Background: an optimization exercise with open tools, aiming at a short achievable clock period and few clock cycles. Do not read the settings as production practice. RTL that was checked went through simulation tests only; none was proved equivalent to the original. The series may have gaps, and a smaller design here may also do less where the tests do not look. Only the layout flow was run in runs 4 and 5; the RTL was not checked for function there. Power is estimated from default activity; no workload was simulated.

### design/flow/design.v
module ALU#(
  parameter WIDTH = 32
)(
  input [WIDTH - 1:0] a, b,
  input [2:0] m,
  output reg [WIDTH - 1:0] y,
  output reg cf, of, zf
);
  always @(*) begin
    case (m)
      3'b000: y = a + b;
      3'b001: y = a - b;
      3'b010: y = a & b;
      3'b011: y = a | b;
      3'b100: y = a ^ b;
      default: y = 0;
    endcase
  end
  always @(*) begin
    case ({m[0], a[WIDTH - 1], b[WIDTH - 1], y[WIDTH - 1]})
      4'b0111, 4'b0010, 4'b0100, 4'b1111, 4'b1001, 4'b1010: cf = 1;
      default: cf = 0;
    endcase
  end
  always @(*) begin
    case ({m[0], a[WIDTH - 1], b[WIDTH - 1], y[WIDTH - 1]})
      4'b0001, 4'b0110, 4'b1011, 4'b1100: of = 1;
      default: of = 0;
    endcase
  end
  always @(*) begin
    zf = ~(| y[0]);
  end
endmodule
module RegFile#(
  parameter WIDTH = 32
)(
  input clk, rst, we,
  input [4:0] ra0, ra1, wa,
  input [WIDTH - 1:0] wd,
  output reg [WIDTH - 1:0] rd0, rd1
);
  reg [WIDTH - 1:0] regvec[31:0];
  always @(*) begin
    rd0 = (we & (wa == ra0) & (| ra0)) ? wd : regvec[ra0];
    rd1 = (we & (wa == ra1) & (| ra1)) ? wd : regvec[ra1];
  end
  integer i;
  always @(posedge clk) begin
    if (rst) begin
      for (i = 0; i < 32; i = i + 1) begin
        regvec[i] <= 0;
      end
    end else begin
      if (we) begin
        if (wa != 0) begin
          regvec[wa] <= wd;
        end
      end
    end
  end
endmodule
module Ctl(
  input clk, rst,
  input [31:0] ins,
  output f_jmp, f_branch, f_rd, f_rw, f_m2r, f_mw, f_alus, f_aluo, f_choke
);
  wire [5:0] op;
  assign op = ins[31:26];
  wire [4:0] ra0;
  assign ra0 = ins[25:21];
  wire [4:0] ra1;
  assign ra1 = ins[20:16];
  reg [31:0] pre_ins;
  wire [5:0] pre_op;
  assign pre_op = pre_ins[31:26];
  wire [4:0] pre_wa;
  assign pre_wa = pre_ins[20:16];
  assign f_choke = (pre_op == 6'b000100) || (
    (pre_op == 6'b100011) && (| pre_wa) && (
      (
        (op != 6'b000010) && (ra0 == pre_wa)
      ) || (
        ((op == 6'b000000) || (op == 6'b000100) || (op == 6'b101011)) && (ra1 == pre_wa)
      )
    )
  );
  assign f_jmp = f_choke ? 0 : op == 6'b000010;
  always @(posedge clk) begin
    if (rst) begin
      pre_ins <= 0;
    end else begin
      pre_ins <= f_choke ? 0 : ins;
    end
  end
  reg ifid_branch, ifid_rd, ifid_rw, ifid_m2r, ifid_mw, ifid_alus, ifid_aluo;
  always @(posedge clk) begin
    if (f_choke || rst) begin
      ifid_branch <= 0;
      ifid_rw <= 0;
      ifid_m2r <= 0;
      ifid_mw <= 0;
      ifid_alus <= 0;
      ifid_aluo <= 0;
      ifid_rd <= 0;
    end else begin
      ifid_rw <= (op == 6'b000000) || (op == 6'b001000) || (op == 6'b100011);
      ifid_m2r <= op == 6'b100011;
      ifid_mw <= op == 6'b101011;
      ifid_alus <= (op == 6'b001000) || (op == 6'b100011) || (op == 6'b101011);
      ifid_aluo <= op == 6'b000100;
      ifid_branch <= op == 6'b000100;
      ifid_rd <= op == 6'b000000;
    end
  end
  assign f_rd = ifid_rd;
  assign f_branch = ifid_branch;
  reg idex_rw, idex_m2r, idex_mw, idex_alus, idex_aluo;
  always @(posedge clk) begin
    if (rst) begin
      idex_rw <= 0;
      idex_m2r <= 0;
      idex_mw <= 0;
      idex_alus <= 0;
      idex_aluo <= 0;
    end else begin
      idex_rw <= ifid_rw;
      idex_m2r <= ifid_m2r;
      idex_mw <= ifid_mw;
      idex_alus <= ifid_alus;
      idex_aluo <= ifid_aluo;
    end
  end
  assign f_alus = idex_alus;
  assign f_aluo = idex_aluo;
  reg exmem_rw, exmem_m2r, exmem_mw;
  always @(posedge clk) begin
    if (rst) begin
      exmem_rw <= 0;
      exmem_m2r <= 0;
      exmem_mw <= 0;
    end else begin
      exmem_rw <= idex_rw;
      exmem_m2r <= idex_m2r;
      exmem_mw <= idex_mw;
    end
  end
  assign f_mw = exmem_mw;
  reg memwb_rw, memwb_m2r;
  always @(posedge clk) begin
    if (rst) begin
      memwb_m2r <= 0;
      memwb_rw <= 0;
    end else begin
      memwb_m2r <= exmem_m2r;
      memwb_rw <= exmem_rw;
    end
  end
  assign f_m2r = memwb_m2r;
  assign f_rw = memwb_rw;
endmodule
module PipelineCPU(
  input clk, rst,
  output [8:0] imem_addr,
  input [31:0] imem_data,
  output [8:0] dmem_addr,
  output [31:0] dmem_wdata,
  output dmem_we,
  input [31:0] dmem_rdata
);
  wire [8:0] ins_a;
  wire [31:0] ins_spo;
  wire reg_we;
  wire [4:0] ra0, ra1, wa;
  wire [31:0] rd0, rd1, wd;
  RegFile#(.WIDTH(32)) reg_file(
    .clk(clk), .rst(rst), .we(reg_we), .ra0(ra0), .ra1(ra1), .wa(wa), .wd(wd),.rd0(rd0), .rd1(rd1));
  wire [31:0] a, b, y;
  wire [2:0] m;
  wire zf;
  ALU#(.WIDTH(32)) alu(.a(a), .b(b), .m(m), .y(y), .zf(zf));
  wire mem_we;
  wire [8:0] mem_a;
  wire [31:0] mem_d, mem_spo;
  assign imem_addr = ins_a;
  assign ins_spo = imem_data;
  assign dmem_addr = mem_a;
  assign dmem_wdata = mem_d;
  assign dmem_we = mem_we;
  assign mem_spo = dmem_rdata;
  wire [5:0] op;
  wire f_jmp, f_branch, f_rd, f_rw, f_m2r, f_mw, f_alus, f_aluo;
  wire f_choke;
  Ctl ctl(
    .clk(clk), .rst(rst), .ins(ins_spo),
    .f_jmp(f_jmp), .f_branch(f_branch), .f_rd(f_rd), .f_rw(f_rw),
    .f_m2r(f_m2r), .f_mw(f_mw), .f_alus(f_alus), .f_aluo(f_aluo),
    .f_choke(f_choke));
  reg [31:0] pc;
  assign ins_a = pc[10:0] >> 2;
  wire [31:0] npc_ser;
  assign npc_ser = pc + 4;
  wire [31:0] npc_j;
  assign npc_j = {npc_ser[31:28], ins_spo[25:0] << 2};
  assign op = ins_spo[31:26];
  reg [31:0] ifid_ins, ifid_npc_ser;
  reg ifid_valid;
  always @(posedge clk) begin
    if (rst) begin
      ifid_ins <= 0;
      ifid_valid <= 0;
    end else begin
      ifid_ins <= ins_spo;
      ifid_valid <= ~f_choke;
    end
    ifid_npc_ser <= npc_ser;
  end
  assign ra0 = ifid_ins[25:21];
  assign ra1 = ifid_ins[20:16];
  wire [4:0] wa_pre;
  assign wa_pre = f_rd ? ifid_ins[15:11] : ifid_ins[20:16];
  wire [31:0] imm;
  assign imm = {{16{ifid_ins[15]}}, ifid_ins[15:0]};
  wire w_ex2wb;
  assign w_ex2wb = ifid_valid && (((ifid_ins[31:26] == 6'b000000) && (| ifid_ins[15:11]))
    || ((ifid_ins[31:26] == 6'b001000) && (| ifid_ins[20:16])));
  wire w_mem2wb;
  assign w_mem2wb = ifid_valid && (ifid_ins[31:26] == 6'b100011) && (| ifid_ins[20:16]);
  reg [31:0] idex_rd0, idex_rd1, idex_imm, idex_npc_ser;
  reg [31:0] exmem_y;
  reg [4:0] idex_wa, exmem_wa;
  reg idex_w_ex2wb, exmem_w_ex2wb;
  reg idex_w_mem2wb, exmem_w_mem2wb;
  wire [31:0] rd0_bypass, rd1_bypass;
  assign rd0_bypass = (| ra0) ? (
    idex_w_ex2wb && (ra0 == idex_wa) ? y : (
      exmem_w_mem2wb && (ra0 == exmem_wa) ? mem_spo : (
        exmem_w_ex2wb && (ra0 == exmem_wa) ? exmem_y : rd0
      )
    )
  ) : 0;
  assign rd1_bypass = (| ra1) ? (
    idex_w_ex2wb && (ra1 == idex_wa) ? y : (
      exmem_w_mem2wb && (ra1 == exmem_wa) ? mem_spo : (
        exmem_w_ex2wb && (ra1 == exmem_wa) ? exmem_y : rd1
      )
    )
  ) : 0;
  wire [31:0] npc_beq;
  assign npc_beq = ifid_npc_ser + (imm << 2);
  wire beq_zf;
  assign beq_zf = rd0_bypass == rd1_bypass;
  wire [31:0] npc;
  assign npc = rst ? 0 : (
    f_jmp ? npc_j : (
      f_branch & beq_zf ? npc_beq : (
        f_choke ? pc : npc_ser
      )
    )
  );
  always @(posedge clk) begin
    idex_rd0 <= rd0_bypass;
    idex_rd1 <= rd1_bypass;
    idex_imm <= imm;
    idex_npc_ser <= ifid_npc_ser;
    idex_wa <= wa_pre;
    if (rst) begin
      idex_w_ex2wb <= 0;
      idex_w_mem2wb <= 0;
    end else begin
      idex_w_ex2wb <= w_ex2wb;
      idex_w_mem2wb <= w_mem2wb;
    end
  end
  assign a = idex_rd0;
  assign b = f_alus ? idex_imm : idex_rd1;
  assign m = f_aluo;
  always @(posedge clk) begin
    pc <= npc;
  end
  reg [31:0] exmem_mem_d;
  always @(posedge clk) begin
    exmem_y <= y;
    exmem_mem_d <= idex_rd1;
    exmem_wa <= idex_wa;
    if (rst) begin
      exmem_w_ex2wb <= 0;
      exmem_w_mem2wb <= 0;
    end else begin
      exmem_w_ex2wb <= idex_w_ex2wb;
      exmem_w_mem2wb <= idex_w_mem2wb;
    end
  end
  assign mem_a = exmem_y[10:0] >> 2;
  assign mem_d = exmem_mem_d;
  assign mem_we = f_mw;
  reg [31:0] memwb_mem_spo, memwb_y;
  reg [4:0] memwb_wa;
  always @(posedge clk) begin
    memwb_mem_spo <= mem_spo;
    memwb_y <= exmem_y;
    memwb_wa <= exmem_wa;
  end
  assign wa = memwb_wa;
  assign wd = f_m2r ? memwb_mem_spo : memwb_y;
  assign reg_we = f_rw;
endmodule
### design/flow/run.sh
#!/bin/bash
# synth_recipe.tcl (not shown) runs the flow's synth.tcl, then flattens the netlist and writes it again
# the make line also repeats each setting of config.mk as NAME=value (left out here)
make -C /OpenROAD-flow-scripts/flow DESIGN_CONFIG=/design/flow/config.mk WORK_HOME=/design/flow/orfs CLKGATE_MAP_FILE= SYNTH_SCRIPT=/design/flow/synth_recipe.tcl finish
### design/flow/config.mk
export PLATFORM = sky130hd
export DESIGN_NAME = PipelineCPU
export DESIGN_NICKNAME = PipelineCPU
export VERILOG_FILES = /design/flow/design.v
export SDC_FILE = /design/flow/constraint.sdc
export NUM_CORES = 4
export LEC_CHECK = 0
export CAP_MARGIN = 20
export CORE_MARGIN = 2
export CORE_UTILIZATION = 40
export SETUP_SLACK_MARGIN = 0.4
export SLEW_MARGIN = 20
### design/flow/constraint.sdc
create_clock -name core_clock -period 6.5 [get_ports {clk}]
set_input_delay 1.3000 -clock core_clock [delete_from_list [all_inputs] [get_ports {clk}]]
set_output_delay 1.3000 -clock core_clock [all_outputs]
set_load 0.01 [all_outputs]
==> flow_metrics.tcl, run 1 <==
set metrics [dict create \
    drtIter0Drc 8522 \
    cap_violations 0 \
    finalCritPeriodShare 0.914 \
    grt_use_total 0.311 \
    yosys.cell_count.top_type "nor2_1" \
    met1_usage 0.414 \
    design_area_um2 77300 \
    grt_pass1_vias 49400 \
    multiInputGateArea_um2 29000 \
    worst_pin_slew_ns 1.21 \
    power.density_nw_per_um2 303 \
    wl_met3_um 33300 \
    synth_xor_area_frac 0.0177 \
    yosys-top-cells-count "1162 x nor2_1, 1024 x edfxtp_1, 402 x mux4_2" \
    vias 51200 \
    power_leakage_nw 27.5 \
    tritoncts "built" \
    synth_top_family_by_area "multiplexers" \
    synth_edf_count 1024 \
    slew_viol_final 0 \
    cp_max_fo 45 \
    cts.sinks 1329 \
    grt_overflow 0 \
    min_path_type "reg2reg" \
    synthAdderAreaFrac 0.00821 \
    h-tree-depth 4 \
    synth_top_area_cell "edfxtp_1" \
    synthCells 5390 \
    grt_pass1_wl_um 381000 \
    ir_worst_vdd_uv 301 \
    clkTransAtPathRegs_ns 0.06 \
    use_met3 0.0829 \
    ys_async_sr_fraction 0 \
    die_area_um2 172000 \
    yosys.area_share.simple 0.119 \
    yosys_warnings 4 \
    hold_slack_ns 0.323 \
    drive_gt1_frac 0.210 \
    area_growth_pct 14.6 \
    antenna_found_initial 15 \
    grt_setup_unrepaired "yes" \
    clock_skew_ns 0.0254 \
    synth_area_leaders "edfxtp_1 46%, mux4_2 13%, dfxtp_1 9.1%, nor2_1 6.5%, mux2i_1 3.7%" \
    initial_utilization 0.403 \
    highest-signal-layer "met5" \
    via_per_inst 6.55 \
    fmax_mhz 168 \
    worstSetupStartpointType "register" \
    fin_ws_ns 0.556 \
    yosys_register_bits 1329 \
    place_area_um2 72000 \
    root_buffer "clkbuf_16" \
    layout.cells.non_filler 7819 \
    grt_busiest_layer "met2" \
    hold_viol_final 0 \
    dp_hpwl_um 180000 \
    seqCellArea_um2 36900 \
    ant_nets 0 \
    hold_buffers 0 \
    ys.flop_type "edfxtp_1" \
    drc 0 \
    grt_use_met2 0.462 \
    setup_violations 0 \
    grt_start_max_net_pins 121 \
    largest_register_ffs 1024 \
    place_inst 7520 \
    period_needed_ns 5.94 \
    yosysTopAreaCellShare 0.456 \
    nets 5602 \
    wl_per_cell_um 35.0 \
    clk_latency_ns 0.81 \
    rows 150 \
    firstDrtPassIters 8 \
    synth_cell_types 97 \
    drt-met1-wl_um 102000 \
    fill_cells 14900 \
    gp_congestion 0.979 \
    die_w_um 414 \
    dr_wl_met2_um 120000 \
    cp-end-kind "register" \
    largest_register "reg_file.regvec" \
    setup_tns_ns 0 \
    worstPathRequired_ns 7.19 \
    numCtsBuffers 144 \
    synth.avg_cell_area_um2 12.5 \
    status "complete, no violations" \
    syn-cell-area_um2 67400 \
    muxShareOfSynthArea 0.189 \
    ys_seq_area_frac 0.547 \
    place_ws_ns -0.122 \
    die_height_um 414 \
    port_buffers 116 \
    relSlewSlack 0.195 \
]
Testbench counts for the RTL of run 1, summed over its fixed seeds: cycles 79,718.
==> run 1: critical path, stage by stage, from the launching register on <==
cell       delay [ns]
dfxtp_4          0.89
buf_12           0.38
nand3b_1         0.67
buf_4            0.44
o22ai_1          0.21
nor4_1           0.09
nor3_1           0.76
o22ai_1          0.29
xor2_1           0.24
a2111oi_4        0.20
nand4_1          0.21
nor4_4           0.22
nand3_2          0.14
nor4b_4          0.32
buf_12           0.19
buf_12           0.15
a2111oi_4        0.04
a221o_1          0.30
==> run 1: final timing paths <==
kind / from / end / slack (ns) / depth (start not counted)
worst max-delay path: ifid_ins[17] / pc[7] / 0.56 / 17
worst min-delay path: ifid_ins[10] / idex_imm[10] / 0.32 / 0
worst max register to register: ifid_ins[17] / pc[7] / 0.56 / 17
worst min register to register: ifid_ins[10] / idex_imm[10] / 0.32 / 0
==> run 1: timing repair <==
item                       CTS  global route
buffers inserted            20             7
pin swaps                   22            38
cloned                       0             1
setup endpoints to repair    9             9
resized for setup           35            49
==> run 1: placed cells by master, fill, tap and decap left out, drive strengths merged, types with 41 or more instances in the layout <==
cell type and count:
nor2 1162, mux2 64, ha 41, o22ai 82, nor2b 77, inv 62, nor3 67, buf 302
a22oi 61, clkbuf 187, o211ai 50, xnor2 79, clkdlybuf4s50 115, nand3 70, dfxtp 305, mux4 419
mux2i 249, o21ai 139, edfxtp 1024, nand2 208, a211oi 43, xor2 57, clkinv 55, nand2b 70
a21oi 130
==> run 1: layout make-up <==
| type | count | share of cell area |
|---|---|---|
| tap | 2204 | 0.0357 |
| sequential | 1329 | 0.478 |
| inverter | 55 | 0.00267 |
| timing repair buffer | 418 | 0.0493 |
| clock buffer | 186 | 0.0503 |
| antenna | 11 | 0.000356 |
| multi-input combinational | 3545 | 0.376 |
| clock inverter | 71 | 0.00800 |
==> run 1: power by group <==
group / leakage [nW] / switching, mW / total, mW / internal (mW)
Combinational: 12.2 / 3.40 / 5.02 / 1.62
Clock: 2.21 / 3.55 / 8.10 / 4.55
Sequential: 13.1 / 0.567 / 10.3 / 9.72
==> run 1: logic make-up (layout without fill, tap and decap cells) <==
family / Yosys count / in the layout
xor+xnor: 136 / 136
fa+ha+maj: 43 / 43
mux: 732 / 732
other cells: 1 / 43
simple gates: 1828 / 1828
compound gates: 774 / 774
buf+inv: 547 / 730
flops: 1329 / 1329
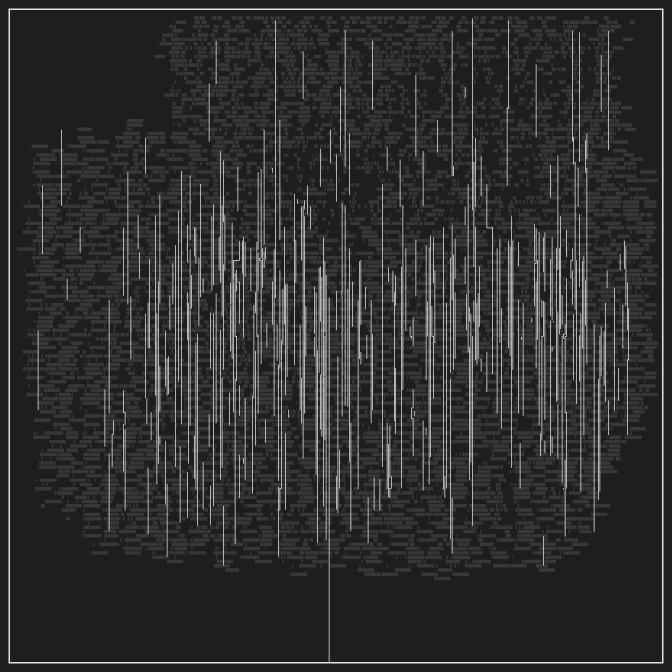
Fig. 1. M4 wires (run 1).
Cells faint in the background.
The layer carries 17300 µm of wire. The layer holds 6.3% of the routed length. The wires run mostly vertical.

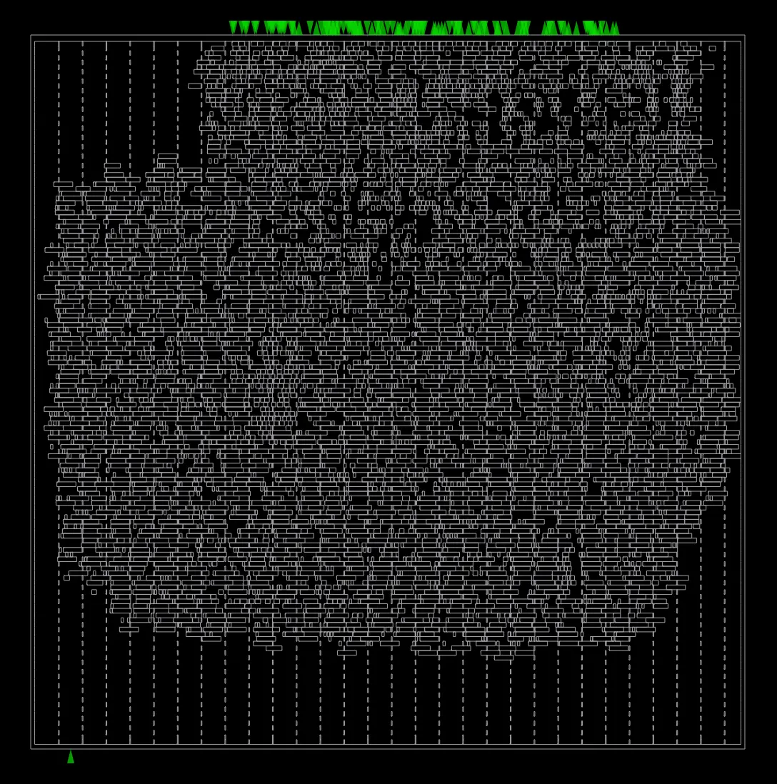
Fig. 2. Placed standard cells (run 1).
n_taps: 2204
core area: 167000 µm²
sequential cell area share: 0.478

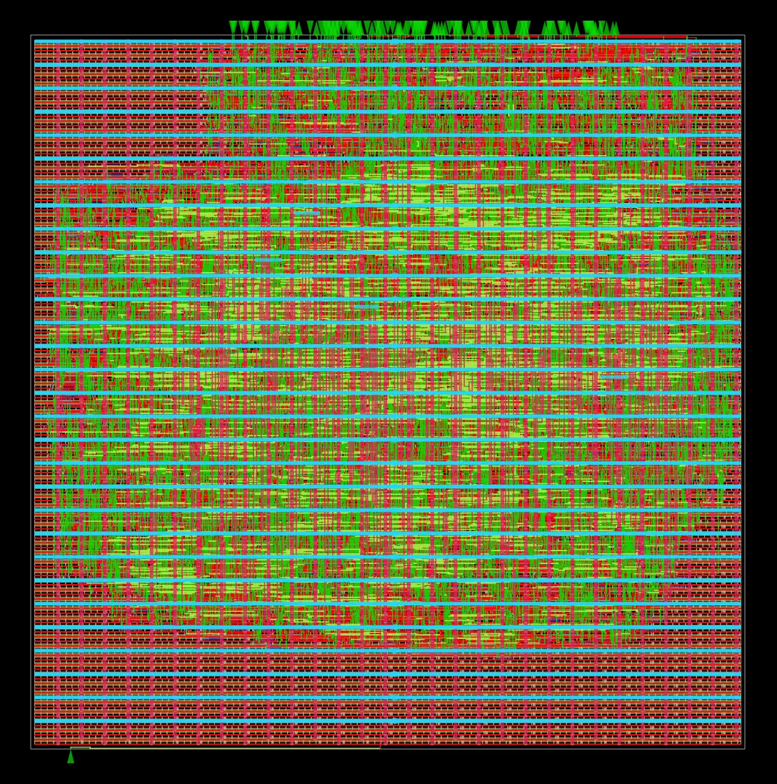
Fig. 3. Final layout (run 1).
Routed WL: 273000 µm
io pins: 117
fin util: 0.462

==> run 2, diff against run 1 <==
==> design/flow/design.v (replaced) <==
module ALU(
  input [31:0] a, b,
  output [31:0] y
);
  assign y = a + b;
endmodule
module RegFile(
  input clk, rst, we,
  input [4:0] ra0, ra1, wa,
  input [31:0] wd,
  output [31:0] rd0, rd1
);
  reg [31:0] regvec[31:1];
  assign rd0 = (ra0 == 5'd0) ? 32'd0 : regvec[ra0];
  assign rd1 = (ra1 == 5'd0) ? 32'd0 : regvec[ra1];
  integer i;
  always @(posedge clk) begin
    if (rst) begin
      for (i = 1; i < 32; i = i + 1) regvec[i] <= 32'd0;
    end else if (we && wa != 5'd0) begin
      regvec[wa] <= wd;
    end
  end
endmodule
module Ctl(
  input [5:0] op,
  output is_add, is_addi, is_lw, is_sw, is_beq, is_j
);
  assign is_add = op == 6'b000000;
  assign is_addi = op == 6'b001000;
  assign is_lw = op == 6'b100011;
  assign is_sw = op == 6'b101011;
  assign is_beq = op == 6'b000100;
  assign is_j = op == 6'b000010;
endmodule
module PipelineCPU(
  input clk, rst,
  output [8:0] imem_addr,
  input [31:0] imem_data,
  output [8:0] dmem_addr,
  output [31:0] dmem_wdata,
  output dmem_we,
  input [31:0] dmem_rdata
);
  reg [8:0] pc;
  assign imem_addr = pc;
  wire [31:0] ins = imem_data;
  wire [4:0] rs = ins[25:21];
  wire [4:0] rt = ins[20:16];
  wire d_add, d_addi, d_lw, d_sw, d_beq, d_j;
  Ctl ctl(.op(ins[31:26]), .is_add(d_add), .is_addi(d_addi), .is_lw(d_lw),
          .is_sw(d_sw), .is_beq(d_beq), .is_j(d_j));
  wire beq_always = d_beq & (rs == rt);
  wire beq_cond = d_beq & (rs != rt);
  wire use_rs = d_add | d_addi | d_lw | d_sw | beq_cond;
  wire use_rt = d_add | beq_cond;
  wire [4:0] dest = d_add ? ins[15:11] : rt;
  wire dest_nz = |dest;
  wire [31:0] rf_a, rf_b;
  reg ex_alu, ex_ld, ex_st, ex_br, ex_imm_sel;
  reg [4:0] ex_rs, ex_rt, ex_dest;
  reg [31:0] ex_a, ex_b, ex_imm;
  reg [8:0] ex_tgt;
  reg mem_alu, mem_ld, mem_st;
  reg [4:0] mem_dest;
  reg [31:0] mem_y, mem_wd;
  reg wb_wr;
  reg [4:0] wb_dest;
  reg [31:0] wb_val;
  wire taken;
  wire stall = ex_ld & ((use_rs & (rs == ex_dest)) | (use_rt & (rt == ex_dest)));
  wire issue = ~taken & ~stall;
  wire [8:0] pc1 = pc + 9'd1;
  wire [8:0] btgt = pc1 + ins[8:0];
  always @(posedge clk) begin
    if (rst) pc <= 9'd0;
    else if (taken) pc <= ex_tgt;
    else if (stall) pc <= pc;
    else if (d_j) pc <= ins[8:0];
    else if (beq_always) pc <= btgt;
    else pc <= pc1;
  end
  always @(posedge clk) begin
    if (rst | ~issue) begin
      ex_alu <= 1'b0;
      ex_ld <= 1'b0;
      ex_st <= 1'b0;
      ex_br <= 1'b0;
    end else begin
      ex_alu <= (d_add | d_addi) & dest_nz;
      ex_ld <= d_lw & dest_nz;
      ex_st <= d_sw;
      ex_br <= beq_cond;
    end
    ex_imm_sel <= ~d_add;
    ex_rs <= rs;
    ex_rt <= rt;
    ex_dest <= dest;
    ex_a <= rf_a;
    ex_b <= rf_b;
    ex_imm <= {{16{ins[15]}}, ins[15:0]};
    ex_tgt <= btgt;
  end
  wire a_m = mem_alu & (ex_rs == mem_dest);
  wire a_w = wb_wr & (ex_rs == wb_dest);
  wire b_m = mem_alu & (ex_rt == mem_dest);
  wire b_w = wb_wr & (ex_rt == wb_dest);
  wire [31:0] a = a_m ? mem_y : a_w ? wb_val : ex_a;
  wire [31:0] b = b_m ? mem_y : b_w ? wb_val : ex_b;
  wire [31:0] y;
  ALU alu(.a(a), .b(ex_imm_sel ? ex_imm : b), .y(y));
  assign taken = ex_br & (a == b);
  wire s_ld = mem_ld & (ex_rt == mem_dest);
  wire [31:0] sd = s_ld ? dmem_rdata : b;
  always @(posedge clk) begin
    if (rst) begin
      mem_alu <= 1'b0;
      mem_ld <= 1'b0;
      mem_st <= 1'b0;
    end else begin
      mem_alu <= ex_alu;
      mem_ld <= ex_ld;
      mem_st <= ex_st;
    end
    mem_dest <= ex_dest;
    mem_y <= y;
    mem_wd <= sd;
  end
  assign dmem_addr = mem_y[10:2];
  assign dmem_wdata = mem_wd;
  assign dmem_we = mem_st;
  wire wr = mem_alu | mem_ld;
  wire [31:0] wd = mem_ld ? dmem_rdata : mem_y;
  always @(posedge clk) begin
    wb_wr <= ~rst & wr;
    wb_dest <= mem_dest;
    wb_val <= wd;
  end
  RegFile reg_file(.clk(clk), .rst(rst), .we(wr), .wa(mem_dest), .wd(wd),
                   .ra0(rs), .ra1(rt), .rd0(rf_a), .rd1(rf_b));
endmodule
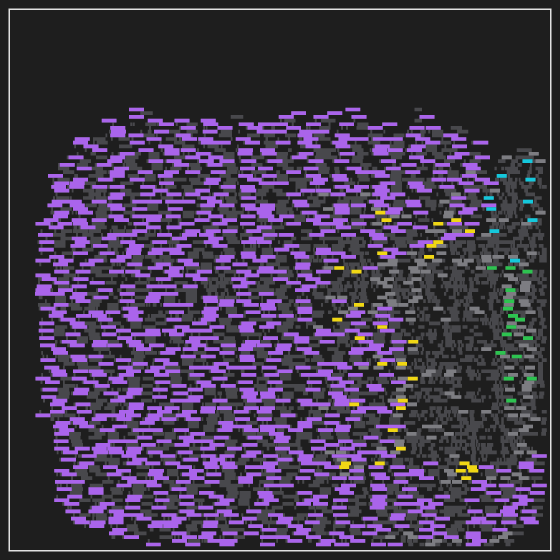
Fig. 4. Where the registers sit (run 2).
Other sequential cells in the stronger grey, the rest of the logic in the fainter grey.
Key: purple = reg_file.regvec [placed flops 1024, where widely spread]; cyan = ex_tgt [placed flops 9]; green = ex_imm [placed flops 16, where middle right]; yellow = ex_a [placed flops 32]
Another 171 sequential cells are not coloured.
register area: 35300 µm²
sequential cell area share: 0.498
fin util: 0.460

==> run 2 against run 1 <==
Effect of this change:
- via count down 21%
- core utilization down 0.24 points
- clock skew up 0.0055 ns
- sequential share of layout area up 2.1 points
- critical path depth up 2
- combinational power down about 20%
- synthesized area down 7.6%
- maximum frequency up 13%
- largest cell class unchanged
==> flow_metrics.tcl, run 2 <==
set metrics [dict create \
    status "complete, no violations" \
    use_met3 0.0710 \
    yosys_warnings 2 \
    ys_seq_area_frac 0.567 \
    power.density_nw_per_um2 303 \
    root_buffer "clkbuf_16" \
    worstSetupStartpointType "register" \
    met1_usage 0.359 \
    dp_hpwl_um 127000 \
    firstDrtPassIters 6 \
    die_height_um 398 \
    wl_per_cell_um 31.7 \
    p_comb_frac 0.187 \
    worstPathRequired_ns 7.20 \
    io_pins 117 \
    dr_wl_met2_um 95800 \
    grt_pass1_vias 40000 \
    rows 144 \
    yosys-top-cells-count "1126 x nor2_1, 1024 x edfxtp_1, 640 x mux4_2" \
    drc 0 \
    relSlewSlack 0.221 \
    via_per_inst 6.20 \
    initial_utilization 0.404 \
    max_stage_delay_ns 0.50 \
    grt_pass1_wl_um 293000 \
    cap_violations 0 \
    die_area_um2 159000 \
    synth_edf_count 1024 \
    yosys.cell_count.top_type "nor2_1" \
    min_path_type "reg2reg" \
    final_cell_mix "1121 x nor2_1, 1024 x edfxtp_1, 640 x mux4_2" \
    clockPowerShare 0.360 \
    finalCritPeriodShare 0.811 \
    ys.flop_type "edfxtp_1" \
    cts_resized 0 \
    cp_top_family "compound AO/OA/AOI/OAI gates" \
    clock_skew_ns 0.0308 \
    largest_register "reg_file.regvec" \
    synth_cell_types 72 \
    slew_viol_final 0 \
    ir_worst_vdd_uv 298 \
    clkTransAtPathRegs_ns 0.07 \
    power_leakage_nw 25.7 \
    synth_area_leaders "edfxtp_1 49%, mux4_2 23%, dfxtp_1 7.3%, nor2_1 6.8%, mux2i_1 2.2%" \
    worstPathCellList "xor2_1, or2b_2, nor2_2, buf_4, mux2i_1, nand2_1, o21ai_0, o21ai_0, fa_1, a211oi_1, o211ai_1, a41oi_1, nor2_1, o21a_1, a22oi_1, a21oi_1, a41oi_1, nor2b_1, xnor2_1" \
    hold_buffers 0 \
    antenna_found_initial 3 \
    swShare 0.293 \
    multiInputGateArea_um2 25800 \
    drtIter0Drc 5736 \
    drt-met1-wl_um 80900 \
    clk_latency_ns 0.79 \
    grt_use_total 0.260 \
    syn-cell-area_um2 62200 \
    core-area_um2 154000 \
    numCtsBuffers 134 \
    tritoncts "built" \
    synthCells 4375 \
    netSwitchingPower_mw 6.31 \
    cts.sinks 1252 \
    cp_max_fo 25 \
]
Testbench counts for the RTL of run 2, summed over its fixed seeds: cycles 71,745.
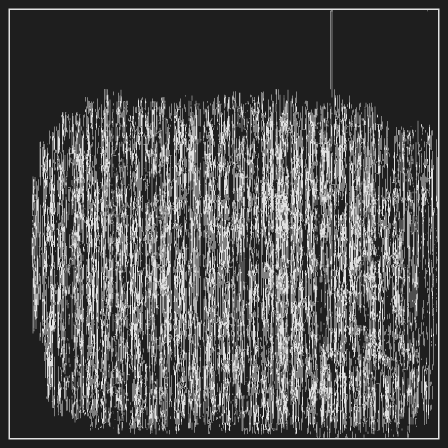
Fig. 5. M2 wires (run 2).
The layer carries 95.8 mm of wire. The wires run mostly vertical. The longest straight run is 143 µm.
Routed WL: 207000 µm
Vias: 40600
grt met2 use: 0.404

[run 2: worst paths after layout]
| check | startpoint | endpoint | slack [ns] | cells after the start |
|---|---|---|---|---|
| worst max-delay path | wb_dest[1] | mem_y[28] | 1.23 | 19 |
| worst min-delay path | ex_dest[1] | mem_dest[1] | 0.43 | 0 |
| worst max register to register | wb_dest[1] | mem_y[28] | 1.23 | 19 |
| worst min register to register | ex_dest[1] | mem_dest[1] | 0.43 | 0 |
[run 2: cell type report]
class                           instances  area share
Sequential cell                      1252       0.498
Multi-Input combinational cell       2696       0.364
Clock buffer                          183      0.0537
Timing Repair Buffer                  265      0.0370
Tap cell                             2044      0.0361
Clock inverter                         61     0.00821
Inverter                               42     0.00222
Antenna cell                            2   0.0000706
[run 2: cell families after synthesis]
family | count (synthesis) | synth area share
and+or+nand+nor | 1400 | 0.0904
AOI/OAI and AO/OA | 320 | 0.0319
adders and majority gates | 42 | 0.00868
DFF | 1252 | 0.567
xor gates and xnor gates | 109 | 0.0153
buffers and inverters | 458 | 0.0294
other | 1 | 0.0000602
muxes | 793 | 0.257
[run 2: stage by stage]
step / utilization / hold slack, ns / cell area [µm²] / worst slack [ns]
after floorplan: - / 0.326 / 62400 / 2.15
after global placement: 0.429 / 0.421 / 66100 / 1.41
after detailed placement: 0.430 / 0.406 / 66400 / 1.31
after CTS: 0.459 / 0.432 / 70800 / 1.27
after global routing: 0.460 / 0.446 / 70900 / 0.817
final: 0.460 / 0.429 / 70900 / 1.23
[run 2: worst register-to-register path: stages, from the launching register on]
cell	delay (ns)
dfxtp_1	0.33
xor2_1	0.16
or2b_2	0.50
nor2_2	0.19
buf_4	0.27
mux2i_1	0.44
nand2_1	0.09
o21ai_0	0.11
o21ai_0	0.19
fa_1	0.50
a211oi_1	0.32
o211ai_1	0.18
a41oi_1	0.47
nor2_1	0.12
o21a_1	0.26
a22oi_1	0.28
a21oi_1	0.14
a41oi_1	0.31
nor2b_1	0.20
xnor2_1	0.12
[run 2: power groups by stage]
stage / Combinational, mW / Sequential (mW) / Clock [mW]
floorplan: 2.31 / 9.62 / 0
CTS: 3.89 / 9.71 / 7.82
detailed placement: 3.87 / 9.87 / 0
finish: 4.03 / 9.73 / 7.75
global route: 4.20 / 9.77 / 8.12
global placement: 3.70 / 9.86 / 0
==> run 3, diff against run 2 <==
--- a/design/flow/config.mk
+++ b/design/flow/config.mk
@@ -8,5 +8,5 @@
 export CAP_MARGIN = 20
 export CORE_MARGIN = 2
 export CORE_UTILIZATION = 40
-export SETUP_SLACK_MARGIN = 0.4
+export SETUP_SLACK_MARGIN = 4.3
 export SLEW_MARGIN = 20
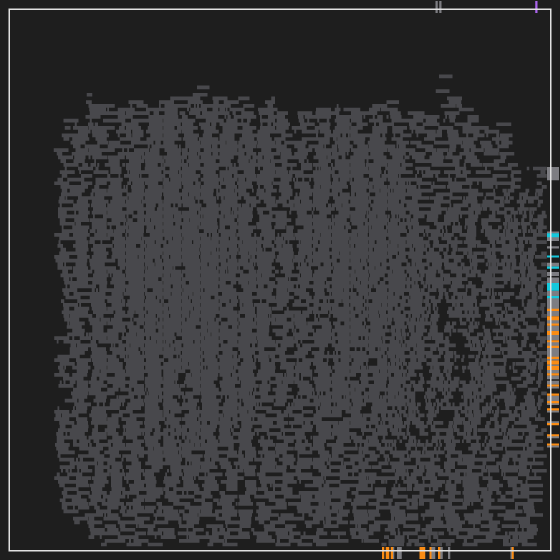
Fig. 6. Pin placement (run 3).
Pins as bars across the die edge, other pins in grey.
Key: cyan = imem_addr [pins 9, direction output, edge right]; purple = clk [pins 1, direction input, edge top]; orange = dmem_rdata [pins 32, direction input, edge 21 right, 11 bottom]
All pins by edge: 92 right, 22 bottom, 3 top.

==> run 3 against run 2 <==
Effect of this change:
- power grew 12%
- design area grew 25%
- cell count grew 11%
- global-route usage grew 6.9 points
- first-iteration DRC count grew 76%
- highest routed layer is now met5
- die area is the same
- sequential share of layout area shrank 9.7 points
==> flow_metrics.tcl, run 3 <==
set metrics [dict create \
    status "complete, no violations" \
    die_w_um 398 \
    tritoncts "built" \
    yosys.cell_count.top_type "nor2_1" \
    largest_register_ffs 1024 \
    initial_utilization 0.404 \
    drc 0 \
    cp_max_fo 17 \
    clkTransAtPathRegs_ns 0.06 \
    place_inst 6238 \
    layout.cells.non_filler 7249 \
    final_common_cell "edfxtp_1" \
    drt-met1-wl_um 94700 \
    area_growth_pct 41.9 \
    vias 50500 \
    root_buffer "clkbuf_16" \
    critical_path_buf_inv_count 2 \
    h-tree-depth 4 \
    clk_latency_ns 0.81 \
    drive_gt1_frac 0.486 \
    relSlewSlack 0.261 \
    io_pins 117 \
    synth_area_leaders "edfxtp_1 49%, mux4_2 23%, dfxtp_1 7.3%, nor2_1 6.8%, mux2i_1 2.2%" \
    worstPathCellList "xnor2_1, nand4_1, buf_4, nor2_4, buf_4, a21oi_1, a21oi_1, ha_2, a2111oi_2, a21oi_1, a211o_1, a22oi_2, a21oi_2, a41oi_2, nor2b_2, xnor2_1" \
    worstSetupStartpointType "register" \
    grt_use_total 0.328 \
    cp_top_family "compound AO/OA/AOI/OAI gates" \
    wl_per_cell_um 42.7 \
    power.density_nw_per_um2 272 \
    grt_overflow 0 \
    yosys-top-cells-count "1126 x nor2_1, 1024 x edfxtp_1, 640 x mux4_2" \
    synth_cell_types 72 \
    dp_hpwl_um 122000 \
    yosys_warnings 2 \
    syn-cell-area_um2 62200 \
    cp.arrival_ns 4.90 \
    final_cell_mix "1024 x edfxtp_1, 709 x nor2_1, 640 x mux4_2" \
    worstPathRequired_ns 7.22 \
    slew_viol_final 0 \
    synthCells 4375 \
    nets 5196 \
    die_height_um 398 \
    ys_seq_area_frac 0.567 \
    fmax_mhz 239 \
    via_per_inst 6.97 \
    netSwitchingPower_mw 7.82 \
    yosys_register_bits 1252 \
    timing.critical_path.to "mem_y[28]" \
    use_met3 0.111 \
    ys_async_sr_fraction 0 \
    p_comb_frac 0.251 \
    drtIter0Drc 10100 \
    finalCritPeriodShare 0.643 \
    met1_usage 0.420 \
    highest-signal-layer "met5" \
    min_path_type "reg2reg" \
    power_frac_seq 0.411 \
    wl_um 310000 \
    crit_type "reg2reg" \
    crit_path_start "ex_rs[4]" \
    period_needed_ns 4.18 \
    setup_tns_ns 0 \
    grt_pass1_vias 45200 \
    r2r_slack_ns 2.32 \
    die_area_um2 159000 \
    clk_path_buf_depth 3 \
    clockPowerShare 0.338 \
    synth_edf_count 1024 \
    dr_wl_met2_um 127000 \
    power_leakage_nw 32.4 \
    ir_worst_vdd_uv 269 \
    hold_viol_final 0 \
    core-area_um2 154000 \
    worstSetupPathDepth 16 \
    ant_nets 0 \
    worst_pin_slew_ns 1.11 \
    setup_violations 0 \
    firstDrtPassIters 8 \
    r2r-start "ex_rs[4]" \
    cap_violations 0 \
    grt_setup_unrepaired "yes" \
    rows 144 \
    hold_buffers 0 \
    grt_busiest_layer "met2" \
    grt_pass1_wl_um 358000 \
    synth_top_area_cell "edfxtp_1" \
    worstRegToRegCells 16 \
    antenna_found_initial 15 \
    ys.flop_type "edfxtp_1" \
    largest_register "reg_file.regvec" \
    synth.avg_cell_area_um2 14.2 \
    grt_use_met2 0.483 \
    cp-end-kind "register" \
    cts.sinks 1252 \
    numCtsBuffers 140 \
    reg2reg_to "mem_y[28]" \
    max_stage_delay_ns 0.40 \
    swShare 0.326 \
    gp_congestion 0.940 \
    clock_skew_ns 0.0397 \
]
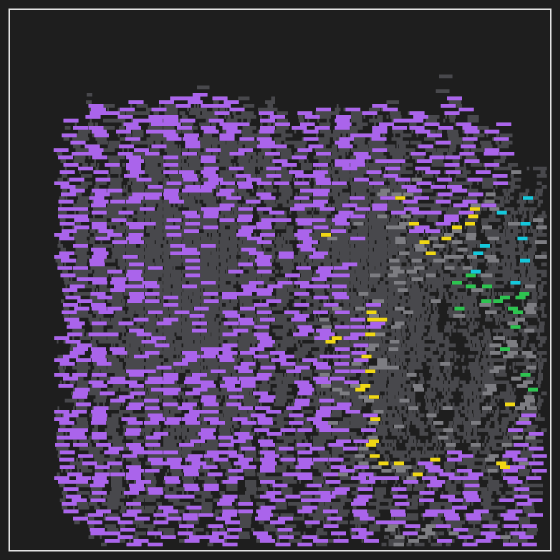
Fig. 7. Where the registers sit (run 3).
Other sequential cells in the stronger grey, the rest of the logic in the fainter grey.
Key: purple = reg_file.regvec [placed flops 1024, where widely spread]; green = ex_imm [placed flops 16, where middle right]; cyan = ex_tgt [placed flops 9, where middle right]; yellow = ex_a [placed flops 32]
Another 171 sequential cells are not coloured.
fin util: 0.573
register area: 35400 µm²
sequential power: 9.86 mW
sequential cell area share: 0.401

==> run 3: timing repair <==
item | 4_1_cts | 5_1_grt
endpoints found under the setup margin | 2172 | 1626
pin swaps | 78 | 82
gates cloned | 145 | 84
gates resized for setup | 869 | 1153
buffers inserted | 334 | 189
==> run 3: how the worst min path moves through the flow <==
stage           startpoint     endpoint  slack (ns)  cells after the start
2_1_floorplan  mem_dest[2]   wb_dest[2]        0.34                      0
3_3_place_gp    ex_dest[3]  mem_dest[3]        0.39                      0
3_5_place_dp    ex_dest[3]  mem_dest[3]        0.38                      0
4_1_cts         ex_dest[2]  mem_dest[2]        0.40                      0
5_1_grt         ex_dest[2]  mem_dest[2]        0.41                      0
6_report        ex_dest[3]  mem_dest[3]        0.40                      0
==> run 3: cells by family (layout without fill, tap and decap cells) <==
| logic type | Yosys count | count (layout) | share of synthesized area |
|---|---|---|---|
| AND/OR/NAND/NOR | 1400 | 1467 | 0.0904 |
| flip-flops | 1252 | 1252 | 0.567 |
| multiplexers | 793 | 803 | 0.257 |
| buffers and inverters | 458 | 1174 | 0.0294 |
| AO/OA/AOI/OAI | 320 | 320 | 0.0319 |
| XOR/XNOR | 109 | 109 | 0.0153 |
| adder cells (fa/ha/maj) | 42 | 42 | 0.00868 |
| other | 1 | 38 | 0.0000602 |
==> run 3: final cells by class <==
class | instances | area [µm²]
well taps | 2044 | 2560
repair buffers | 879 | 13900
multi-input cells | 2773 | 31700
flip-flops and latches | 1252 | 35400
clock inverters | 50 | 415
diodes | 6 | 15.0
clock buffers | 203 | 4120
fillers | 11300 | 65900
inverters | 42 | 158
==> run 3: power groups by stage <==
stage | clock (mW) | sequential, mW | combinational (mW)
3_3_place_gp | 0 | 9.85 | 3.75
3_5_place_dp | 0 | 9.85 | 3.79
2_1_floorplan | 0 | 9.62 | 2.43
4_1_cts | 7.97 | 9.77 | 4.85
5_1_grt | 8.38 | 9.86 | 6.04
6_report | 8.11 | 9.86 | 6.01
==> run 3: through the flow <==
step           hold WS [ns]  setup WS (ns)   util  power [mW]  instance area [µm²]
6_report              0.403           2.32  0.573        24.0                88300
2_1_floorplan         0.340           2.83      -        12.1                64600
5_1_grt               0.412           2.25  0.572        24.3                88300
3_3_place_gp          0.385           1.41  0.430        13.6                66300
4_1_cts               0.402           2.61  0.520        22.6                80300
3_5_place_dp          0.384           1.37  0.430        13.6                66400
==> run 4: a larger rewrite; changed files in full <==
==> design/flow/design.v <==
module ALU #(
  parameter W = 16
)(
  input [W-1:0] a, b,
  input ci,
  output [W-1:0] y,
  output co
);
  wire [W-1:0] p = a ^ b;
  wire [W-1:0] t = a | b;
  wire [W-1:0] gl [0:5];
  wire [W-1:0] tl [0:5];
  genvar i, k;
  generate
    for (i = 0; i < W; i = i + 1) begin : l1
      if (i >= 1) begin : s
        assign gl[1][i] = (a[i] & b[i]) | (a[i] & a[i-1] & b[i-1]) | (b[i] & a[i-1] & b[i-1]);
        assign tl[1][i] = t[i] & t[i-1];
      end else begin : n
        assign gl[1][i] = a[i] & b[i];
        assign tl[1][i] = t[i];
      end
    end
    for (k = 1; k < 5; k = k + 1) begin : lk
      for (i = 0; i < W; i = i + 1) begin : b
        if (i >= (1 << k)) begin : s
          assign gl[k+1][i] = gl[k][i] | (tl[k][i] & gl[k][i-(1<<k)]);
          assign tl[k+1][i] = tl[k][i] & tl[k][i-(1<<k)];
        end else begin : n
          assign gl[k+1][i] = gl[k][i];
          assign tl[k+1][i] = tl[k][i];
        end
      end
    end
  endgenerate
  wire [W:0] c = {gl[5] | (tl[5] & {W{ci}}), ci};
  assign y = p ^ c[W-1:0];
  assign co = c[W];
endmodule
module RegFile(
  input clk, rst, we,
  input [4:0] ra0, ra1, wa,
  input [31:0] wd,
  output [31:0] rd0, rd1
);
  reg [31:0] regvec[31:1];
  assign rd0 = (ra0 == 5'd0) ? 32'd0 : regvec[ra0];
  assign rd1 = (ra1 == 5'd0) ? 32'd0 : regvec[ra1];
  integer i;
  always @(posedge clk) begin
    if (rst) begin
      for (i = 1; i < 32; i = i + 1) regvec[i] <= 32'd0;
    end else if (we && wa != 5'd0) begin
      regvec[wa] <= wd;
    end
  end
endmodule
module Ctl(
  input [5:0] op,
  output is_add, is_addi, is_lw, is_sw, is_beq, is_j
);
  assign is_add = op == 6'b000000;
  assign is_addi = op == 6'b001000;
  assign is_lw = op == 6'b100011;
  assign is_sw = op == 6'b101011;
  assign is_beq = op == 6'b000100;
  assign is_j = op == 6'b000010;
endmodule
module PipelineCPU(
  input clk, rst,
  output [8:0] imem_addr,
  input [31:0] imem_data,
  output [8:0] dmem_addr,
  output [31:0] dmem_wdata,
  output dmem_we,
  input [31:0] dmem_rdata
);
  reg [8:0] pc;
  assign imem_addr = pc;
  wire [31:0] ins = imem_data;
  wire [4:0] rs = ins[25:21];
  wire [4:0] rt = ins[20:16];
  wire d_add, d_addi, d_lw, d_sw, d_beq, d_j;
  Ctl ctl(.op(ins[31:26]), .is_add(d_add), .is_addi(d_addi), .is_lw(d_lw),
          .is_sw(d_sw), .is_beq(d_beq), .is_j(d_j));
  wire beq_same = d_beq & (rs == rt);
  wire beq_cond = d_beq & (rs != rt);
  wire [4:0] dest = d_add ? ins[15:11] : rt;
  wire dest_nz = |dest;
  wire wr_alu = (d_add | d_addi) & dest_nz;
  wire wr_ld = d_lw & dest_nz;
  wire skippable = ~(wr_alu | wr_ld | d_sw | beq_cond);
  wire [31:0] rf_a, rf_b;
  reg ex_alu, ex_ld, ex_st, ex_br;
  reg f_am, f_bm, f_al, f_bl, f_sm, f_any;
  reg [4:0] ex_dest;
  reg [31:0] ex_a, ex_bs, ex_sd;
  reg [8:0] ex_tgt;
  reg mem_alu, mem_ld, mem_st, mem_br;
  reg [4:0] mem_dest;
  reg [15:0] mem_ylo, mem_ahi, mem_bhi;
  reg mem_c16, mem_fa, mem_fb, mem_eqlo;
  reg [31:0] mem_wd;
  reg [8:0] mem_tgt;
  reg wb_wr;
  reg [4:0] wb_dest;
  reg [31:0] wb_val;
  wire [15:0] wb_hi = wb_val[31:16];
  wire mem_taken, ex_zero;
  wire [8:0] pc1, btgt, pm1;
  wire pc1_co, btgt_co, pm1_co;
  ALU #(.W(9)) inc(.a(pc), .b(9'd0), .ci(1'b1), .y(pc1), .co(pc1_co));
  ALU #(.W(9)) badd(.a(pc), .b(ins[8:0]), .ci(1'b1), .y(btgt), .co(btgt_co));
  ALU #(.W(9)) dec(.a(pc), .b(9'h1ff), .ci(1'b0), .y(pm1), .co(pm1_co));
  wire [4:0] bz_reg = (rt == 5'd0) ? rs : rt;
  wire bz = beq_cond & ((rt == 5'd0) | (rs == 5'd0)) & ex_alu & ~f_any &
            (bz_reg == ex_dest);
  wire bz_taken = bz & ex_zero;
  reg fv [0:31];
  reg [3:0] ftag [0:31];
  reg [8:0] fsucc [0:31];
  wire fhit = fv[pc[4:0]] & (ftag[pc[4:0]] == pc[8:5]);
  wire [8:0] seqn = fhit ? fsucc[pc[4:0]] : pc1;
  wire [8:0] succ = d_j ? ins[8:0] : beq_same ? btgt : pc1;
  reg fw;
  reg [8:0] fw_key, fw_succ;
  always @(posedge clk) begin
    fw <= ~rst & skippable;
    fw_key <= pm1;
    fw_succ <= succ;
  end
  integer k;
  always @(posedge clk) begin
    if (rst) begin
      for (k = 0; k < 32; k = k + 1) fv[k] <= 1'b0;
    end else if (fw) begin
      fv[fw_key[4:0]] <= 1'b1;
      ftag[fw_key[4:0]] <= fw_key[8:5];
      fsucc[fw_key[4:0]] <= fw_succ;
    end
  end
  always @(posedge clk) begin
    if (rst) pc <= 9'd0;
    else if (mem_taken) pc <= mem_tgt;
    else if (d_j) pc <= ins[8:0];
    else if (beq_same | bz_taken) pc <= btgt;
    else pc <= seqn;
  end
  wire mem_wr = mem_alu | mem_ld;
  wire [15:0] ahi = mem_fa ? wb_hi : mem_ahi;
  wire [15:0] bhi = mem_fb ? wb_hi : mem_bhi;
  wire [15:0] yhi;
  wire co_hi;
  ALU #(.W(16)) alu_hi(.a(ahi), .b(bhi), .ci(mem_c16), .y(yhi), .co(co_hi));
  wire [31:0] mem_val = mem_ld ? dmem_rdata : {yhi, mem_ylo};
  wire [31:0] op_a = (mem_wr & (rs == mem_dest)) ? mem_val :
                     (wb_wr & (rs == wb_dest)) ? wb_val : rf_a;
  wire [31:0] op_b = (mem_wr & (rt == mem_dest)) ? mem_val :
                     (wb_wr & (rt == wb_dest)) ? wb_val : rf_b;
  always @(posedge clk) begin
    if (rst | mem_taken) begin
      ex_alu <= 1'b0;
      ex_ld <= 1'b0;
      ex_st <= 1'b0;
      ex_br <= 1'b0;
    end else begin
      ex_alu <= wr_alu;
      ex_ld <= wr_ld;
      ex_st <= d_sw;
      ex_br <= beq_cond & ~bz;
    end
    f_am <= ex_alu & (rs == ex_dest);
    f_bm <= ex_alu & (rt == ex_dest) & (d_add | d_beq);
    f_al <= ex_ld & (rs == ex_dest);
    f_bl <= ex_ld & (rt == ex_dest) & (d_add | d_beq);
    f_any <= (ex_alu | ex_ld) & ((rs == ex_dest) | (rt == ex_dest) & (d_add | d_beq));
    f_sm <= (ex_alu | ex_ld) & (rt == ex_dest);
    ex_dest <= dest;
    ex_a <= op_a;
    ex_bs <= (d_add | d_beq) ? op_b : {{16{ins[15]}}, ins[15:0]};
    ex_sd <= op_b;
    ex_tgt <= btgt;
  end
  wire [15:0] alo = f_am ? mem_ylo : f_al ? dmem_rdata[15:0] : ex_a[15:0];
  wire [15:0] blo = f_bm ? mem_ylo : f_bl ? dmem_rdata[15:0] : ex_bs[15:0];
  wire [15:0] ylo;
  wire c16;
  ALU #(.W(16)) alu_lo(.a(alo), .b(blo), .ci(1'b0), .y(ylo), .co(c16));
  assign ex_zero = ((ex_a ^ ex_bs) == {ex_a[30:0] | ex_bs[30:0], 1'b0});
  wire [31:0] sd = f_sm ? mem_val : ex_sd;
  always @(posedge clk) begin
    if (rst | mem_taken) begin
      mem_alu <= 1'b0;
      mem_ld <= 1'b0;
      mem_st <= 1'b0;
      mem_br <= 1'b0;
    end else begin
      mem_alu <= ex_alu;
      mem_ld <= ex_ld;
      mem_st <= ex_st;
      mem_br <= ex_br;
    end
    mem_dest <= ex_dest;
    mem_ylo <= ylo;
    mem_c16 <= c16;
    mem_ahi <= ex_a[31:16];
    mem_bhi <= ex_bs[31:16];
    mem_fa <= f_am | f_al;
    mem_fb <= f_bm | f_bl;
    mem_eqlo <= (alo == blo);
    mem_wd <= sd;
    mem_tgt <= ex_tgt;
  end
  assign dmem_addr = mem_ylo[10:2];
  assign dmem_wdata = mem_wd;
  assign dmem_we = mem_st;
  assign mem_taken = mem_br & mem_eqlo & (ahi == bhi);
  always @(posedge clk) begin
    wb_wr <= ~rst & mem_wr;
    wb_dest <= mem_dest;
    wb_val <= mem_val;
  end
  RegFile reg_file(.clk(clk), .rst(rst), .we(wb_wr), .wa(wb_dest), .wd(wb_val),
                   .ra0(rs), .ra1(rt), .rd0(rf_a), .rd1(rf_b));
endmodule
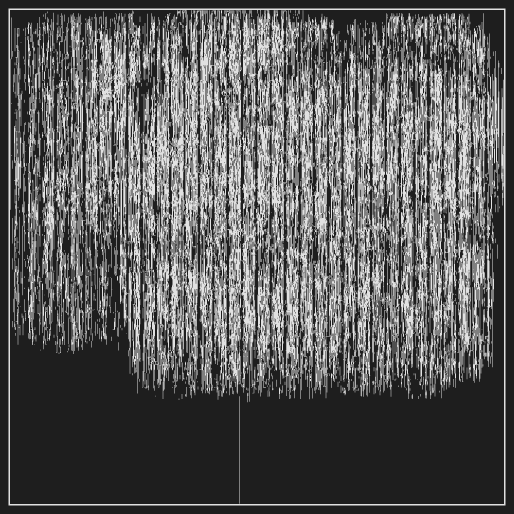
Fig. 8. M2 wires (run 4).
The longest straight run is 148 µm. The layer holds 45% of the routed length.
grt met2 use: 0.460
Routed WL: 339000 µm
Vias: 60800

==> run 4 against run 3 <==
Effect of this change:
- still clean
- power up 28%
- setup slack better by 0.61 ns
- global-route usage down 3.1 points
- synthesized cell count up 37%
- largest cell class unchanged
==> flow_metrics.tcl, run 4 <==
set metrics [dict create \
    status "complete, no violations" \
    rows 170 \
    synth.avg_cell_area_um2 14.4 \
    gp_congestion 0.877 \
    numCtsBuffers 180 \
    slew_viol_final 0 \
    grt_pass1_wl_um 456000 \
    grt_use_total 0.298 \
    root_buffer "clkbuf_16" \
    hold_buffers 0 \
    synthCells 5973 \
    drc 0 \
    io_pins 117 \
    initial_utilization 0.401 \
    final_common_cell "edfxtp_1" \
    worstSetupPathDepth 10 \
    critical_path_buf_inv_count 1 \
    power.density_nw_per_um2 273 \
    fill_cells 17100 \
    relSlewSlack 0.0774 \
    worst_pin_slew_ns 1.38 \
    core-area_um2 214000 \
    grt_pass1_vias 59000 \
    worstPathCellList "mux2i_4, buf_4, a211oi_2, or4_4, or4b_4, a311oi_4, o31ai_2, xnor2_2, o21a_1, a21oi_1" \
    layout.cells.non_filler 9724 \
    synth_cell_types 76 \
    firstDrtPassIters 6 \
    grt_overflow 0 \
    largest_register_ffs 1024 \
    clk_path_buf_depth 3 \
    fmax_mhz 280 \
    seqCellArea_um2 49800 \
    via_per_inst 6.25 \
    setup_tns_ns 0 \
    r2r_slack_ns 2.93 \
    yosys.cell_count.top_type "edfxtp_1" \
    drtIter0Drc 9119 \
    yosys_register_bits 1760 \
    worstPathRequired_ns 7.18 \
    period_needed_ns 3.57 \
    multiInputGateArea_um2 37900 \
    cts.sinks 1760 \
]
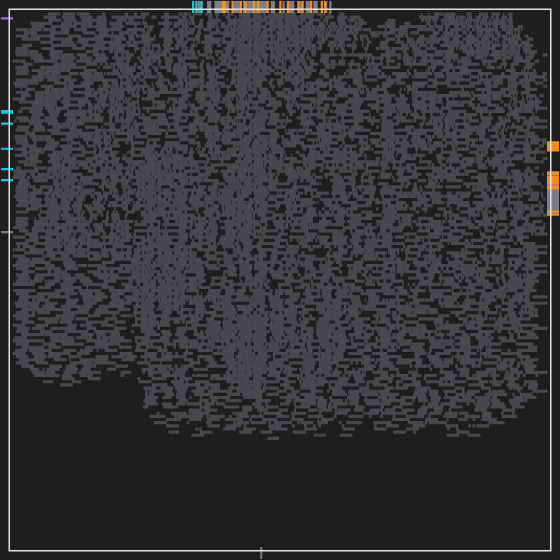
Fig. 9. Pin placement (run 4).
Pins as bars across the die edge, other pins in grey.
Key: cyan = imem_addr [pins 9, direction output, edge 6 left, 3 top]; purple = clk [pins 1, direction input, edge left]; orange = dmem_rdata [pins 32, direction input, edge 17 right, 15 top]
All pins by edge: 74 top, 34 right, 8 left, 1 bottom.
port buffer count: 116
chip width: 467 µm

-- run 4: stage by stage --
stage	utilization	setup slack [ns]	cell area [µm²]	total power [mW]	hold WS, ns
CTS	0.507	3.08	108000	30.1	0.329
global placement	0.428	1.65	91500	18.5	0.310
detailed placement	0.428	1.61	91500	18.6	0.315
global route	0.523	2.93	112000	31.3	0.337
finish	0.523	2.93	112000	30.6	0.329
floorplan	-	3.05	88900	16.6	0.310
-- run 4: final timing paths --
| check | start | end |
|---|---|---|
| max | mem_fb | mem_wd[30] |
| min | ex_tgt[8] | mem_tgt[8] |
| max reg2reg | mem_fb | mem_wd[30] |
| min reg2reg | ex_tgt[8] | mem_tgt[8] |
-- run 4: final cells by class --
class / count / area share
Timing Repair Buffer: 1022 / 0.124
Tap cell: 2838 / 0.0317
Antenna cell: 15 / 0.000335
Clock inverter: 102 / 0.00795
Inverter: 223 / 0.00814
Multi-Input combinational cell: 3533 / 0.339
Sequential cell: 1760 / 0.445
Clock buffer: 231 / 0.0440
-- run 4: kinds of logic (layout without fill, tap and decap cells) --
group | count (synthesis) | count (layout) | synth area share
flops | 1760 | 1760 | 0.579
simple gates | 1660 | 1693 | 0.108
other cells | 1 | 47 | 0.0000437
xor+xnor | 129 | 129 | 0.0132
fa+ha+maj | 111 | 111 | 0.0163
mux | 978 | 978 | 0.203
compound gates | 590 | 590 | 0.0466
buf+inv | 744 | 1578 | 0.0347
-- run 4: metal layers --
layer / vias to the layer above / wire (µm) / GRT usage
li1: 24100 / - / -
met1: 31200 / 121000 / 0.385
met2: 4457 / 153000 / 0.460
met3: 1057 / 40700 / 0.0665
met4: 14 / 24200 / 0.177
met5: - / 154 / 0
-- run 4: what timing repair did --
item,in CTS,in global routing
endpoints found under the setup margin,2579,1751
hold endpoints to repair,0,0
buffers inserted,485,174
pin swaps,208,194
gates resized for setup,1228,280
gates cloned,85,24
-- run 4: report_power, final --
group	internal, mW	switching, mW	leakage, nW
Clock	5.78	4.65	2.86
Combinational	2.66	3.77	21.4
Sequential	13.0	0.714	17.0
==> run 5, diff against run 4 <==
--- a/design/flow/design.v
+++ b/design/flow/design.v
@@ -92,20 +92,21 @@
   wire skippable = ~(wr_alu | wr_ld | d_sw | beq_cond);
   wire [31:0] rf_a, rf_b;
   reg ex_alu, ex_ld, ex_st, ex_br;
-  reg f_am, f_bm, f_al, f_bl, f_sm, f_any;
+  reg f_am, f_bm, f_al, f_bl, f_aw, f_bw, f_sm, f_sw, f_any;
   reg [4:0] ex_dest;
   reg [31:0] ex_a, ex_bs, ex_sd;
   reg [8:0] ex_tgt;
   reg mem_alu, mem_ld, mem_st, mem_br;
   reg [4:0] mem_dest;
   reg [15:0] mem_ylo, mem_ahi, mem_bhi;
-  reg mem_c16, mem_fa, mem_fb, mem_eqlo;
+  reg mem_c16, mem_fa, mem_fb, mem_fa2, mem_fb2, mem_eqlo;
   reg [31:0] mem_wd;
   reg [8:0] mem_tgt;
   reg wb_wr;
   reg [4:0] wb_dest;
   reg [31:0] wb_val;
   wire [15:0] wb_hi = wb_val[31:16];
+  reg [15:0] wb2_hi;
   wire mem_taken, ex_zero;
   wire [8:0] pc1, btgt, pm1;
   wire pc1_co, btgt_co, pm1_co;
@@ -147,16 +148,16 @@
     else pc <= seqn;
   end
   wire mem_wr = mem_alu | mem_ld;
-  wire [15:0] ahi = mem_fa ? wb_hi : mem_ahi;
-  wire [15:0] bhi = mem_fb ? wb_hi : mem_bhi;
+  wire [15:0] ahi = mem_fa ? wb_hi : mem_fa2 ? wb2_hi : mem_ahi;
+  wire [15:0] bhi = mem_fb ? wb_hi : mem_fb2 ? wb2_hi : mem_bhi;
   wire [15:0] yhi;
   wire co_hi;
   ALU #(.W(16)) alu_hi(.a(ahi), .b(bhi), .ci(mem_c16), .y(yhi), .co(co_hi));
   wire [31:0] mem_val = mem_ld ? dmem_rdata : {yhi, mem_ylo};
-  wire [31:0] op_a = (mem_wr & (rs == mem_dest)) ? mem_val :
-                     (wb_wr & (rs == wb_dest)) ? wb_val : rf_a;
-  wire [31:0] op_b = (mem_wr & (rt == mem_dest)) ? mem_val :
-                     (wb_wr & (rt == wb_dest)) ? wb_val : rf_b;
+  wire [31:0] op_a = (wb_wr & (rs == wb_dest)) ? wb_val : rf_a;
+  wire [31:0] op_b = (wb_wr & (rt == wb_dest)) ? wb_val : rf_b;
+  wire ex_wr = ex_alu | ex_ld;
+  wire use_b = d_add | d_beq;
   always @(posedge clk) begin
     if (rst | mem_taken) begin
       ex_alu <= 1'b0;
@@ -170,24 +171,28 @@
       ex_br <= beq_cond & ~bz;
     end
     f_am <= ex_alu & (rs == ex_dest);
-    f_bm <= ex_alu & (rt == ex_dest) & (d_add | d_beq);
+    f_bm <= ex_alu & (rt == ex_dest) & use_b;
     f_al <= ex_ld & (rs == ex_dest);
-    f_bl <= ex_ld & (rt == ex_dest) & (d_add | d_beq);
-    f_any <= (ex_alu | ex_ld) & ((rs == ex_dest) | (rt == ex_dest) & (d_add | d_beq));
-    f_sm <= (ex_alu | ex_ld) & (rt == ex_dest);
+    f_bl <= ex_ld & (rt == ex_dest) & use_b;
+    f_aw <= mem_wr & (rs == mem_dest) & ~(ex_wr & (rs == ex_dest));
+    f_bw <= mem_wr & (rt == mem_dest) & ~(ex_wr & (rt == ex_dest)) & use_b;
+    f_any <= ex_wr & ((rs == ex_dest) | (rt == ex_dest) & use_b) |
+             mem_wr & ((rs == mem_dest) | (rt == mem_dest) & use_b);
+    f_sm <= ex_wr & (rt == ex_dest);
+    f_sw <= mem_wr & (rt == mem_dest) & ~(ex_wr & (rt == ex_dest));
     ex_dest <= dest;
     ex_a <= op_a;
     ex_bs <= (d_add | d_beq) ? op_b : {{16{ins[15]}}, ins[15:0]};
     ex_sd <= op_b;
     ex_tgt <= btgt;
   end
-  wire [15:0] alo = f_am ? mem_ylo : f_al ? dmem_rdata[15:0] : ex_a[15:0];
-  wire [15:0] blo = f_bm ? mem_ylo : f_bl ? dmem_rdata[15:0] : ex_bs[15:0];
+  wire [15:0] alo = f_am ? mem_ylo : f_al ? dmem_rdata[15:0] : f_aw ? wb_val[15:0] : ex_a[15:0];
+  wire [15:0] blo = f_bm ? mem_ylo : f_bl ? dmem_rdata[15:0] : f_bw ? wb_val[15:0] : ex_bs[15:0];
   wire [15:0] ylo;
   wire c16;
   ALU #(.W(16)) alu_lo(.a(alo), .b(blo), .ci(1'b0), .y(ylo), .co(c16));
   assign ex_zero = ((ex_a ^ ex_bs) == {ex_a[30:0] | ex_bs[30:0], 1'b0});
-  wire [31:0] sd = f_sm ? mem_val : ex_sd;
+  wire [31:0] sd = f_sm ? mem_val : f_sw ? wb_val : ex_sd;
   always @(posedge clk) begin
     if (rst | mem_taken) begin
       mem_alu <= 1'b0;
@@ -207,6 +212,8 @@
     mem_bhi <= ex_bs[31:16];
     mem_fa <= f_am | f_al;
     mem_fb <= f_bm | f_bl;
+    mem_fa2 <= f_aw;
+    mem_fb2 <= f_bw;
     mem_eqlo <= (alo == blo);
     mem_wd <= sd;
     mem_tgt <= ex_tgt;
@@ -219,6 +226,7 @@
     wb_wr <= ~rst & mem_wr;
     wb_dest <= mem_dest;
     wb_val <= mem_val;
+    wb2_hi <= wb_hi;
   end
   RegFile reg_file(.clk(clk), .rst(rst), .we(wb_wr), .wa(wb_dest), .wd(wb_val),
                    .ra0(rs), .ra1(rt), .rd0(rf_a), .rd1(rf_b));
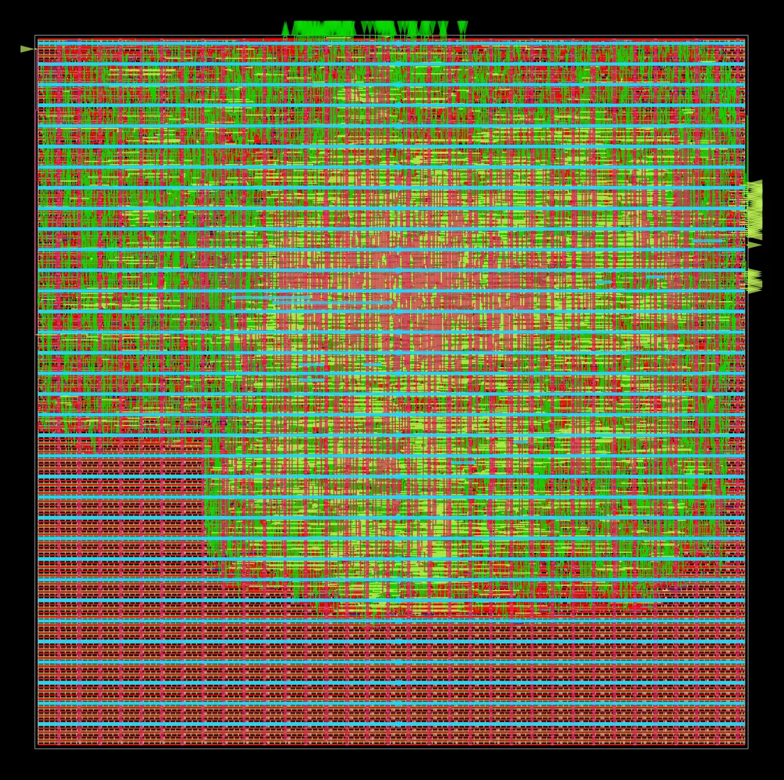
Fig. 10. Final layout (run 5).
Routed WL: 367000 µm
die area: 221000 µm²
Final Cell Area: 117000 µm²

==> run 5 against run 4 <==
Effect of this change:
- power decreased by 0.27%
- non-clock buffer count increased by 91
- critical path depth increased by 1
- critical path type unchanged
- highest routed layer unchanged
==> flow_metrics.tcl, run 5 <==
set metrics [dict create \
    cts.sinks 1781 \
    drc 0 \
    clkTransAtPathRegs_ns 0.07 \
    setup_tns_ns 0 \
    period_needed_ns 3.09 \
    port_buffers 116 \
    status "complete, no violations" \
    hold_buffers 0 \
    synth.avg_cell_area_um2 14.4 \
    gp_congestion 0.889 \
    io_pins 117 \
    via_per_inst 6.41 \
    firstDrtPassIters 12 \
    worst_pin_slew_ns 1.08 \
    synthCells 6044 \
    seqCellArea_um2 50200 \
    core-area_um2 217000 \
    p_total_mw 30.5 \
    synth_top_area_cell "edfxtp_1" \
    nets 7033 \
    yosys_register_bits 1781 \
    power.density_nw_per_um2 261 \
    fin_ws_ns 3.41 \
    relSlewSlack 0.271 \
    worstPathRequired_ns 7.32 \
    ys_async_sr_fraction 0 \
    largest_register_ffs 1024 \
    synth_cell_types 78 \
    root_buffer "clkbuf_16" \
    clk_path_buf_depth 3 \
    layout.cells.non_filler 9923 \
    place_area_um2 92100 \
    slew_viol_final 0 \
    die_w_um 470 \
    worstSetupStartpointType "register" \
    grt_start_max_net_pins 101 \
    fill_cells 16800 \
    drtIter0Drc 10600 \
    fmax_mhz 323 \
    final_common_cell "edfxtp_1" \
    grt_use_total 0.300 \
    grt_pass1_wl_um 467000 \
    numCtsBuffers 183 \
    clock_skew_ns 0.0894 \
    yosys.cell_count.top_type "edfxtp_1" \
    vias 63600 \
    grt_overflow 0 \
    grt_pass1_vias 60100 \
    place_ws_ns 1.86 \
    yosys_warnings 4 \
    initial_utilization 0.402 \
    rows 171 \
]
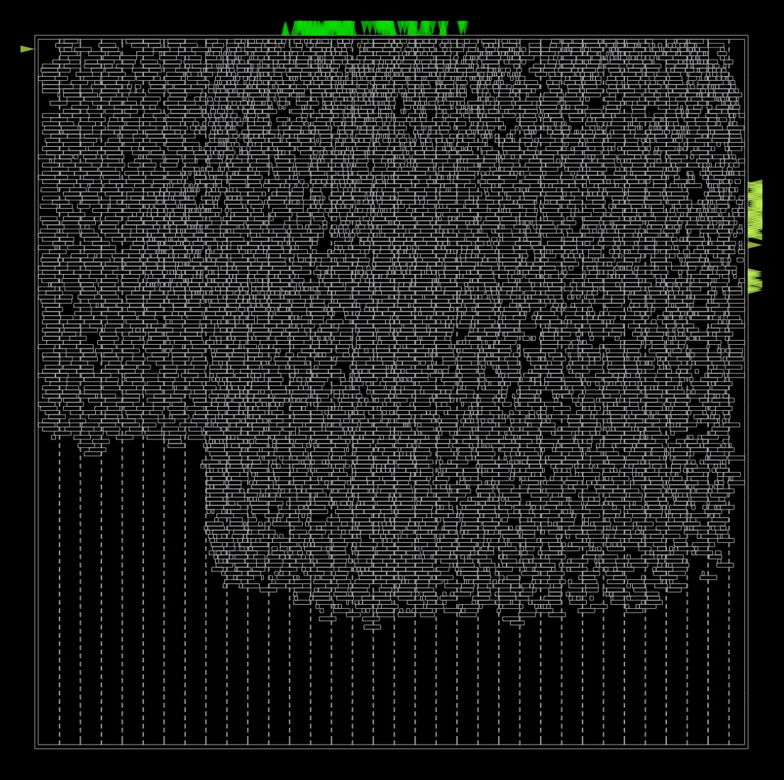
Fig. 11. Placed standard cells (run 5).
sequential cell area share: 0.429
num sequential: 1781
n_taps: 2854

-- run 5: cell types whose count changed after synthesis, sizes merged, moves of 21 or more --
cell    before  now
inv        220  186
nor3        62   41
o31ai       14   64
a211oi      54   19
a22oi       25    1
mux2i      293  314
dfxtp      320  341
nand2      173  253
nor2       258  218
mux2        86  111
o21ai       44  120
a21oi      172   83
-- run 5: cell type report --
type / count / share of cell area
Antenna cell: 55 / 0.00118
Timing Repair Buffer: 1113 / 0.144
Multi-Input combinational cell: 3583 / 0.336
Clock buffer: 254 / 0.0433
Tap cell: 2854 / 0.0305
Sequential cell: 1781 / 0.429
Inverter: 194 / 0.00679
Clock inverter: 89 / 0.00902
-- run 5: where the power goes --
group          internal, mW  switching [mW]  leakage (nW)
sequential             13.0           0.494          17.2
clock                  6.02            4.87          2.95
combinational          2.44            3.65          22.7
-- run 5: worst max-delay path, stage by stage (launching register included) --
cell	delay, ns
dfxtp_2	0.41
inv_1	0.08
ha_1	0.30
xnor2_1	0.27
nor4_2	0.41
nand4_1	0.22
nor4_4	0.44
a41o_4	0.37
nand2b_4	0.19
a211o_1	0.13
nand2_1	0.06
o21ai_1	0.12
-- run 5: path summary, 6_finish.rpt --
check,start,end,slack (ns),cells after the start
setup / recovery,ex_a[8],pc[3],3.41,11
hold / removal,ex_tgt[2],mem_tgt[2],0.32,0
setup reg to reg,ex_a[8],pc[3],3.41,11
hold reg to reg,ex_tgt[2],mem_tgt[2],0.32,0
-- run 5: cell families after synthesis --
family / after synthesis / synth area share
flip-flops: 1781 / 0.575
buffers and inverters: 745 / 0.0353
AND/OR/NAND/NOR: 1665 / 0.106
multiplexers: 1040 / 0.210
adder cells (fa/ha/maj): 111 / 0.0160
XOR/XNOR: 134 / 0.0135
other: 1 / 0.0000431
AO/OA/AOI/OAI: 567 / 0.0440
-- run 5: per-stage QoR --
stage / util / hold WS [ns]
after global placement: 0.425 / 0.310
after CTS: 0.515 / 0.325
after global routing: 0.539 / 0.327
final: 0.540 / 0.322
after detailed placement: 0.425 / 0.312
after floorplan: - / 0.310
-- run 5: layer usage --
metal,wire [µm],track usage
met4,29100,0.187
met5,223,0
met2,160000,0.462
met1,126000,0.380
met3,51900,0.0770
-- run 5: what timing repair did --
action	4_1_cts	5_1_grt
buffers inserted	507	192
pin swaps	208	188
cloned	125	60
setup endpoints to repair	2529	1705
resized for setup	1312	519
==> run 6, diff against run 5 <==
--- a/design/flow/design.v
+++ b/design/flow/design.v
@@ -107,7 +107,9 @@
   reg [31:0] wb_val;
   wire [15:0] wb_hi = wb_val[31:16];
   reg [15:0] wb2_hi;
-  wire mem_taken, ex_zero;
+  wire ex_zero;
+  reg wb_taken;
+  reg [8:0] wb_tgt;
   wire [8:0] pc1, btgt, pm1;
   wire pc1_co, btgt_co, pm1_co;
   ALU #(.W(9)) inc(.a(pc), .b(9'd0), .ci(1'b1), .y(pc1), .co(pc1_co));
@@ -117,11 +119,11 @@
   wire bz = beq_cond & ((rt == 5'd0) | (rs == 5'd0)) & ex_alu & ~f_any &
             (bz_reg == ex_dest);
   wire bz_taken = bz & ex_zero;
-  reg fv [0:31];
-  reg [3:0] ftag [0:31];
-  reg [8:0] fsucc [0:31];
-  wire fhit = fv[pc[4:0]] & (ftag[pc[4:0]] == pc[8:5]);
-  wire [8:0] seqn = fhit ? fsucc[pc[4:0]] : pc1;
+  reg fv [0:15];
+  reg [4:0] ftag [0:15];
+  reg [8:0] fsucc [0:15];
+  wire fhit = fv[pc[3:0]] & (ftag[pc[3:0]] == pc[8:4]);
+  wire [8:0] seqn = fhit ? fsucc[pc[3:0]] : pc1;
   wire [8:0] succ = d_j ? ins[8:0] : beq_same ? btgt : pc1;
   reg fw;
   reg [8:0] fw_key, fw_succ;
@@ -133,16 +135,16 @@
   integer k;
   always @(posedge clk) begin
     if (rst) begin
-      for (k = 0; k < 32; k = k + 1) fv[k] <= 1'b0;
+      for (k = 0; k < 16; k = k + 1) fv[k] <= 1'b0;
     end else if (fw) begin
-      fv[fw_key[4:0]] <= 1'b1;
-      ftag[fw_key[4:0]] <= fw_key[8:5];
-      fsucc[fw_key[4:0]] <= fw_succ;
+      fv[fw_key[3:0]] <= 1'b1;
+      ftag[fw_key[3:0]] <= fw_key[8:4];
+      fsucc[fw_key[3:0]] <= fw_succ;
     end
   end
   always @(posedge clk) begin
     if (rst) pc <= 9'd0;
-    else if (mem_taken) pc <= mem_tgt;
+    else if (wb_taken) pc <= wb_tgt;
     else if (d_j) pc <= ins[8:0];
     else if (beq_same | bz_taken) pc <= btgt;
     else pc <= seqn;
@@ -159,7 +161,7 @@
   wire ex_wr = ex_alu | ex_ld;
   wire use_b = d_add | d_beq;
   always @(posedge clk) begin
-    if (rst | mem_taken) begin
+    if (rst | wb_taken) begin
       ex_alu <= 1'b0;
       ex_ld <= 1'b0;
       ex_st <= 1'b0;
@@ -194,7 +196,7 @@
   assign ex_zero = ((ex_a ^ ex_bs) == {ex_a[30:0] | ex_bs[30:0], 1'b0});
   wire [31:0] sd = f_sm ? mem_val : f_sw ? wb_val : ex_sd;
   always @(posedge clk) begin
-    if (rst | mem_taken) begin
+    if (rst | wb_taken) begin
       mem_alu <= 1'b0;
       mem_ld <= 1'b0;
       mem_st <= 1'b0;
@@ -220,10 +222,12 @@
   end
   assign dmem_addr = mem_ylo[10:2];
   assign dmem_wdata = mem_wd;
-  assign dmem_we = mem_st;
-  assign mem_taken = mem_br & mem_eqlo & (ahi == bhi);
-  always @(posedge clk) begin
-    wb_wr <= ~rst & mem_wr;
+  assign dmem_we = mem_st & ~wb_taken;
+  wire br_taken = mem_br & mem_eqlo & (ahi == bhi);
+  always @(posedge clk) begin
+    wb_wr <= ~rst & mem_wr & ~wb_taken;
+    wb_taken <= ~rst & br_taken & ~wb_taken;
+    wb_tgt <= mem_tgt;
     wb_dest <= mem_dest;
     wb_val <= mem_val;
     wb2_hi <= wb_hi;
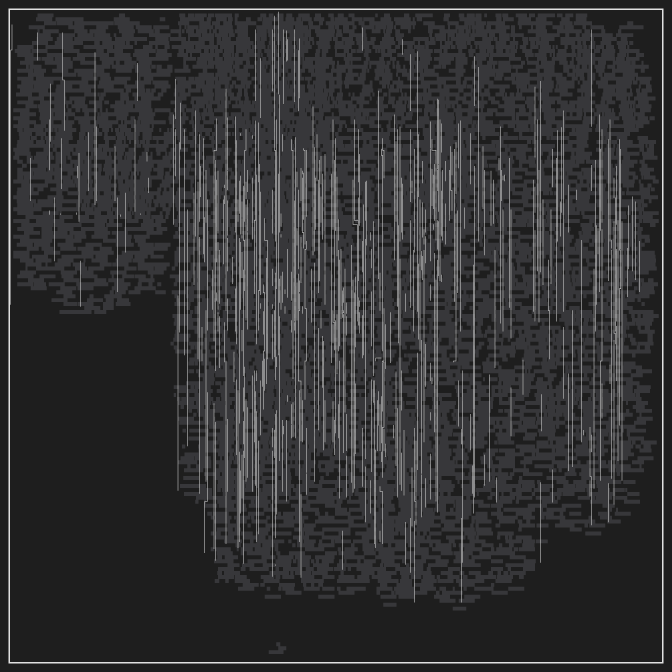
Fig. 12. M4 wires (run 6).
Cells faint in the background.
The layer holds 7.8% of the routed length. The wires run mostly vertical.
Vias: 57300
Routed WL: 319000 µm

==> run 6 against run 5 <==
Effect of this change:
- critical path depth up 3
- sequential power fell by 9.6%
- setup slack better by 0.053 ns
- register-to-register slack better by 0.05 ns
- combinational power shrank 0.8%
- maximum frequency is 1.7% higher
- sequential share of layout area decreased by 1.4 points
- clock power fell by 9.5%
- worst hold slack lost 0.0091 ns
- core utilization is 0.29 points higher
- count of clock-buffer cells in the layout is 27 lower
- cell count is 7.3% lower
- highest routed layer unchanged
==> flow_metrics.tcl, run 6 <==
set metrics [dict create \
    cts.sinks 1583 \
    design_area_um2 107000 \
    cap_violations 0 \
    via_per_inst 6.23 \
    power.density_nw_per_um2 264 \
    yosys_warnings 4 \
    ys_seq_area_frac 0.559 \
    period_needed_ns 3.04 \
    slew_viol_final 0 \
    place_area_um2 84200 \
    grt_pass1_wl_um 424000 \
    worst_pin_slew_ns 1.08 \
    p_comb_frac 0.215 \
    grt_pass1_vias 54700 \
    clockPowerShare 0.350 \
    initial_utilization 0.401 \
    grt_overflow 0 \
    nets 6578 \
    seqCellArea_um2 44400 \
    io_pins 117 \
    firstDrtPassIters 8 \
    crit_type "reg2reg" \
    port_buffers 116 \
    hold_buffers 0 \
    p_int_mw 19.5 \
    numCtsBuffers 172 \
    synth_top_area_cell "edfxtp_1" \
    grt_use_total 0.302 \
    final_common_cell "edfxtp_1" \
    synthCells 5639 \
    yosys.cell_count.top_type "edfxtp_1" \
    clk_latency_ns 0.85 \
    drtIter0Drc 8593 \
    gp_congestion 0.882 \
    fmax_mhz 329 \
    setup_tns_ns 0 \
    worstSetupStartpointType "register" \
    power_frac_seq 0.435 \
    relSlewSlack 0.278 \
    fill_cells 15200 \
    crit_top_cell "buf_12" \
    slowest_stage "dfxtp_4" \
    netSwitchingPower_mw 8.60 \
    clock_skew_ns 0.0795 \
    status "complete, no violations" \
    ir_worst_vdd_uv 283 \
    largest_register_ffs 1024 \
    synth_cell_types 77 \
    ys_async_sr_fraction 0 \
    grt_start_max_net_pins 67 \
    yosys_register_bits 1583 \
    clkTransAtPathRegs_ns 0.06 \
    swShare 0.306 \
    clk_path_buf_depth 3 \
    root_buffer "clkbuf_16" \
    synth.avg_cell_area_um2 14.0 \
    drc 0 \
    min_path_type "reg2reg" \
    core-area_um2 197000 \
    worstPathRequired_ns 7.23 \
    worstPathCellList "buf_12, buf_6, mux2_2, mux2i_4, inv_1, ha_1, nor3_1, a31oi_2, a311oi_2, buf_4, buf_12, xor2_4, o21ai_2, a21o_1" \
    max_stage_delay_ns 0.40 \
]
Testbench counts for the RTL of run 6, summed over its fixed seeds: cycles 62,884.
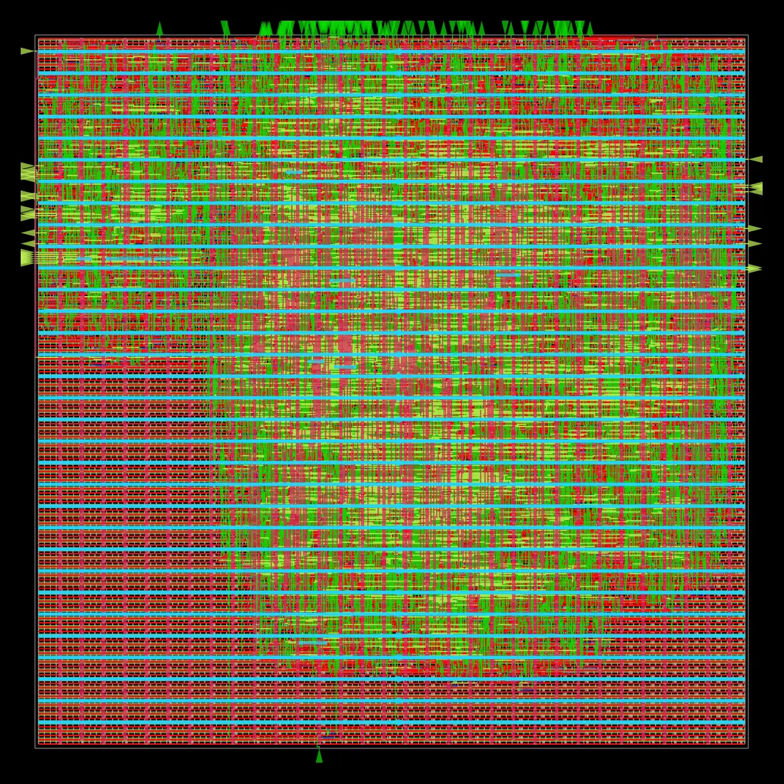
Fig. 13. Final layout (run 6).
die area: 201000 µm²
fin util: 0.543
Std-Cell Rows: 163
chip width: 448 µm

## run 6: power groups by stage
stage          clock, mW  sequential, mW  combinational, mW
6_report            9.86            12.2               6.04
4_1_cts             9.88            12.2               5.48
5_1_grt             10.3            12.3               6.16
3_5_place_dp           0            12.5               3.94
3_3_place_gp           0            12.5               3.92
2_1_floorplan          0            12.1               2.64
## run 6: critical path: cells and delay by family (launching register included)
family | cells | cell delay (ns)
compound gates | 4 | 0.59
xor+xnor | 1 | 0.18
fa+ha+maj | 1 | 0.23
buf+inv | 5 | 0.63
flops | 1 | 0.40
mux | 2 | 0.62
simple gates | 1 | 0.25
## run 6: metrics by stage
step	setup WS, ns	hold slack, ns	power [mW]	std cells	utilization
global placement	1.00	0.310	16.4	8043	0.427
CTS	3.53	0.303	27.6	8937	0.519
finish	3.46	0.313	28.2	9198	0.543
global route	3.34	0.322	28.8	9188	0.542
detailed placement	1.45	0.312	16.4	8046	0.428
floorplan	3.08	0.310	14.7	5670	-
## run 6: final cells by class
class | count | area share
antenna | 13 | 0.000305
clock buffer | 227 | 0.0437
clock inverter | 91 | 0.00866
inverter | 170 | 0.00653
multi-input combinational | 3428 | 0.356
sequential | 1583 | 0.415
tap | 2640 | 0.0309
timing repair buffer | 1044 | 0.139
timing repair inverter | 2 | 0.000164
## run 6: logic make-up after synthesis
kind of cell | share of synthesized area
mux | 0.208
fa+ha+maj | 0.0177
other cells | 0.0000475
compound gates | 0.0494
xor+xnor | 0.0143
flops | 0.559
buf+inv | 0.0366
simple gates | 0.115
## run 6: timing repair
item / 4_1_cts / 5_1_grt
endpoints found under the setup margin: 2458 / 1340
resized for setup: 1276 / 423
cloned: 108 / 37
pin swaps: 272 / 219
buffers inserted: 465 / 211
## run 6: per-layer routing
layer  vias up  global-route usage  wire length [µm]
li1      22700                   -                 -
met1     29400               0.394            114000
met2      4125               0.463            143000
met3      1004              0.0660             37400
met4        18               0.178             24900
met5         -                   0               118
## run 6: final timing paths
check	start	cells after the start	endpoint	slack (ns)
worst min-delay path	mem_tgt[8]	0	wb_tgt[8]	0.31
worst max-delay path	mem_fb2	14	mem_wd[29]	3.46
worst min register to register	mem_tgt[8]	0	wb_tgt[8]	0.31
worst max register to register	mem_fb2	14	mem_wd[29]	3.46
==> run 7, diff against run 6 <==
--- a/design/flow/design.v
+++ b/design/flow/design.v
@@ -125,11 +125,17 @@
   wire fhit = fv[pc[3:0]] & (ftag[pc[3:0]] == pc[8:4]);
   wire [8:0] seqn = fhit ? fsucc[pc[3:0]] : pc1;
   wire [8:0] succ = d_j ? ins[8:0] : beq_same ? btgt : pc1;
+  reg fu;
+  reg [8:0] fu_key;
+  always @(posedge clk) begin
+    fu <= ~rst & ~wb_taken & ~d_j & ~(beq_same | bz_taken) & fhit;
+    fu_key <= pc;
+  end
   reg fw;
   reg [8:0] fw_key, fw_succ;
   always @(posedge clk) begin
     fw <= ~rst & skippable;
-    fw_key <= pm1;
+    fw_key <= fu ? fu_key : pm1;
     fw_succ <= succ;
   end
   integer k;
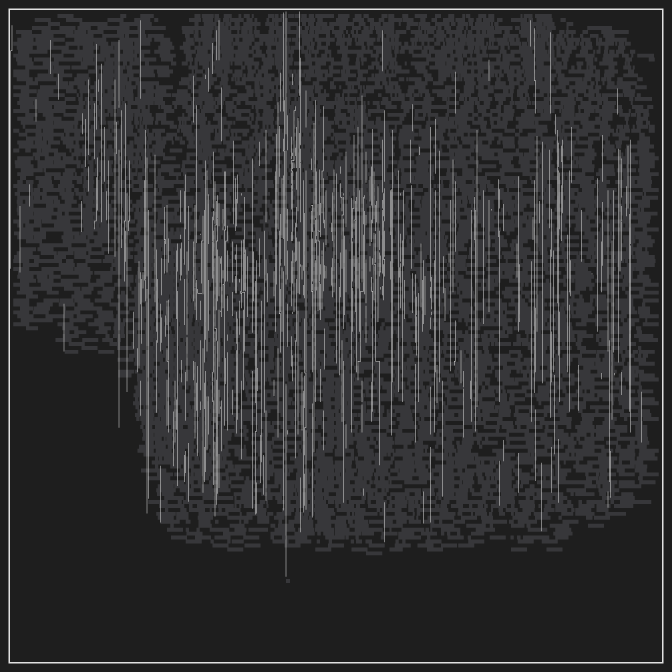
Fig. 14. M4 wires (run 7).
Cells faint in the background.
The layer carries 23.1 mm of wire. The longest straight run is 199 µm. 350 nets have wire on it. The wires run mostly vertical. The layer holds 7.2% of the routed length.
Vias: 57900
Routed WL: 322000 µm

==> run 7 against run 6 <==
Effect of this change:
- via count up 1.0%
- die area is 0.23% higher
- clock power decreased by 3.1%
- non-clock buffer count grew 3
- worst hold slack gained 0.0062 ns
- setup slack got worse by 0.068 ns
- critical endpoint is now pc[7]
- highest routed layer unchanged
==> flow_metrics.tcl, run 7 <==
set metrics [dict create \
    status "complete, no violations" \
    netSwitchingPower_mw 8.28 \
    r2r_slack_ns 3.42 \
    numCtsBuffers 166 \
    grt_use_total 0.293 \
    grt_overflow 0 \
    clk_latency_ns 0.84 \
    root_buffer "clkbuf_16" \
    max_stage_delay_ns 0.41 \
    yosys.cell_count.top_type "edfxtp_1" \
    cts.sinks 1593 \
    synth_top_area_cell "edfxtp_1" \
    period_needed_ns 3.11 \
    min_path_type "reg2reg" \
    ys_seq_area_frac 0.561 \
    clk_path_buf_depth 3 \
    synth.avg_cell_area_um2 13.9 \
    crit_type "in2reg" \
    worstPathRequired_ns 7.28 \
    grt_pass1_vias 55000 \
    final_common_cell "edfxtp_1" \
    grt_pass1_wl_um 419000 \
    place_inst 8123 \
    design_area_um2 108000 \
    slew_viol_final 0 \
    power.density_nw_per_um2 257 \
    cp_top_family "compound AO/OA/AOI/OAI gates" \
    fmax_mhz 322 \
    firstDrtPassIters 8 \
    swShare 0.299 \
    drtIter0Drc 8494 \
    port_buffers 116 \
    synthCells 5709 \
    die_w_um 449 \
    yosys_warnings 4 \
    ys_async_sr_fraction 0 \
    slowest_stage "a21oi_4" \
    clockPowerShare 0.346 \
    worst_pin_slew_ns 0.966 \
    grt_start_max_net_pins 55 \
    clkTransAtPathRegs_ns 0.07 \
    hold_buffers 0 \
    nets 6628 \
    clock_skew_ns 0.0344 \
    via_per_inst 6.27 \
    largest_register_ffs 1024 \
    critical_path_buf_inv_count 4 \
    power_frac_seq 0.445 \
    ir_worst_vdd_uv 255 \
]
Testbench counts for the RTL of run 7, summed over its fixed seeds: cycles 62,604.
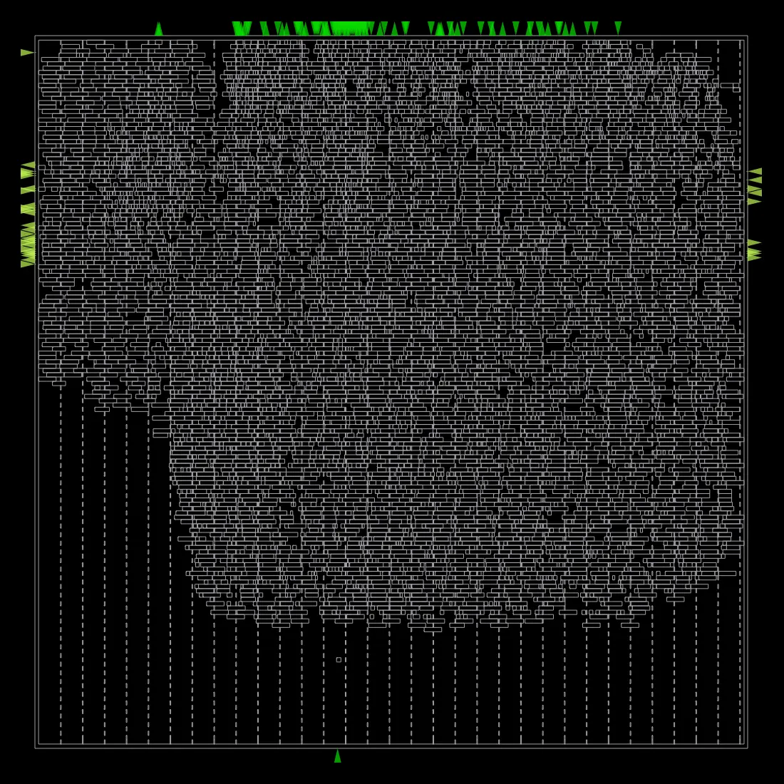
Fig. 15. Placed standard cells (run 7).
num sequential: 1593
fin cells: 9241

-- run 7: cell types whose count changed after synthesis, sizes merged, moves of 13 or more --
cell / change
nand2: +48
o21ai: +25
clkbuf: +21
xor2: -20
xnor2: +17
buf: -13
-- run 7: kinds of logic after synthesis --
family | synth area share
compound gates | 0.0499
flops | 0.561
fa+ha+maj | 0.0176
simple gates | 0.117
buf+inv | 0.0355
xor+xnor | 0.0139
other cells | 0.0000474
mux | 0.205
-- run 7: final timing paths --
kind,from,to,cells after the start
min reg2reg,mem_tgt[4],wb_tgt[4],0
max,imem_data[17],pc[7],13
max reg2reg,mem_fb2,mem_wd[31],13
min,mem_tgt[4],wb_tgt[4],0
-- run 7: power groups by stage --
stage	Clock (mW)	Sequential [mW]	Combinational (mW)
final	9.55	12.3	5.80
after global placement	0	12.4	3.84
after CTS	9.57	12.3	5.14
after floorplan	0	12.1	2.61
after global routing	10.0	12.3	5.93
after detailed placement	0	12.5	3.87
-- run 7: metrics by stage --
step / power, mW / worst slack, ns / hold WS [ns] / util
2_1_floorplan: 14.8 / 3.07 / 0.310 / -
3_3_place_gp: 16.3 / 0.960 / 0.311 / 0.428
3_5_place_dp: 16.4 / 1.40 / 0.313 / 0.428
4_1_cts: 27.0 / 3.43 / 0.325 / 0.517
5_1_grt: 28.3 / 3.34 / 0.325 / 0.547
6_report: 27.7 / 3.39 / 0.319 / 0.547
-- run 7: metal layers --
layer  wire length (µm)  share of wire  up-vias  global-route usage
met5                118        0.00037        -                   0
met4              23100          0.072       16               0.165
met3              42500           0.13     1114              0.0673
met2             141000           0.44     4196               0.446
met1             115000           0.36    29600               0.386
li1                   -              -    23000                   -
-- run 7: final cells by class --
class	instances	area [µm²]
inverter	169	693
timing repair buffer	1047	15700
fill	15300	89300
tap	2640	3300
sequential	1593	44600
antenna	13	32.5
clock buffer	225	4590
timing repair inverter	3	26.3
clock inverter	80	758
multi-input combinational	3471	38000
-- run 7: what timing repair did --
action / CTS / global route
resized for setup: 1390 / 595
pin swaps: 254 / 226
endpoints found under the setup margin: 2427 / 1938
buffers inserted: 419 / 193
cloned: 122 / 66
==> run 8, diff against run 7 <==
--- a/design/flow/design.v
+++ b/design/flow/design.v
@@ -115,15 +115,22 @@
   ALU #(.W(9)) inc(.a(pc), .b(9'd0), .ci(1'b1), .y(pc1), .co(pc1_co));
   ALU #(.W(9)) badd(.a(pc), .b(ins[8:0]), .ci(1'b1), .y(btgt), .co(btgt_co));
   ALU #(.W(9)) dec(.a(pc), .b(9'h1ff), .ci(1'b0), .y(pm1), .co(pm1_co));
-  wire [4:0] bz_reg = (rt == 5'd0) ? rs : rt;
-  wire bz = beq_cond & ((rt == 5'd0) | (rs == 5'd0)) & ex_alu & ~f_any &
-            (bz_reg == ex_dest);
+  wire bz = d_beq & ex_alu & ~f_any &
+            (((rt == 5'd0) & (rs == ex_dest)) | ((rs == 5'd0) & (rt == ex_dest)));
   wire bz_taken = bz & ex_zero;
   reg fv [0:15];
   reg [4:0] ftag [0:15];
   reg [8:0] fsucc [0:15];
-  wire fhit = fv[pc[3:0]] & (ftag[pc[3:0]] == pc[8:4]);
-  wire [8:0] seqn = fhit ? fsucc[pc[3:0]] : pc1;
+  reg [15:0] fidx;
+  reg [14:0] fsel;
+  integer e;
+  always @(*) begin
+    fsel = 15'd0;
+    for (e = 0; e < 16; e = e + 1)
+      fsel = fsel | ({15{fidx[e]}} & {fv[e], ftag[e], fsucc[e]});
+  end
+  wire fhit = fsel[14] & (fsel[13:9] == pc[8:4]);
+  wire [8:0] seqn = fhit ? fsel[8:0] : pc1;
   wire [8:0] succ = d_j ? ins[8:0] : beq_same ? btgt : pc1;
   reg fu;
   reg [8:0] fu_key;
@@ -148,12 +155,25 @@
       fsucc[fw_key[3:0]] <= fw_succ;
     end
   end
-  always @(posedge clk) begin
-    if (rst) pc <= 9'd0;
-    else if (wb_taken) pc <= wb_tgt;
-    else if (d_j) pc <= ins[8:0];
-    else if (beq_same | bz_taken) pc <= btgt;
-    else pc <= seqn;
+  function [15:0] onehot(input [3:0] v);
+    onehot = 16'd1 << v;
+  endfunction
+  reg [15:0] wb_tgt_oh;
+  wire [8:0] pc_next = wb_taken ? wb_tgt :
+                       d_j ? ins[8:0] :
+                       (beq_same | bz_taken) ? btgt : seqn;
+  wire [15:0] idx_next = wb_taken ? wb_tgt_oh :
+                         d_j ? onehot(ins[3:0]) :
+                         (beq_same | bz_taken) ? onehot(btgt[3:0]) :
+                         fhit ? onehot(fsel[3:0]) : onehot(pc1[3:0]);
+  always @(posedge clk) begin
+    if (rst) begin
+      pc <= 9'd0;
+      fidx <= 16'd1;
+    end else begin
+      pc <= pc_next;
+      fidx <= idx_next;
+    end
   end
   wire mem_wr = mem_alu | mem_ld;
   wire [15:0] ahi = mem_fa ? wb_hi : mem_fa2 ? wb2_hi : mem_ahi;
@@ -234,6 +254,7 @@
     wb_wr <= ~rst & mem_wr & ~wb_taken;
     wb_taken <= ~rst & br_taken & ~wb_taken;
     wb_tgt <= mem_tgt;
+    wb_tgt_oh <= onehot(mem_tgt[3:0]);
     wb_dest <= mem_dest;
     wb_val <= mem_val;
     wb2_hi <= wb_hi;
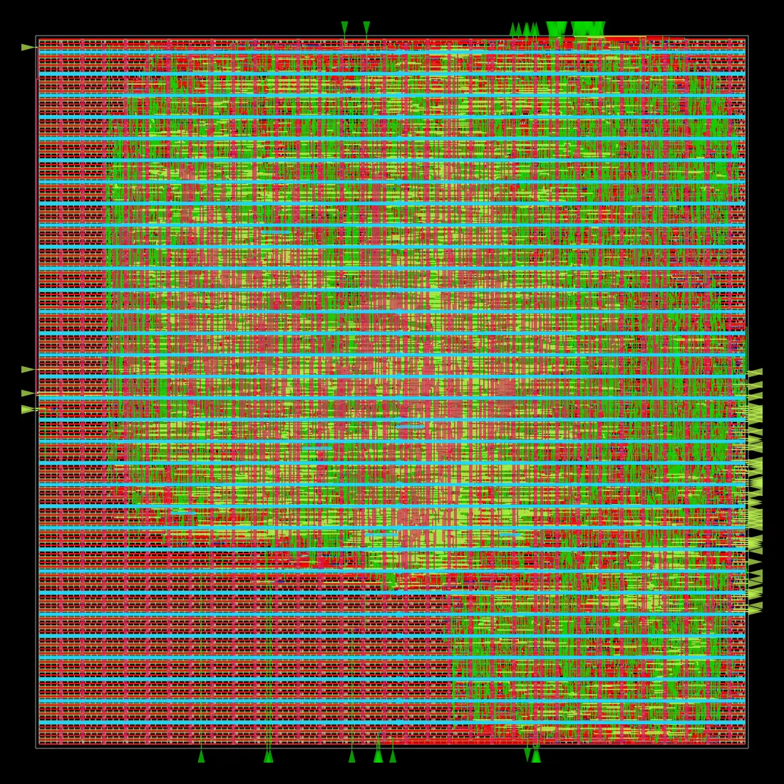
Fig. 16. Final layout (run 8).
Final Cell Area: 110000 µm²
Die Y: 448 µm
Routed WL: 342000 µm
die area: 201000 µm²
chip width: 448 µm

==> run 8 against run 7 <==
Effect of this change:
- non-clock buffer count increased by 103
- flip-flop and latch count increased by 32
- maximum frequency decreased by 9.3%
- via count decreased by 0.52%
- count of clock-buffer cells in the layout increased by 13
- setup slack got worse by 0.32 ns
- core utilization increased by 1.4 points
- global-route usage increased by 2.2 points
- design area increased by 2.5%
- power increased by 4.9%
- critical endpoint is now fidx[8]
==> flow_metrics.tcl, run 8 <==
set metrics [dict create \
    worstSetupPathDepth 12 \
    r2r_slack_ns 3.08 \
    fmax_mhz 292 \
    synth_top_family_by_area "multiplexers" \
    grt_pass1_wl_um 435000 \
    grt_overflow 0 \
    cp_top_family "simple AND/OR/NAND/NOR gates" \
    hold_end "wb_tgt[7]" \
    worstRegToRegCells 12 \
    final_core_util 0.561 \
    final_common_cell "edfxtp_1" \
    muxShareOfSynthArea 0.214 \
    vias 57600 \
    worst_pin_slew_ns 0.903 \
    synth_xor_area_frac 0.0138 \
    multiInputGateArea_um2 36600 \
    nets 6493 \
    min_path_type "reg2reg" \
    ys_async_sr_fraction 0 \
    synthCells 5423 \
    yosys_warnings 4 \
    worstHoldStart "mem_tgt[7]" \
    firstDrtPassIters 8 \
    status "complete, no violations" \
    port_buffers 116 \
    clk_latency_ns 0.86 \
    cts.sinks 1625 \
    min_path_cells 0 \
    ir_worst_vdd_uv 209 \
    yosys.cell_count.top_type "edfxtp_1" \
    drtIter0Drc 9097 \
    worstPathRequired_ns 7.25 \
    clkTransAtPathRegs_ns 0.06 \
    crit_type "reg2reg" \
    root_buffer "clkbuf_16" \
    seqCellArea_um2 45200 \
    period_needed_ns 3.42 \
    synth_top_area_cell "edfxtp_1" \
    largest_register_ffs 1024 \
    critical_path_buf_inv_count 1 \
    numCtsBuffers 173 \
    via_per_inst 6.32 \
    clk_path_buf_depth 3 \
]
Testbench counts for the RTL of run 8, summed over its fixed seeds: cycles 62,604.
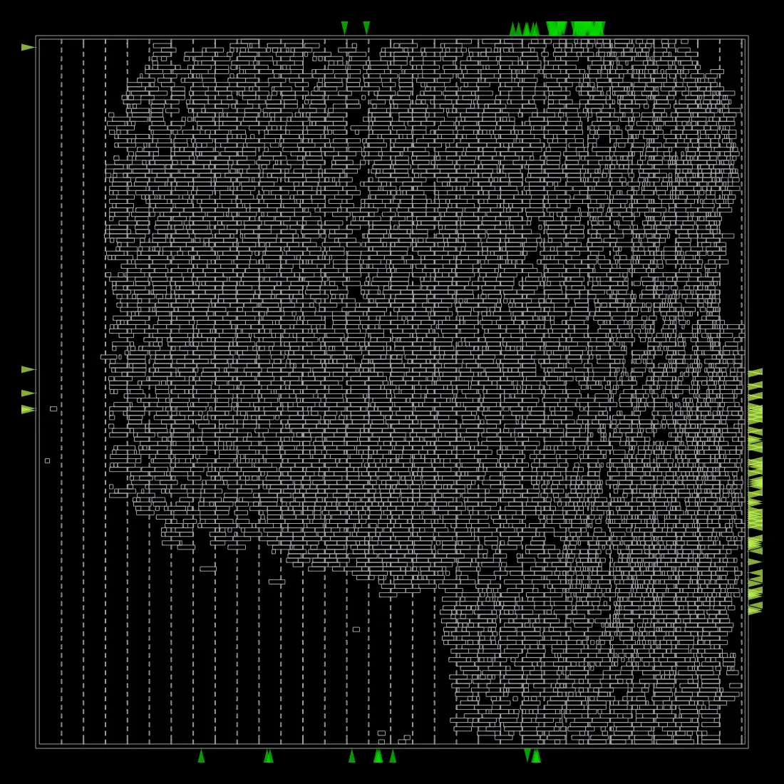
Fig. 17. Placed standard cells (run 8).
fin cells: 9116
n_taps: 2640
Fillers: 14500

run 8: power by group:
group / internal (mW) / total, mW / switching [mW]
logic: 2.57 / 6.32 / 3.75
registers: 11.9 / 12.5 / 0.517
clock network: 5.72 / 10.2 / 4.53
total: 20.2 / 29.0 / 8.79
run 8: routing by layer:
layer / GRT usage / up-vias / share of wire
li1: - / 22400 / -
met1: 0.391 / 29300 / 0.34
met2: 0.483 / 4669 / 0.44
met3: 0.0948 / 1320 / 0.13
met4: 0.192 / 12 / 0.087
met5: 0 / - / 0.00027
run 8: final cells by class:
cell class / count / area share
Tap cell: 2640 / 0.0299
Sequential cell: 1625 / 0.409
Multi-Input combinational cell: 3207 / 0.331
Timing Repair inverter: 2 / 0.000295
Clock buffer: 238 / 0.0446
Timing Repair Buffer: 1150 / 0.170
Inverter: 156 / 0.00601
Clock inverter: 87 / 0.00831
Antenna cell: 11 / 0.000249
run 8: worst max-delay path by stage:
stage                             start       end
after floorplan           imem_data[27]  fidx[14]
after global placement    imem_data[27]   fidx[1]
after detailed placement  imem_data[27]  fidx[12]
after CTS                     ex_bs[30]   fidx[2]
after global routing          ex_bs[21]   fidx[7]
final                         ex_bs[21]   fidx[8]
run 8: metrics by stage:
step | cells | cell area, µm² | power [mW] | worst slack [ns] | hold slack, ns
3_5_place_dp | 7886 | 84300 | 16.8 | 1.65 | 0.313
5_1_grt | 9107 | 110000 | 29.6 | 3.12 | 0.303
2_1_floorplan | 5454 | 82100 | 15.1 | 2.55 | 0.310
6_report | 9116 | 110000 | 29.0 | 3.08 | 0.307
4_1_cts | 8868 | 104000 | 28.1 | 3.11 | 0.302
3_3_place_gp | 7883 | 84300 | 16.7 | 1.70 | 0.310
run 8: cells by family (layout without fill, tap and decap cells):
logic type,after synthesis,count (layout)
XOR/XNOR,124,124
buffers and inverters,642,1633
AO/OA/AOI/OAI,506,509
adder cells (fa/ha/maj),112,112
multiplexers,875,875
other,1,43
AND/OR/NAND/NOR,1538,1555
flip-flops,1625,1625
run 8: repair_timing:
item	4_1_cts	5_1_grt
endpoints found under the setup margin	2475	2328
pin swaps	193	184
resized for setup	1340	843
buffers inserted	486	177
hold buffers	0	0
gates cloned	171	60
==> run 9, diff against run 8 <==
--- a/design/flow/design.v
+++ b/design/flow/design.v
@@ -92,14 +92,14 @@
   wire skippable = ~(wr_alu | wr_ld | d_sw | beq_cond);
   wire [31:0] rf_a, rf_b;
   reg ex_alu, ex_ld, ex_st, ex_br;
-  reg f_am, f_bm, f_al, f_bl, f_aw, f_bw, f_sm, f_sw, f_any;
+  reg f_am, f_bm, f_al, f_bl, f_aw, f_bw, f_an, f_bn, f_sm, f_sw, f_sn, f_any;
   reg [4:0] ex_dest;
   reg [31:0] ex_a, ex_bs, ex_sd;
   reg [8:0] ex_tgt;
   reg mem_alu, mem_ld, mem_st, mem_br;
   reg [4:0] mem_dest;
   reg [15:0] mem_ylo, mem_ahi, mem_bhi;
-  reg mem_c16, mem_fa, mem_fb, mem_fa2, mem_fb2, mem_eqlo;
+  reg mem_c16, mem_fa, mem_fb, mem_fa2, mem_fb2, mem_fan, mem_fbn, mem_eqlo;
   reg [31:0] mem_wd;
   reg [8:0] mem_tgt;
   reg wb_wr;
@@ -117,7 +117,7 @@
   ALU #(.W(9)) dec(.a(pc), .b(9'h1ff), .ci(1'b0), .y(pm1), .co(pm1_co));
   wire bz = d_beq & ex_alu & ~f_any &
             (((rt == 5'd0) & (rs == ex_dest)) | ((rs == 5'd0) & (rt == ex_dest)));
-  wire bz_taken = bz & ex_zero;
+  wire bz_go = bz & ex_zero & ~wb_taken;
   reg fv [0:15];
   reg [4:0] ftag [0:15];
   reg [8:0] fsucc [0:15];
@@ -135,7 +135,7 @@
   reg fu;
   reg [8:0] fu_key;
   always @(posedge clk) begin
-    fu <= ~rst & ~wb_taken & ~d_j & ~(beq_same | bz_taken) & fhit;
+    fu <= ~rst & ~wb_taken & ~d_j & ~beq_same & ~bz_go & fhit;
     fu_key <= pc;
   end
   reg fw;
@@ -159,13 +159,15 @@
     onehot = 16'd1 << v;
   endfunction
   reg [15:0] wb_tgt_oh;
-  wire [8:0] pc_next = wb_taken ? wb_tgt :
+  wire [8:0] pc_base = wb_taken ? wb_tgt :
                        d_j ? ins[8:0] :
-                       (beq_same | bz_taken) ? btgt : seqn;
-  wire [15:0] idx_next = wb_taken ? wb_tgt_oh :
+                       beq_same ? btgt : seqn;
+  wire [15:0] idx_base = wb_taken ? wb_tgt_oh :
                          d_j ? onehot(ins[3:0]) :
-                         (beq_same | bz_taken) ? onehot(btgt[3:0]) :
+                         beq_same ? onehot(btgt[3:0]) :
                          fhit ? onehot(fsel[3:0]) : onehot(pc1[3:0]);
+  wire [8:0] pc_next = bz_go ? btgt : pc_base;
+  wire [15:0] idx_next = bz_go ? onehot(btgt[3:0]) : idx_base;
   always @(posedge clk) begin
     if (rst) begin
       pc <= 9'd0;
@@ -176,8 +178,9 @@
     end
   end
   wire mem_wr = mem_alu | mem_ld;
-  wire [15:0] ahi = mem_fa ? wb_hi : mem_fa2 ? wb2_hi : mem_ahi;
-  wire [15:0] bhi = mem_fb ? wb_hi : mem_fb2 ? wb2_hi : mem_bhi;
+  wire [15:0] ahi = {16{mem_fa}} & wb_hi | {16{mem_fa2}} & wb2_hi | {16{mem_fan}} & mem_ahi;
+  wire [15:0] bhi = {16{mem_fb}} & wb_hi | {16{mem_fb2}} & wb2_hi | {16{mem_fbn}} & mem_bhi;
+  wire br_taken = mem_br & mem_eqlo & (ahi == bhi);
   wire [15:0] yhi;
   wire co_hi;
   ALU #(.W(16)) alu_hi(.a(ahi), .b(bhi), .ci(mem_c16), .y(yhi), .co(co_hi));
@@ -206,21 +209,26 @@
     f_bw <= mem_wr & (rt == mem_dest) & ~(ex_wr & (rt == ex_dest)) & use_b;
     f_any <= ex_wr & ((rs == ex_dest) | (rt == ex_dest) & use_b) |
              mem_wr & ((rs == mem_dest) | (rt == mem_dest) & use_b);
+    f_an <= ~(ex_wr & (rs == ex_dest)) & ~(mem_wr & (rs == mem_dest));
+    f_bn <= ~(ex_wr & (rt == ex_dest) & use_b) & ~(mem_wr & (rt == mem_dest) & use_b);
     f_sm <= ex_wr & (rt == ex_dest);
     f_sw <= mem_wr & (rt == mem_dest) & ~(ex_wr & (rt == ex_dest));
+    f_sn <= ~(ex_wr & (rt == ex_dest)) & ~(mem_wr & (rt == mem_dest));
     ex_dest <= dest;
     ex_a <= op_a;
     ex_bs <= (d_add | d_beq) ? op_b : {{16{ins[15]}}, ins[15:0]};
     ex_sd <= op_b;
     ex_tgt <= btgt;
   end
-  wire [15:0] alo = f_am ? mem_ylo : f_al ? dmem_rdata[15:0] : f_aw ? wb_val[15:0] : ex_a[15:0];
-  wire [15:0] blo = f_bm ? mem_ylo : f_bl ? dmem_rdata[15:0] : f_bw ? wb_val[15:0] : ex_bs[15:0];
+  wire [15:0] alo = {16{f_am}} & mem_ylo | {16{f_al}} & dmem_rdata[15:0] |
+                    {16{f_aw}} & wb_val[15:0] | {16{f_an}} & ex_a[15:0];
+  wire [15:0] blo = {16{f_bm}} & mem_ylo | {16{f_bl}} & dmem_rdata[15:0] |
+                    {16{f_bw}} & wb_val[15:0] | {16{f_bn}} & ex_bs[15:0];
   wire [15:0] ylo;
   wire c16;
   ALU #(.W(16)) alu_lo(.a(alo), .b(blo), .ci(1'b0), .y(ylo), .co(c16));
   assign ex_zero = ((ex_a ^ ex_bs) == {ex_a[30:0] | ex_bs[30:0], 1'b0});
-  wire [31:0] sd = f_sm ? mem_val : f_sw ? wb_val : ex_sd;
+  wire [31:0] sd = {32{f_sm}} & mem_val | {32{f_sw}} & wb_val | {32{f_sn}} & ex_sd;
   always @(posedge clk) begin
     if (rst | wb_taken) begin
       mem_alu <= 1'b0;
@@ -230,7 +238,7 @@
     end else begin
       mem_alu <= ex_alu;
       mem_ld <= ex_ld;
-      mem_st <= ex_st;
+      mem_st <= ex_st & ~br_taken;
       mem_br <= ex_br;
     end
     mem_dest <= ex_dest;
@@ -242,14 +250,15 @@
     mem_fb <= f_bm | f_bl;
     mem_fa2 <= f_aw;
     mem_fb2 <= f_bw;
+    mem_fan <= f_an;
+    mem_fbn <= f_bn;
     mem_eqlo <= (alo == blo);
     mem_wd <= sd;
     mem_tgt <= ex_tgt;
   end
   assign dmem_addr = mem_ylo[10:2];
   assign dmem_wdata = mem_wd;
-  assign dmem_we = mem_st & ~wb_taken;
-  wire br_taken = mem_br & mem_eqlo & (ahi == bhi);
+  assign dmem_we = mem_st;
   always @(posedge clk) begin
     wb_wr <= ~rst & mem_wr & ~wb_taken;
     wb_taken <= ~rst & br_taken & ~wb_taken;
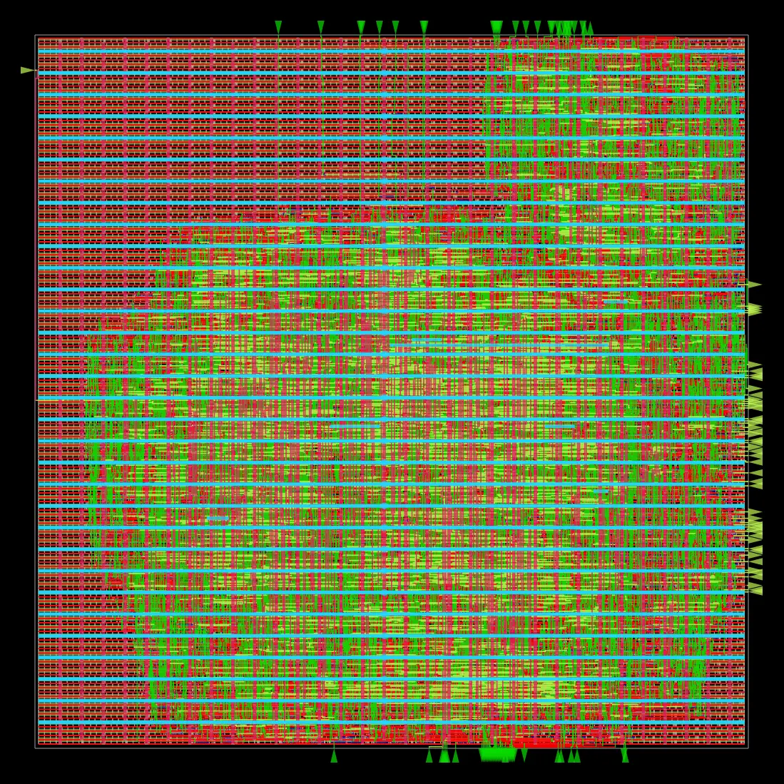
Fig. 18. Final layout (run 9).
chip width: 448 µm
Routed WL: 320000 µm
fin util: 0.528

==> run 9 against run 8 <==
Effect of this change:
- still clean on timing, DRC and antenna
- power is 2.5% lower
- sequential share of layout area is 2.7 points higher
- clock skew is 0.026 ns higher
- synthesized area hardly changed
- critical path type unchanged
==> flow_metrics.tcl, run 9 <==
set metrics [dict create \
    cp_top_family "simple AND/OR/NAND/NOR gates" \
    area_growth_pct 31.6 \
    r2r-start "fidx[12]" \
    antenna_found_initial 29 \
    synth_area_leaders "edfxtp_1 47%, mux4_2 18%, dfxtp_1 9.7%, and2_1 8.0%, clkbuf_1 1.9%" \
    yosys.cell_count.top_type "edfxtp_1" \
    die_area_um2 201000 \
    initial_utilization 0.401 \
    worstRegToRegCells 10 \
    worstSetupStartpointType "register" \
    numCtsBuffers 173 \
    via_per_inst 6.31 \
    ys_seq_area_frac 0.572 \
    ant_nets 0 \
    tritoncts "built" \
    place_area_um2 84300 \
    power.density_nw_per_um2 272 \
    largest_register_ffs 1024 \
    r2r_slack_ns 3.04 \
    yosys_warnings 4 \
    crit_type "reg2reg" \
    final_common_cell "edfxtp_1" \
    syn-cell-area_um2 78900 \
    core-area_um2 197000 \
    fmax_mhz 289 \
    synth_top_area_cell "edfxtp_1" \
    max_stage_delay_ns 0.57 \
    p_total_mw 28.3 \
    largest_register "reg_file.regvec" \
    gp_congestion 0.918 \
    clk_path_buf_depth 3 \
    worstPathRequired_ns 7.26 \
    yosysTopAreaCellShare 0.475 \
    vias 56400 \
    synth.avg_cell_area_um2 14.5 \
    design_area_um2 104000 \
    root_buffer "clkbuf_16" \
    period_needed_ns 3.46 \
    finalCritPeriodShare 0.532 \
    hold_slack_ns 0.322 \
    final_cell_mix "1248 x edfxtp_1, 927 x and2_1, 640 x mux4_2" \
    drive_gt1_frac 0.404 \
    port_buffers 116 \
    cp_max_fo 12 \
    clk_latency_ns 0.85 \
    drtIter0Drc 8804 \
    cp-end-kind "register" \
    synthCells 5437 \
    slowest_stage "or4_4" \
    drc 0 \
    worst_pin_slew_ns 1.14 \
    setup_tns_ns 0 \
    cp.arrival_ns 4.22 \
    grt_overflow 0 \
    crit_top_cell "or4_4" \
    grt_setup_unrepaired "yes" \
    synth_cell_types 66 \
    slew_viol_final 0 \
    reg2reg_to "fidx[14]" \
    clkTransAtPathRegs_ns 0.06 \
    dp_hpwl_um 163000 \
    clock_skew_ns 0.0745 \
    io_pins 117 \
    ys.flop_type "edfxtp_1" \
    relSlewSlack 0.237 \
    yosys-top-cells-count "1248 x edfxtp_1, 1003 x and2_1, 640 x mux4_2" \
    yosys_register_bits 1630 \
    ir_worst_vdd_uv 236 \
    timing.critical_path.to "fidx[14]" \
    worstPathCellList "buf_8, a22o_1, a221oi_2, nand4_1, xnor2_2, or4_4, or4_4, a221o_1, a211o_1, a21oi_2" \
    min_path_type "reg2reg" \
    nets 6316 \
    hold_viol_final 0 \
    wl_per_cell_um 35.8 \
    cap_violations 0 \
    grt_pass1_wl_um 422000 \
    synth_edf_count 1248 \
    hold_buffers 0 \
    h-tree-depth 4 \
    rows 163 \
    setup_violations 0 \
    ys_async_sr_fraction 0 \
    grt_pass1_vias 53900 \
    cts.sinks 1630 \
    worstSetupPathDepth 10 \
    grt_use_total 0.303 \
    grt_start_max_net_pins 50 \
    worstHoldStart "mem_tgt[4]" \
    crit_path_start "fidx[12]" \
    power_leakage_nw 38.6 \
    firstDrtPassIters 9 \
    critical_path_buf_inv_count 1 \
    status "complete, no violations" \
]
Testbench counts for the RTL of run 9, summed over its fixed seeds: cycles 62,604.
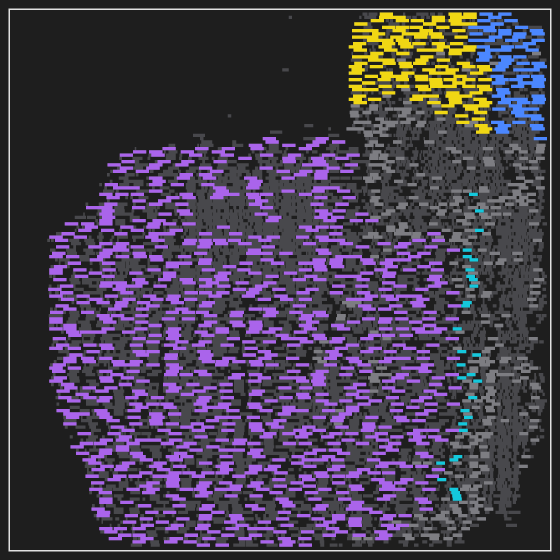
Fig. 19. Where the registers sit (run 9).
Other sequential cells in the stronger grey, the rest of the logic in the fainter grey.
Key: purple = reg_file.regvec [placed flops 1024]; blue = ftag [placed flops 80, where upper right]; yellow = fsucc [placed flops 144, where upper right]; cyan = ex_a [placed flops 32]
Another 350 sequential cells are not coloured.
register area: 45300 µm²
sequential cell area share: 0.436
sequential power: 12.5 mW

run 9: cell count changes after synthesis, sizes merged, moves of 26 or more:
cell / delta
a222oi: +57
a22oi: +67
clkbuf: +30
mux2: -31
mux2i: -88
nand2: -33
xor2: +26
run 9: stage by stage:
stage,utilization,cells,setup WS (ns)
after floorplan,-,5468,3.22
after global placement,0.428,7880,1.63
after detailed placement,0.429,7884,1.65
after CTS,0.509,8758,3.04
after global routing,0.528,8931,3.00
final,0.528,8936,3.04
run 9: layout make-up:
type	count	area, µm²
fill	15600	92700
sequential	1630	45300
multi-input combinational	3175	35300
timing repair buffer	979	13500
clock buffer	251	4970
tap	2640	3300
inverter	179	712
clock inverter	68	636
antenna	13	32.5
timing repair inverter	1	8.76
run 9: worst register-to-register path, stage by stage (launching register included):
cell and delay [ns]:
dfxtp_2 0.36, buf_8 0.18, a22o_1 0.23, a221oi_2 0.19, nand4_1 0.28, xnor2_2 0.23, or4_4 0.57, or4_4 0.54
a221o_1 0.37, a211o_1 0.28, a21oi_2 0.14
run 9: what timing repair did:
item | CTS | global route
gates resized for setup | 1212 | 401
setup buffers | 460 | 123
endpoints found under the setup margin | 2482 | 1250
pin swaps | 241 | 168
hold endpoints to repair | 0 | 0
gates cloned | 95 | 42
run 9: how the worst min path moves through the flow:
| stage | to | cells past startpoint |
|---|---|---|
| 2_1_floorplan | mem_tgt[0] | 0 |
| 3_3_place_gp | mem_tgt[4] | 0 |
| 3_5_place_dp | mem_tgt[6] | 0 |
| 4_1_cts | mem_tgt[0] | 0 |
| 5_1_grt | mem_tgt[0] | 0 |
| 6_report | wb_tgt[4] | 0 |
run 9: per-layer routing:
metal | wire [µm] | global-route usage | vias up
met2 | 143000 | 0.463 | 4338
met1 | 112000 | 0.393 | 28900
met3 | 40600 | 0.0798 | 996
li1 | - | - | 22200
met4 | 23100 | 0.169 | 14
met5 | 229 | 0 | -
run 9: power breakdown:
group	internal [mW]	switching, mW
Clock	5.51	4.40
Sequential	12.0	0.513
Combinational	2.26	3.63
run 9: kinds of logic after synthesis:
kind of cell    share of synthesized area
flops                               0.572
simple gates                        0.110
mux                                 0.198
buf+inv                            0.0331
compound gates                     0.0549
xor+xnor                           0.0139
fa+ha+maj                          0.0177
other cells                     0.0000475
==> run 10, diff against run 9 <==
--- a/design/flow/design.v
+++ b/design/flow/design.v
@@ -121,16 +121,8 @@
   reg fv [0:15];
   reg [4:0] ftag [0:15];
   reg [8:0] fsucc [0:15];
-  reg [15:0] fidx;
-  reg [14:0] fsel;
-  integer e;
-  always @(*) begin
-    fsel = 15'd0;
-    for (e = 0; e < 16; e = e + 1)
-      fsel = fsel | ({15{fidx[e]}} & {fv[e], ftag[e], fsucc[e]});
-  end
-  wire fhit = fsel[14] & (fsel[13:9] == pc[8:4]);
-  wire [8:0] seqn = fhit ? fsel[8:0] : pc1;
+  wire fhit = fv[pc[3:0]] & (ftag[pc[3:0]] == pc[8:4]);
+  wire [8:0] seqn = fhit ? fsucc[pc[3:0]] : pc1;
   wire [8:0] succ = d_j ? ins[8:0] : beq_same ? btgt : pc1;
   reg fu;
   reg [8:0] fu_key;
@@ -155,27 +147,13 @@
       fsucc[fw_key[3:0]] <= fw_succ;
     end
   end
-  function [15:0] onehot(input [3:0] v);
-    onehot = 16'd1 << v;
-  endfunction
-  reg [15:0] wb_tgt_oh;
   wire [8:0] pc_base = wb_taken ? wb_tgt :
                        d_j ? ins[8:0] :
                        beq_same ? btgt : seqn;
-  wire [15:0] idx_base = wb_taken ? wb_tgt_oh :
-                         d_j ? onehot(ins[3:0]) :
-                         beq_same ? onehot(btgt[3:0]) :
-                         fhit ? onehot(fsel[3:0]) : onehot(pc1[3:0]);
   wire [8:0] pc_next = bz_go ? btgt : pc_base;
-  wire [15:0] idx_next = bz_go ? onehot(btgt[3:0]) : idx_base;
-  always @(posedge clk) begin
-    if (rst) begin
-      pc <= 9'd0;
-      fidx <= 16'd1;
-    end else begin
-      pc <= pc_next;
-      fidx <= idx_next;
-    end
+  always @(posedge clk) begin
+    if (rst) pc <= 9'd0;
+    else pc <= pc_next;
   end
   wire mem_wr = mem_alu | mem_ld;
   wire [15:0] ahi = {16{mem_fa}} & wb_hi | {16{mem_fa2}} & wb2_hi | {16{mem_fan}} & mem_ahi;
@@ -263,7 +241,6 @@
     wb_wr <= ~rst & mem_wr & ~wb_taken;
     wb_taken <= ~rst & br_taken & ~wb_taken;
     wb_tgt <= mem_tgt;
-    wb_tgt_oh <= onehot(mem_tgt[3:0]);
     wb_dest <= mem_dest;
     wb_val <= mem_val;
     wb2_hi <= wb_hi;
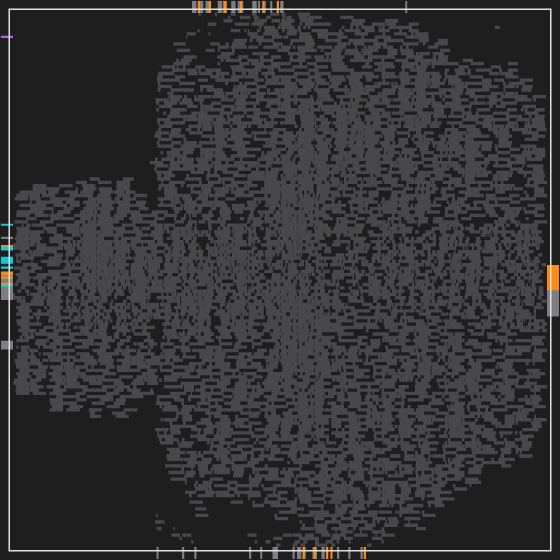
Fig. 20. Pin placement (run 10).
Pins as bars across the die edge, other pins in grey.
Key: cyan = imem_addr [pins 9, direction output, edge left]; orange = dmem_rdata [pins 32, direction input, edge 15 right, 7 top, 5 bottom, 5 left]; purple = clk [pins 1, direction input, edge left]
chip width: 445 µm
Die Y: 445 µm

==> run 10 against run 9 <==
Effect of this change:
- largest cell class unchanged
- sequential power about the same
- synthesized cell count fell by 4.7%
- critical path type unchanged
- first-iteration DRC count shrank 10%
- largest power group unchanged
- die area decreased by 1.2%
- design area fell by 2.5%
==> flow_metrics.tcl, run 10 <==
set metrics [dict create \
    die_area_um2 198000 \
    slew_viol_final 0 \
    use_met3 0.0566 \
    clk-power_mw 10.1 \
    swShare 0.295 \
    final_common_cell "edfxtp_1" \
    drc 0 \
    final_cell_mix "1248 x edfxtp_1, 987 x and2_1, 709 x mux4_2" \
    cap_violations 0 \
    io_pins 117 \
    initial_utilization 0.401 \
    synth_area_leaders "edfxtp_1 48%, mux4_2 20%, dfxtp_1 9.0%, and2_1 8.1%, clkbuf_1 1.9%" \
    layout.cells.non_filler 8534 \
    cp_max_fo 3 \
    ys_async_sr_fraction 0 \
    status "complete, no violations" \
    largest_register_ffs 1024 \
    setup_violations 0 \
    nets 6006 \
    ys.flop_type "edfxtp_1" \
    yosys.cell_count.top_type "edfxtp_1" \
    place_area_um2 82900 \
    drtIter0Drc 7916 \
    grt_pass1_vias 51000 \
    clk_latency_ns 0.86 \
    cp.arrival_ns 4.13 \
    grt_use_total 0.290 \
    setup_tns_ns 0 \
    p_comb_mw 5.64 \
    root_buffer "clkbuf_16" \
    rows 162 \
    ys_seq_area_frac 0.571 \
    dp_hpwl_um 154000 \
    yosys_warnings 4 \
    hold_buffers 0 \
    antenna_found_initial 25 \
    power_leakage_nw 37.9 \
    power_frac_seq 0.439 \
    fill_cells 15400 \
    synthCells 5180 \
    crit_type "reg2reg" \
    finalCritPeriodShare 0.523 \
    p_int_mw 19.7 \
    syn-cell-area_um2 77900 \
    p_comb_frac 0.201 \
    clk_path_buf_depth 3 \
    via_per_inst 6.21 \
    gp_congestion 0.933 \
    worstPathRequired_ns 7.23 \
    grt_overflow 0 \
    final_core_util 0.522 \
    met1_usage 0.377 \
    hold_viol_final 0 \
    yosysTopAreaCellShare 0.481 \
    drive_gt1_frac 0.389 \
    fmax_mhz 294 \
    largest_register "reg_file.regvec" \
    yosys_register_bits 1598 \
    core-area_um2 194000 \
    grt_start_max_net_pins 53 \
    synth.avg_cell_area_um2 15.0 \
    clockPowerShare 0.360 \
    synth_top_area_cell "edfxtp_1" \
    netSwitchingPower_mw 8.26 \
    cp-end-kind "register" \
    h-tree-depth 4 \
    grt_busiest_layer "met2" \
    numCtsBuffers 175 \
    tritoncts "built" \
    synth_edf_count 1248 \
    top_power_group "registers" \
    area_growth_pct 30.0 \
    min_path_type "reg2reg" \
    worst_pin_slew_ns 1.17 \
    synth_cell_types 79 \
    port_buffers 116 \
    yosys-top-cells-count "1248 x edfxtp_1, 1004 x and2_1, 709 x mux4_2" \
    grt_setup_unrepaired "yes" \
    period_needed_ns 3.40 \
    wl_per_cell_um 35.6 \
    ant_nets 0 \
    cts.sinks 1598 \
    relSlewSlack 0.217 \
]
Testbench counts for the RTL of run 10, summed over its fixed seeds: cycles 62,604.
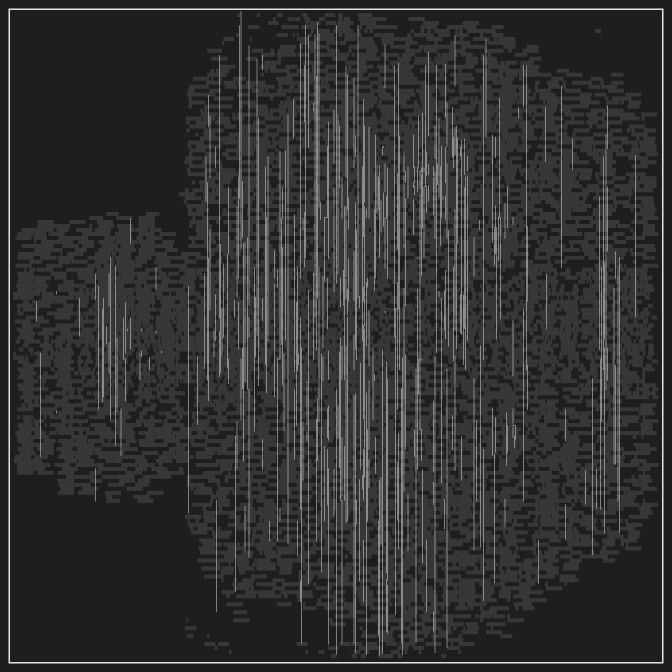
Fig. 21. M4 wires (run 10).
Cells faint in the background.
The layer holds 7.8% of the routed length. The wires run mostly vertical. The layer carries 23.6 mm of wire. The longest straight run is 293 µm.
Vias: 53000
Routed WL: 304000 µm

==> run 10: timing repair <==
item,in CTS,in global routing
cloned,98,57
pin swaps,202,145
endpoints found under the hold margin,0,0
resized for setup,942,302
setup endpoints to repair,2472,1176
setup buffers,379,147
==> run 10: layout make-up <==
type,instances,area (µm²),share of cell area
Sequential cell,1598,44600,0.441
Multi-Input combinational cell,2964,33800,0.334
Timing Repair Buffer,918,13100,0.130
Clock buffer,224,4820,0.0475
Tap cell,2542,3180,0.0314
Clock inverter,101,951,0.00939
Inverter,173,706,0.00697
Timing Repair inverter,2,32.5,0.000321
Antenna cell,12,30.0,0.000296
==> run 10: layer usage <==
| layer | share of wire | wire [µm] |
|---|---|---|
| met1 | 0.36 | 111000 |
| met2 | 0.45 | 136000 |
| met3 | 0.11 | 33500 |
| met4 | 0.078 | 23600 |
| met5 | 0.00032 | 96 |
==> run 10: worst max-delay path, stage by stage, from the launching register on <==
cell,delay (ns)
dfxtp_4,0.35
buf_12,0.12
a222oi_1,0.37
buf_4,0.21
ha_2,0.19
or2_4,0.15
a2111oi_4,0.05
o41ai_4,0.48
o22ai_2,0.19
o31ai_4,0.33
nor3_2,0.07
or3_1,0.31
a31o_1,0.22
a21o_1,0.24
==> run 10: logic make-up (layout without fill, tap and decap cells) <==
kind of cell | Yosys count | in the layout | share of synthesized area
other | 1 | 44 | 0.0000481
flip-flops | 1598 | 1598 | 0.571
AND/OR/NAND/NOR | 1430 | 1445 | 0.106
adder cells (fa/ha/maj) | 108 | 108 | 0.0174
XOR/XNOR | 126 | 126 | 0.0142
buffers and inverters | 668 | 1418 | 0.0330
AO/OA/AOI/OAI | 415 | 419 | 0.0373
multiplexers | 834 | 834 | 0.222
==> run 10: final timing paths <==
kind,from,slack (ns),depth (start not counted),end
setup / recovery,wb_val[19],3.10,13,mem_wd[30]
hold / removal,mem_tgt[6],0.32,0,wb_tgt[6]
setup reg to reg,wb_val[19],3.10,13,mem_wd[30]
hold reg to reg,mem_tgt[6],0.32,0,wb_tgt[6]
==> run 10: stage by stage <==
| stage | hold WS [ns] | total power [mW] | setup slack, ns |
|---|---|---|---|
| after floorplan | 0.310 | 14.9 | 3.13 |
| after global placement | 0.310 | 16.6 | 1.35 |
| after detailed placement | 0.312 | 16.6 | 1.30 |
| after CTS | 0.319 | 27.6 | 3.21 |
| after global routing | 0.318 | 28.6 | 3.08 |
| final | 0.318 | 28.0 | 3.10 |

-- what the ideal ports hide --
The flow's constraints put no driver on any port. The routed layouts listed below were extracted and timed again, unchanged, in two steps. Step 1 assumes that a clkbuf_16 drives the clock port and a buf_2 every other input. Step 2 adds t to the input delays and takes it off the output delays; t is the mean of the earliest and latest rising clock arrival at the registers after step 1. Input paths then give back, and output paths get back, about the clock's delay inside the block. a / b / c = ideal ports / drivers / drivers and shift; a / b = the first two.
| run | t, ns | setup slack, ns | worst setup path at the end | worst register clock-pin slew, ns |
|---|---|---|---|---|
| run 1 | 0.873 | 0.556 / 0.556 / 0.556 | register to register | 0.07 / 0.07 |
| run 2 | 0.859 | 1.227 / 1.227 / 1.227 | register to register | 0.07 / 0.07 |
| run 3 | 0.869 | 2.318 / 2.318 / 2.318 | register to register | 0.07 / 0.07 |
| run 4 | 0.919 | 2.928 / 2.928 / 2.033 | input to register | 0.07 / 0.07 |
| run 5 | 0.947 | 3.409 / 3.178 / 2.231 | input to register | 0.07 / 0.07 |
| run 6 | 0.899 | 3.462 / 3.144 / 2.245 | input to register | 0.07 / 0.07 |
| run 7 | 0.913 | 3.394 / 3.216 / 2.302 | input to register | 0.07 / 0.07 |
| run 8 | 0.926 | 3.075 / 3.060 / 2.134 | input to register | 0.07 / 0.07 |
| run 9 | 0.903 | 3.044 / 3.044 / 2.353 | input to register | 0.07 / 0.07 |
| run 10 | 0.910 | 3.103 / 3.103 / 2.309 | input to register | 0.07 / 0.07 |
After both steps every run listed still meets setup and hold. The setup slack of run 6, which loses most, moves by -0.318 ns with the drivers and by -1.217 ns with both steps.
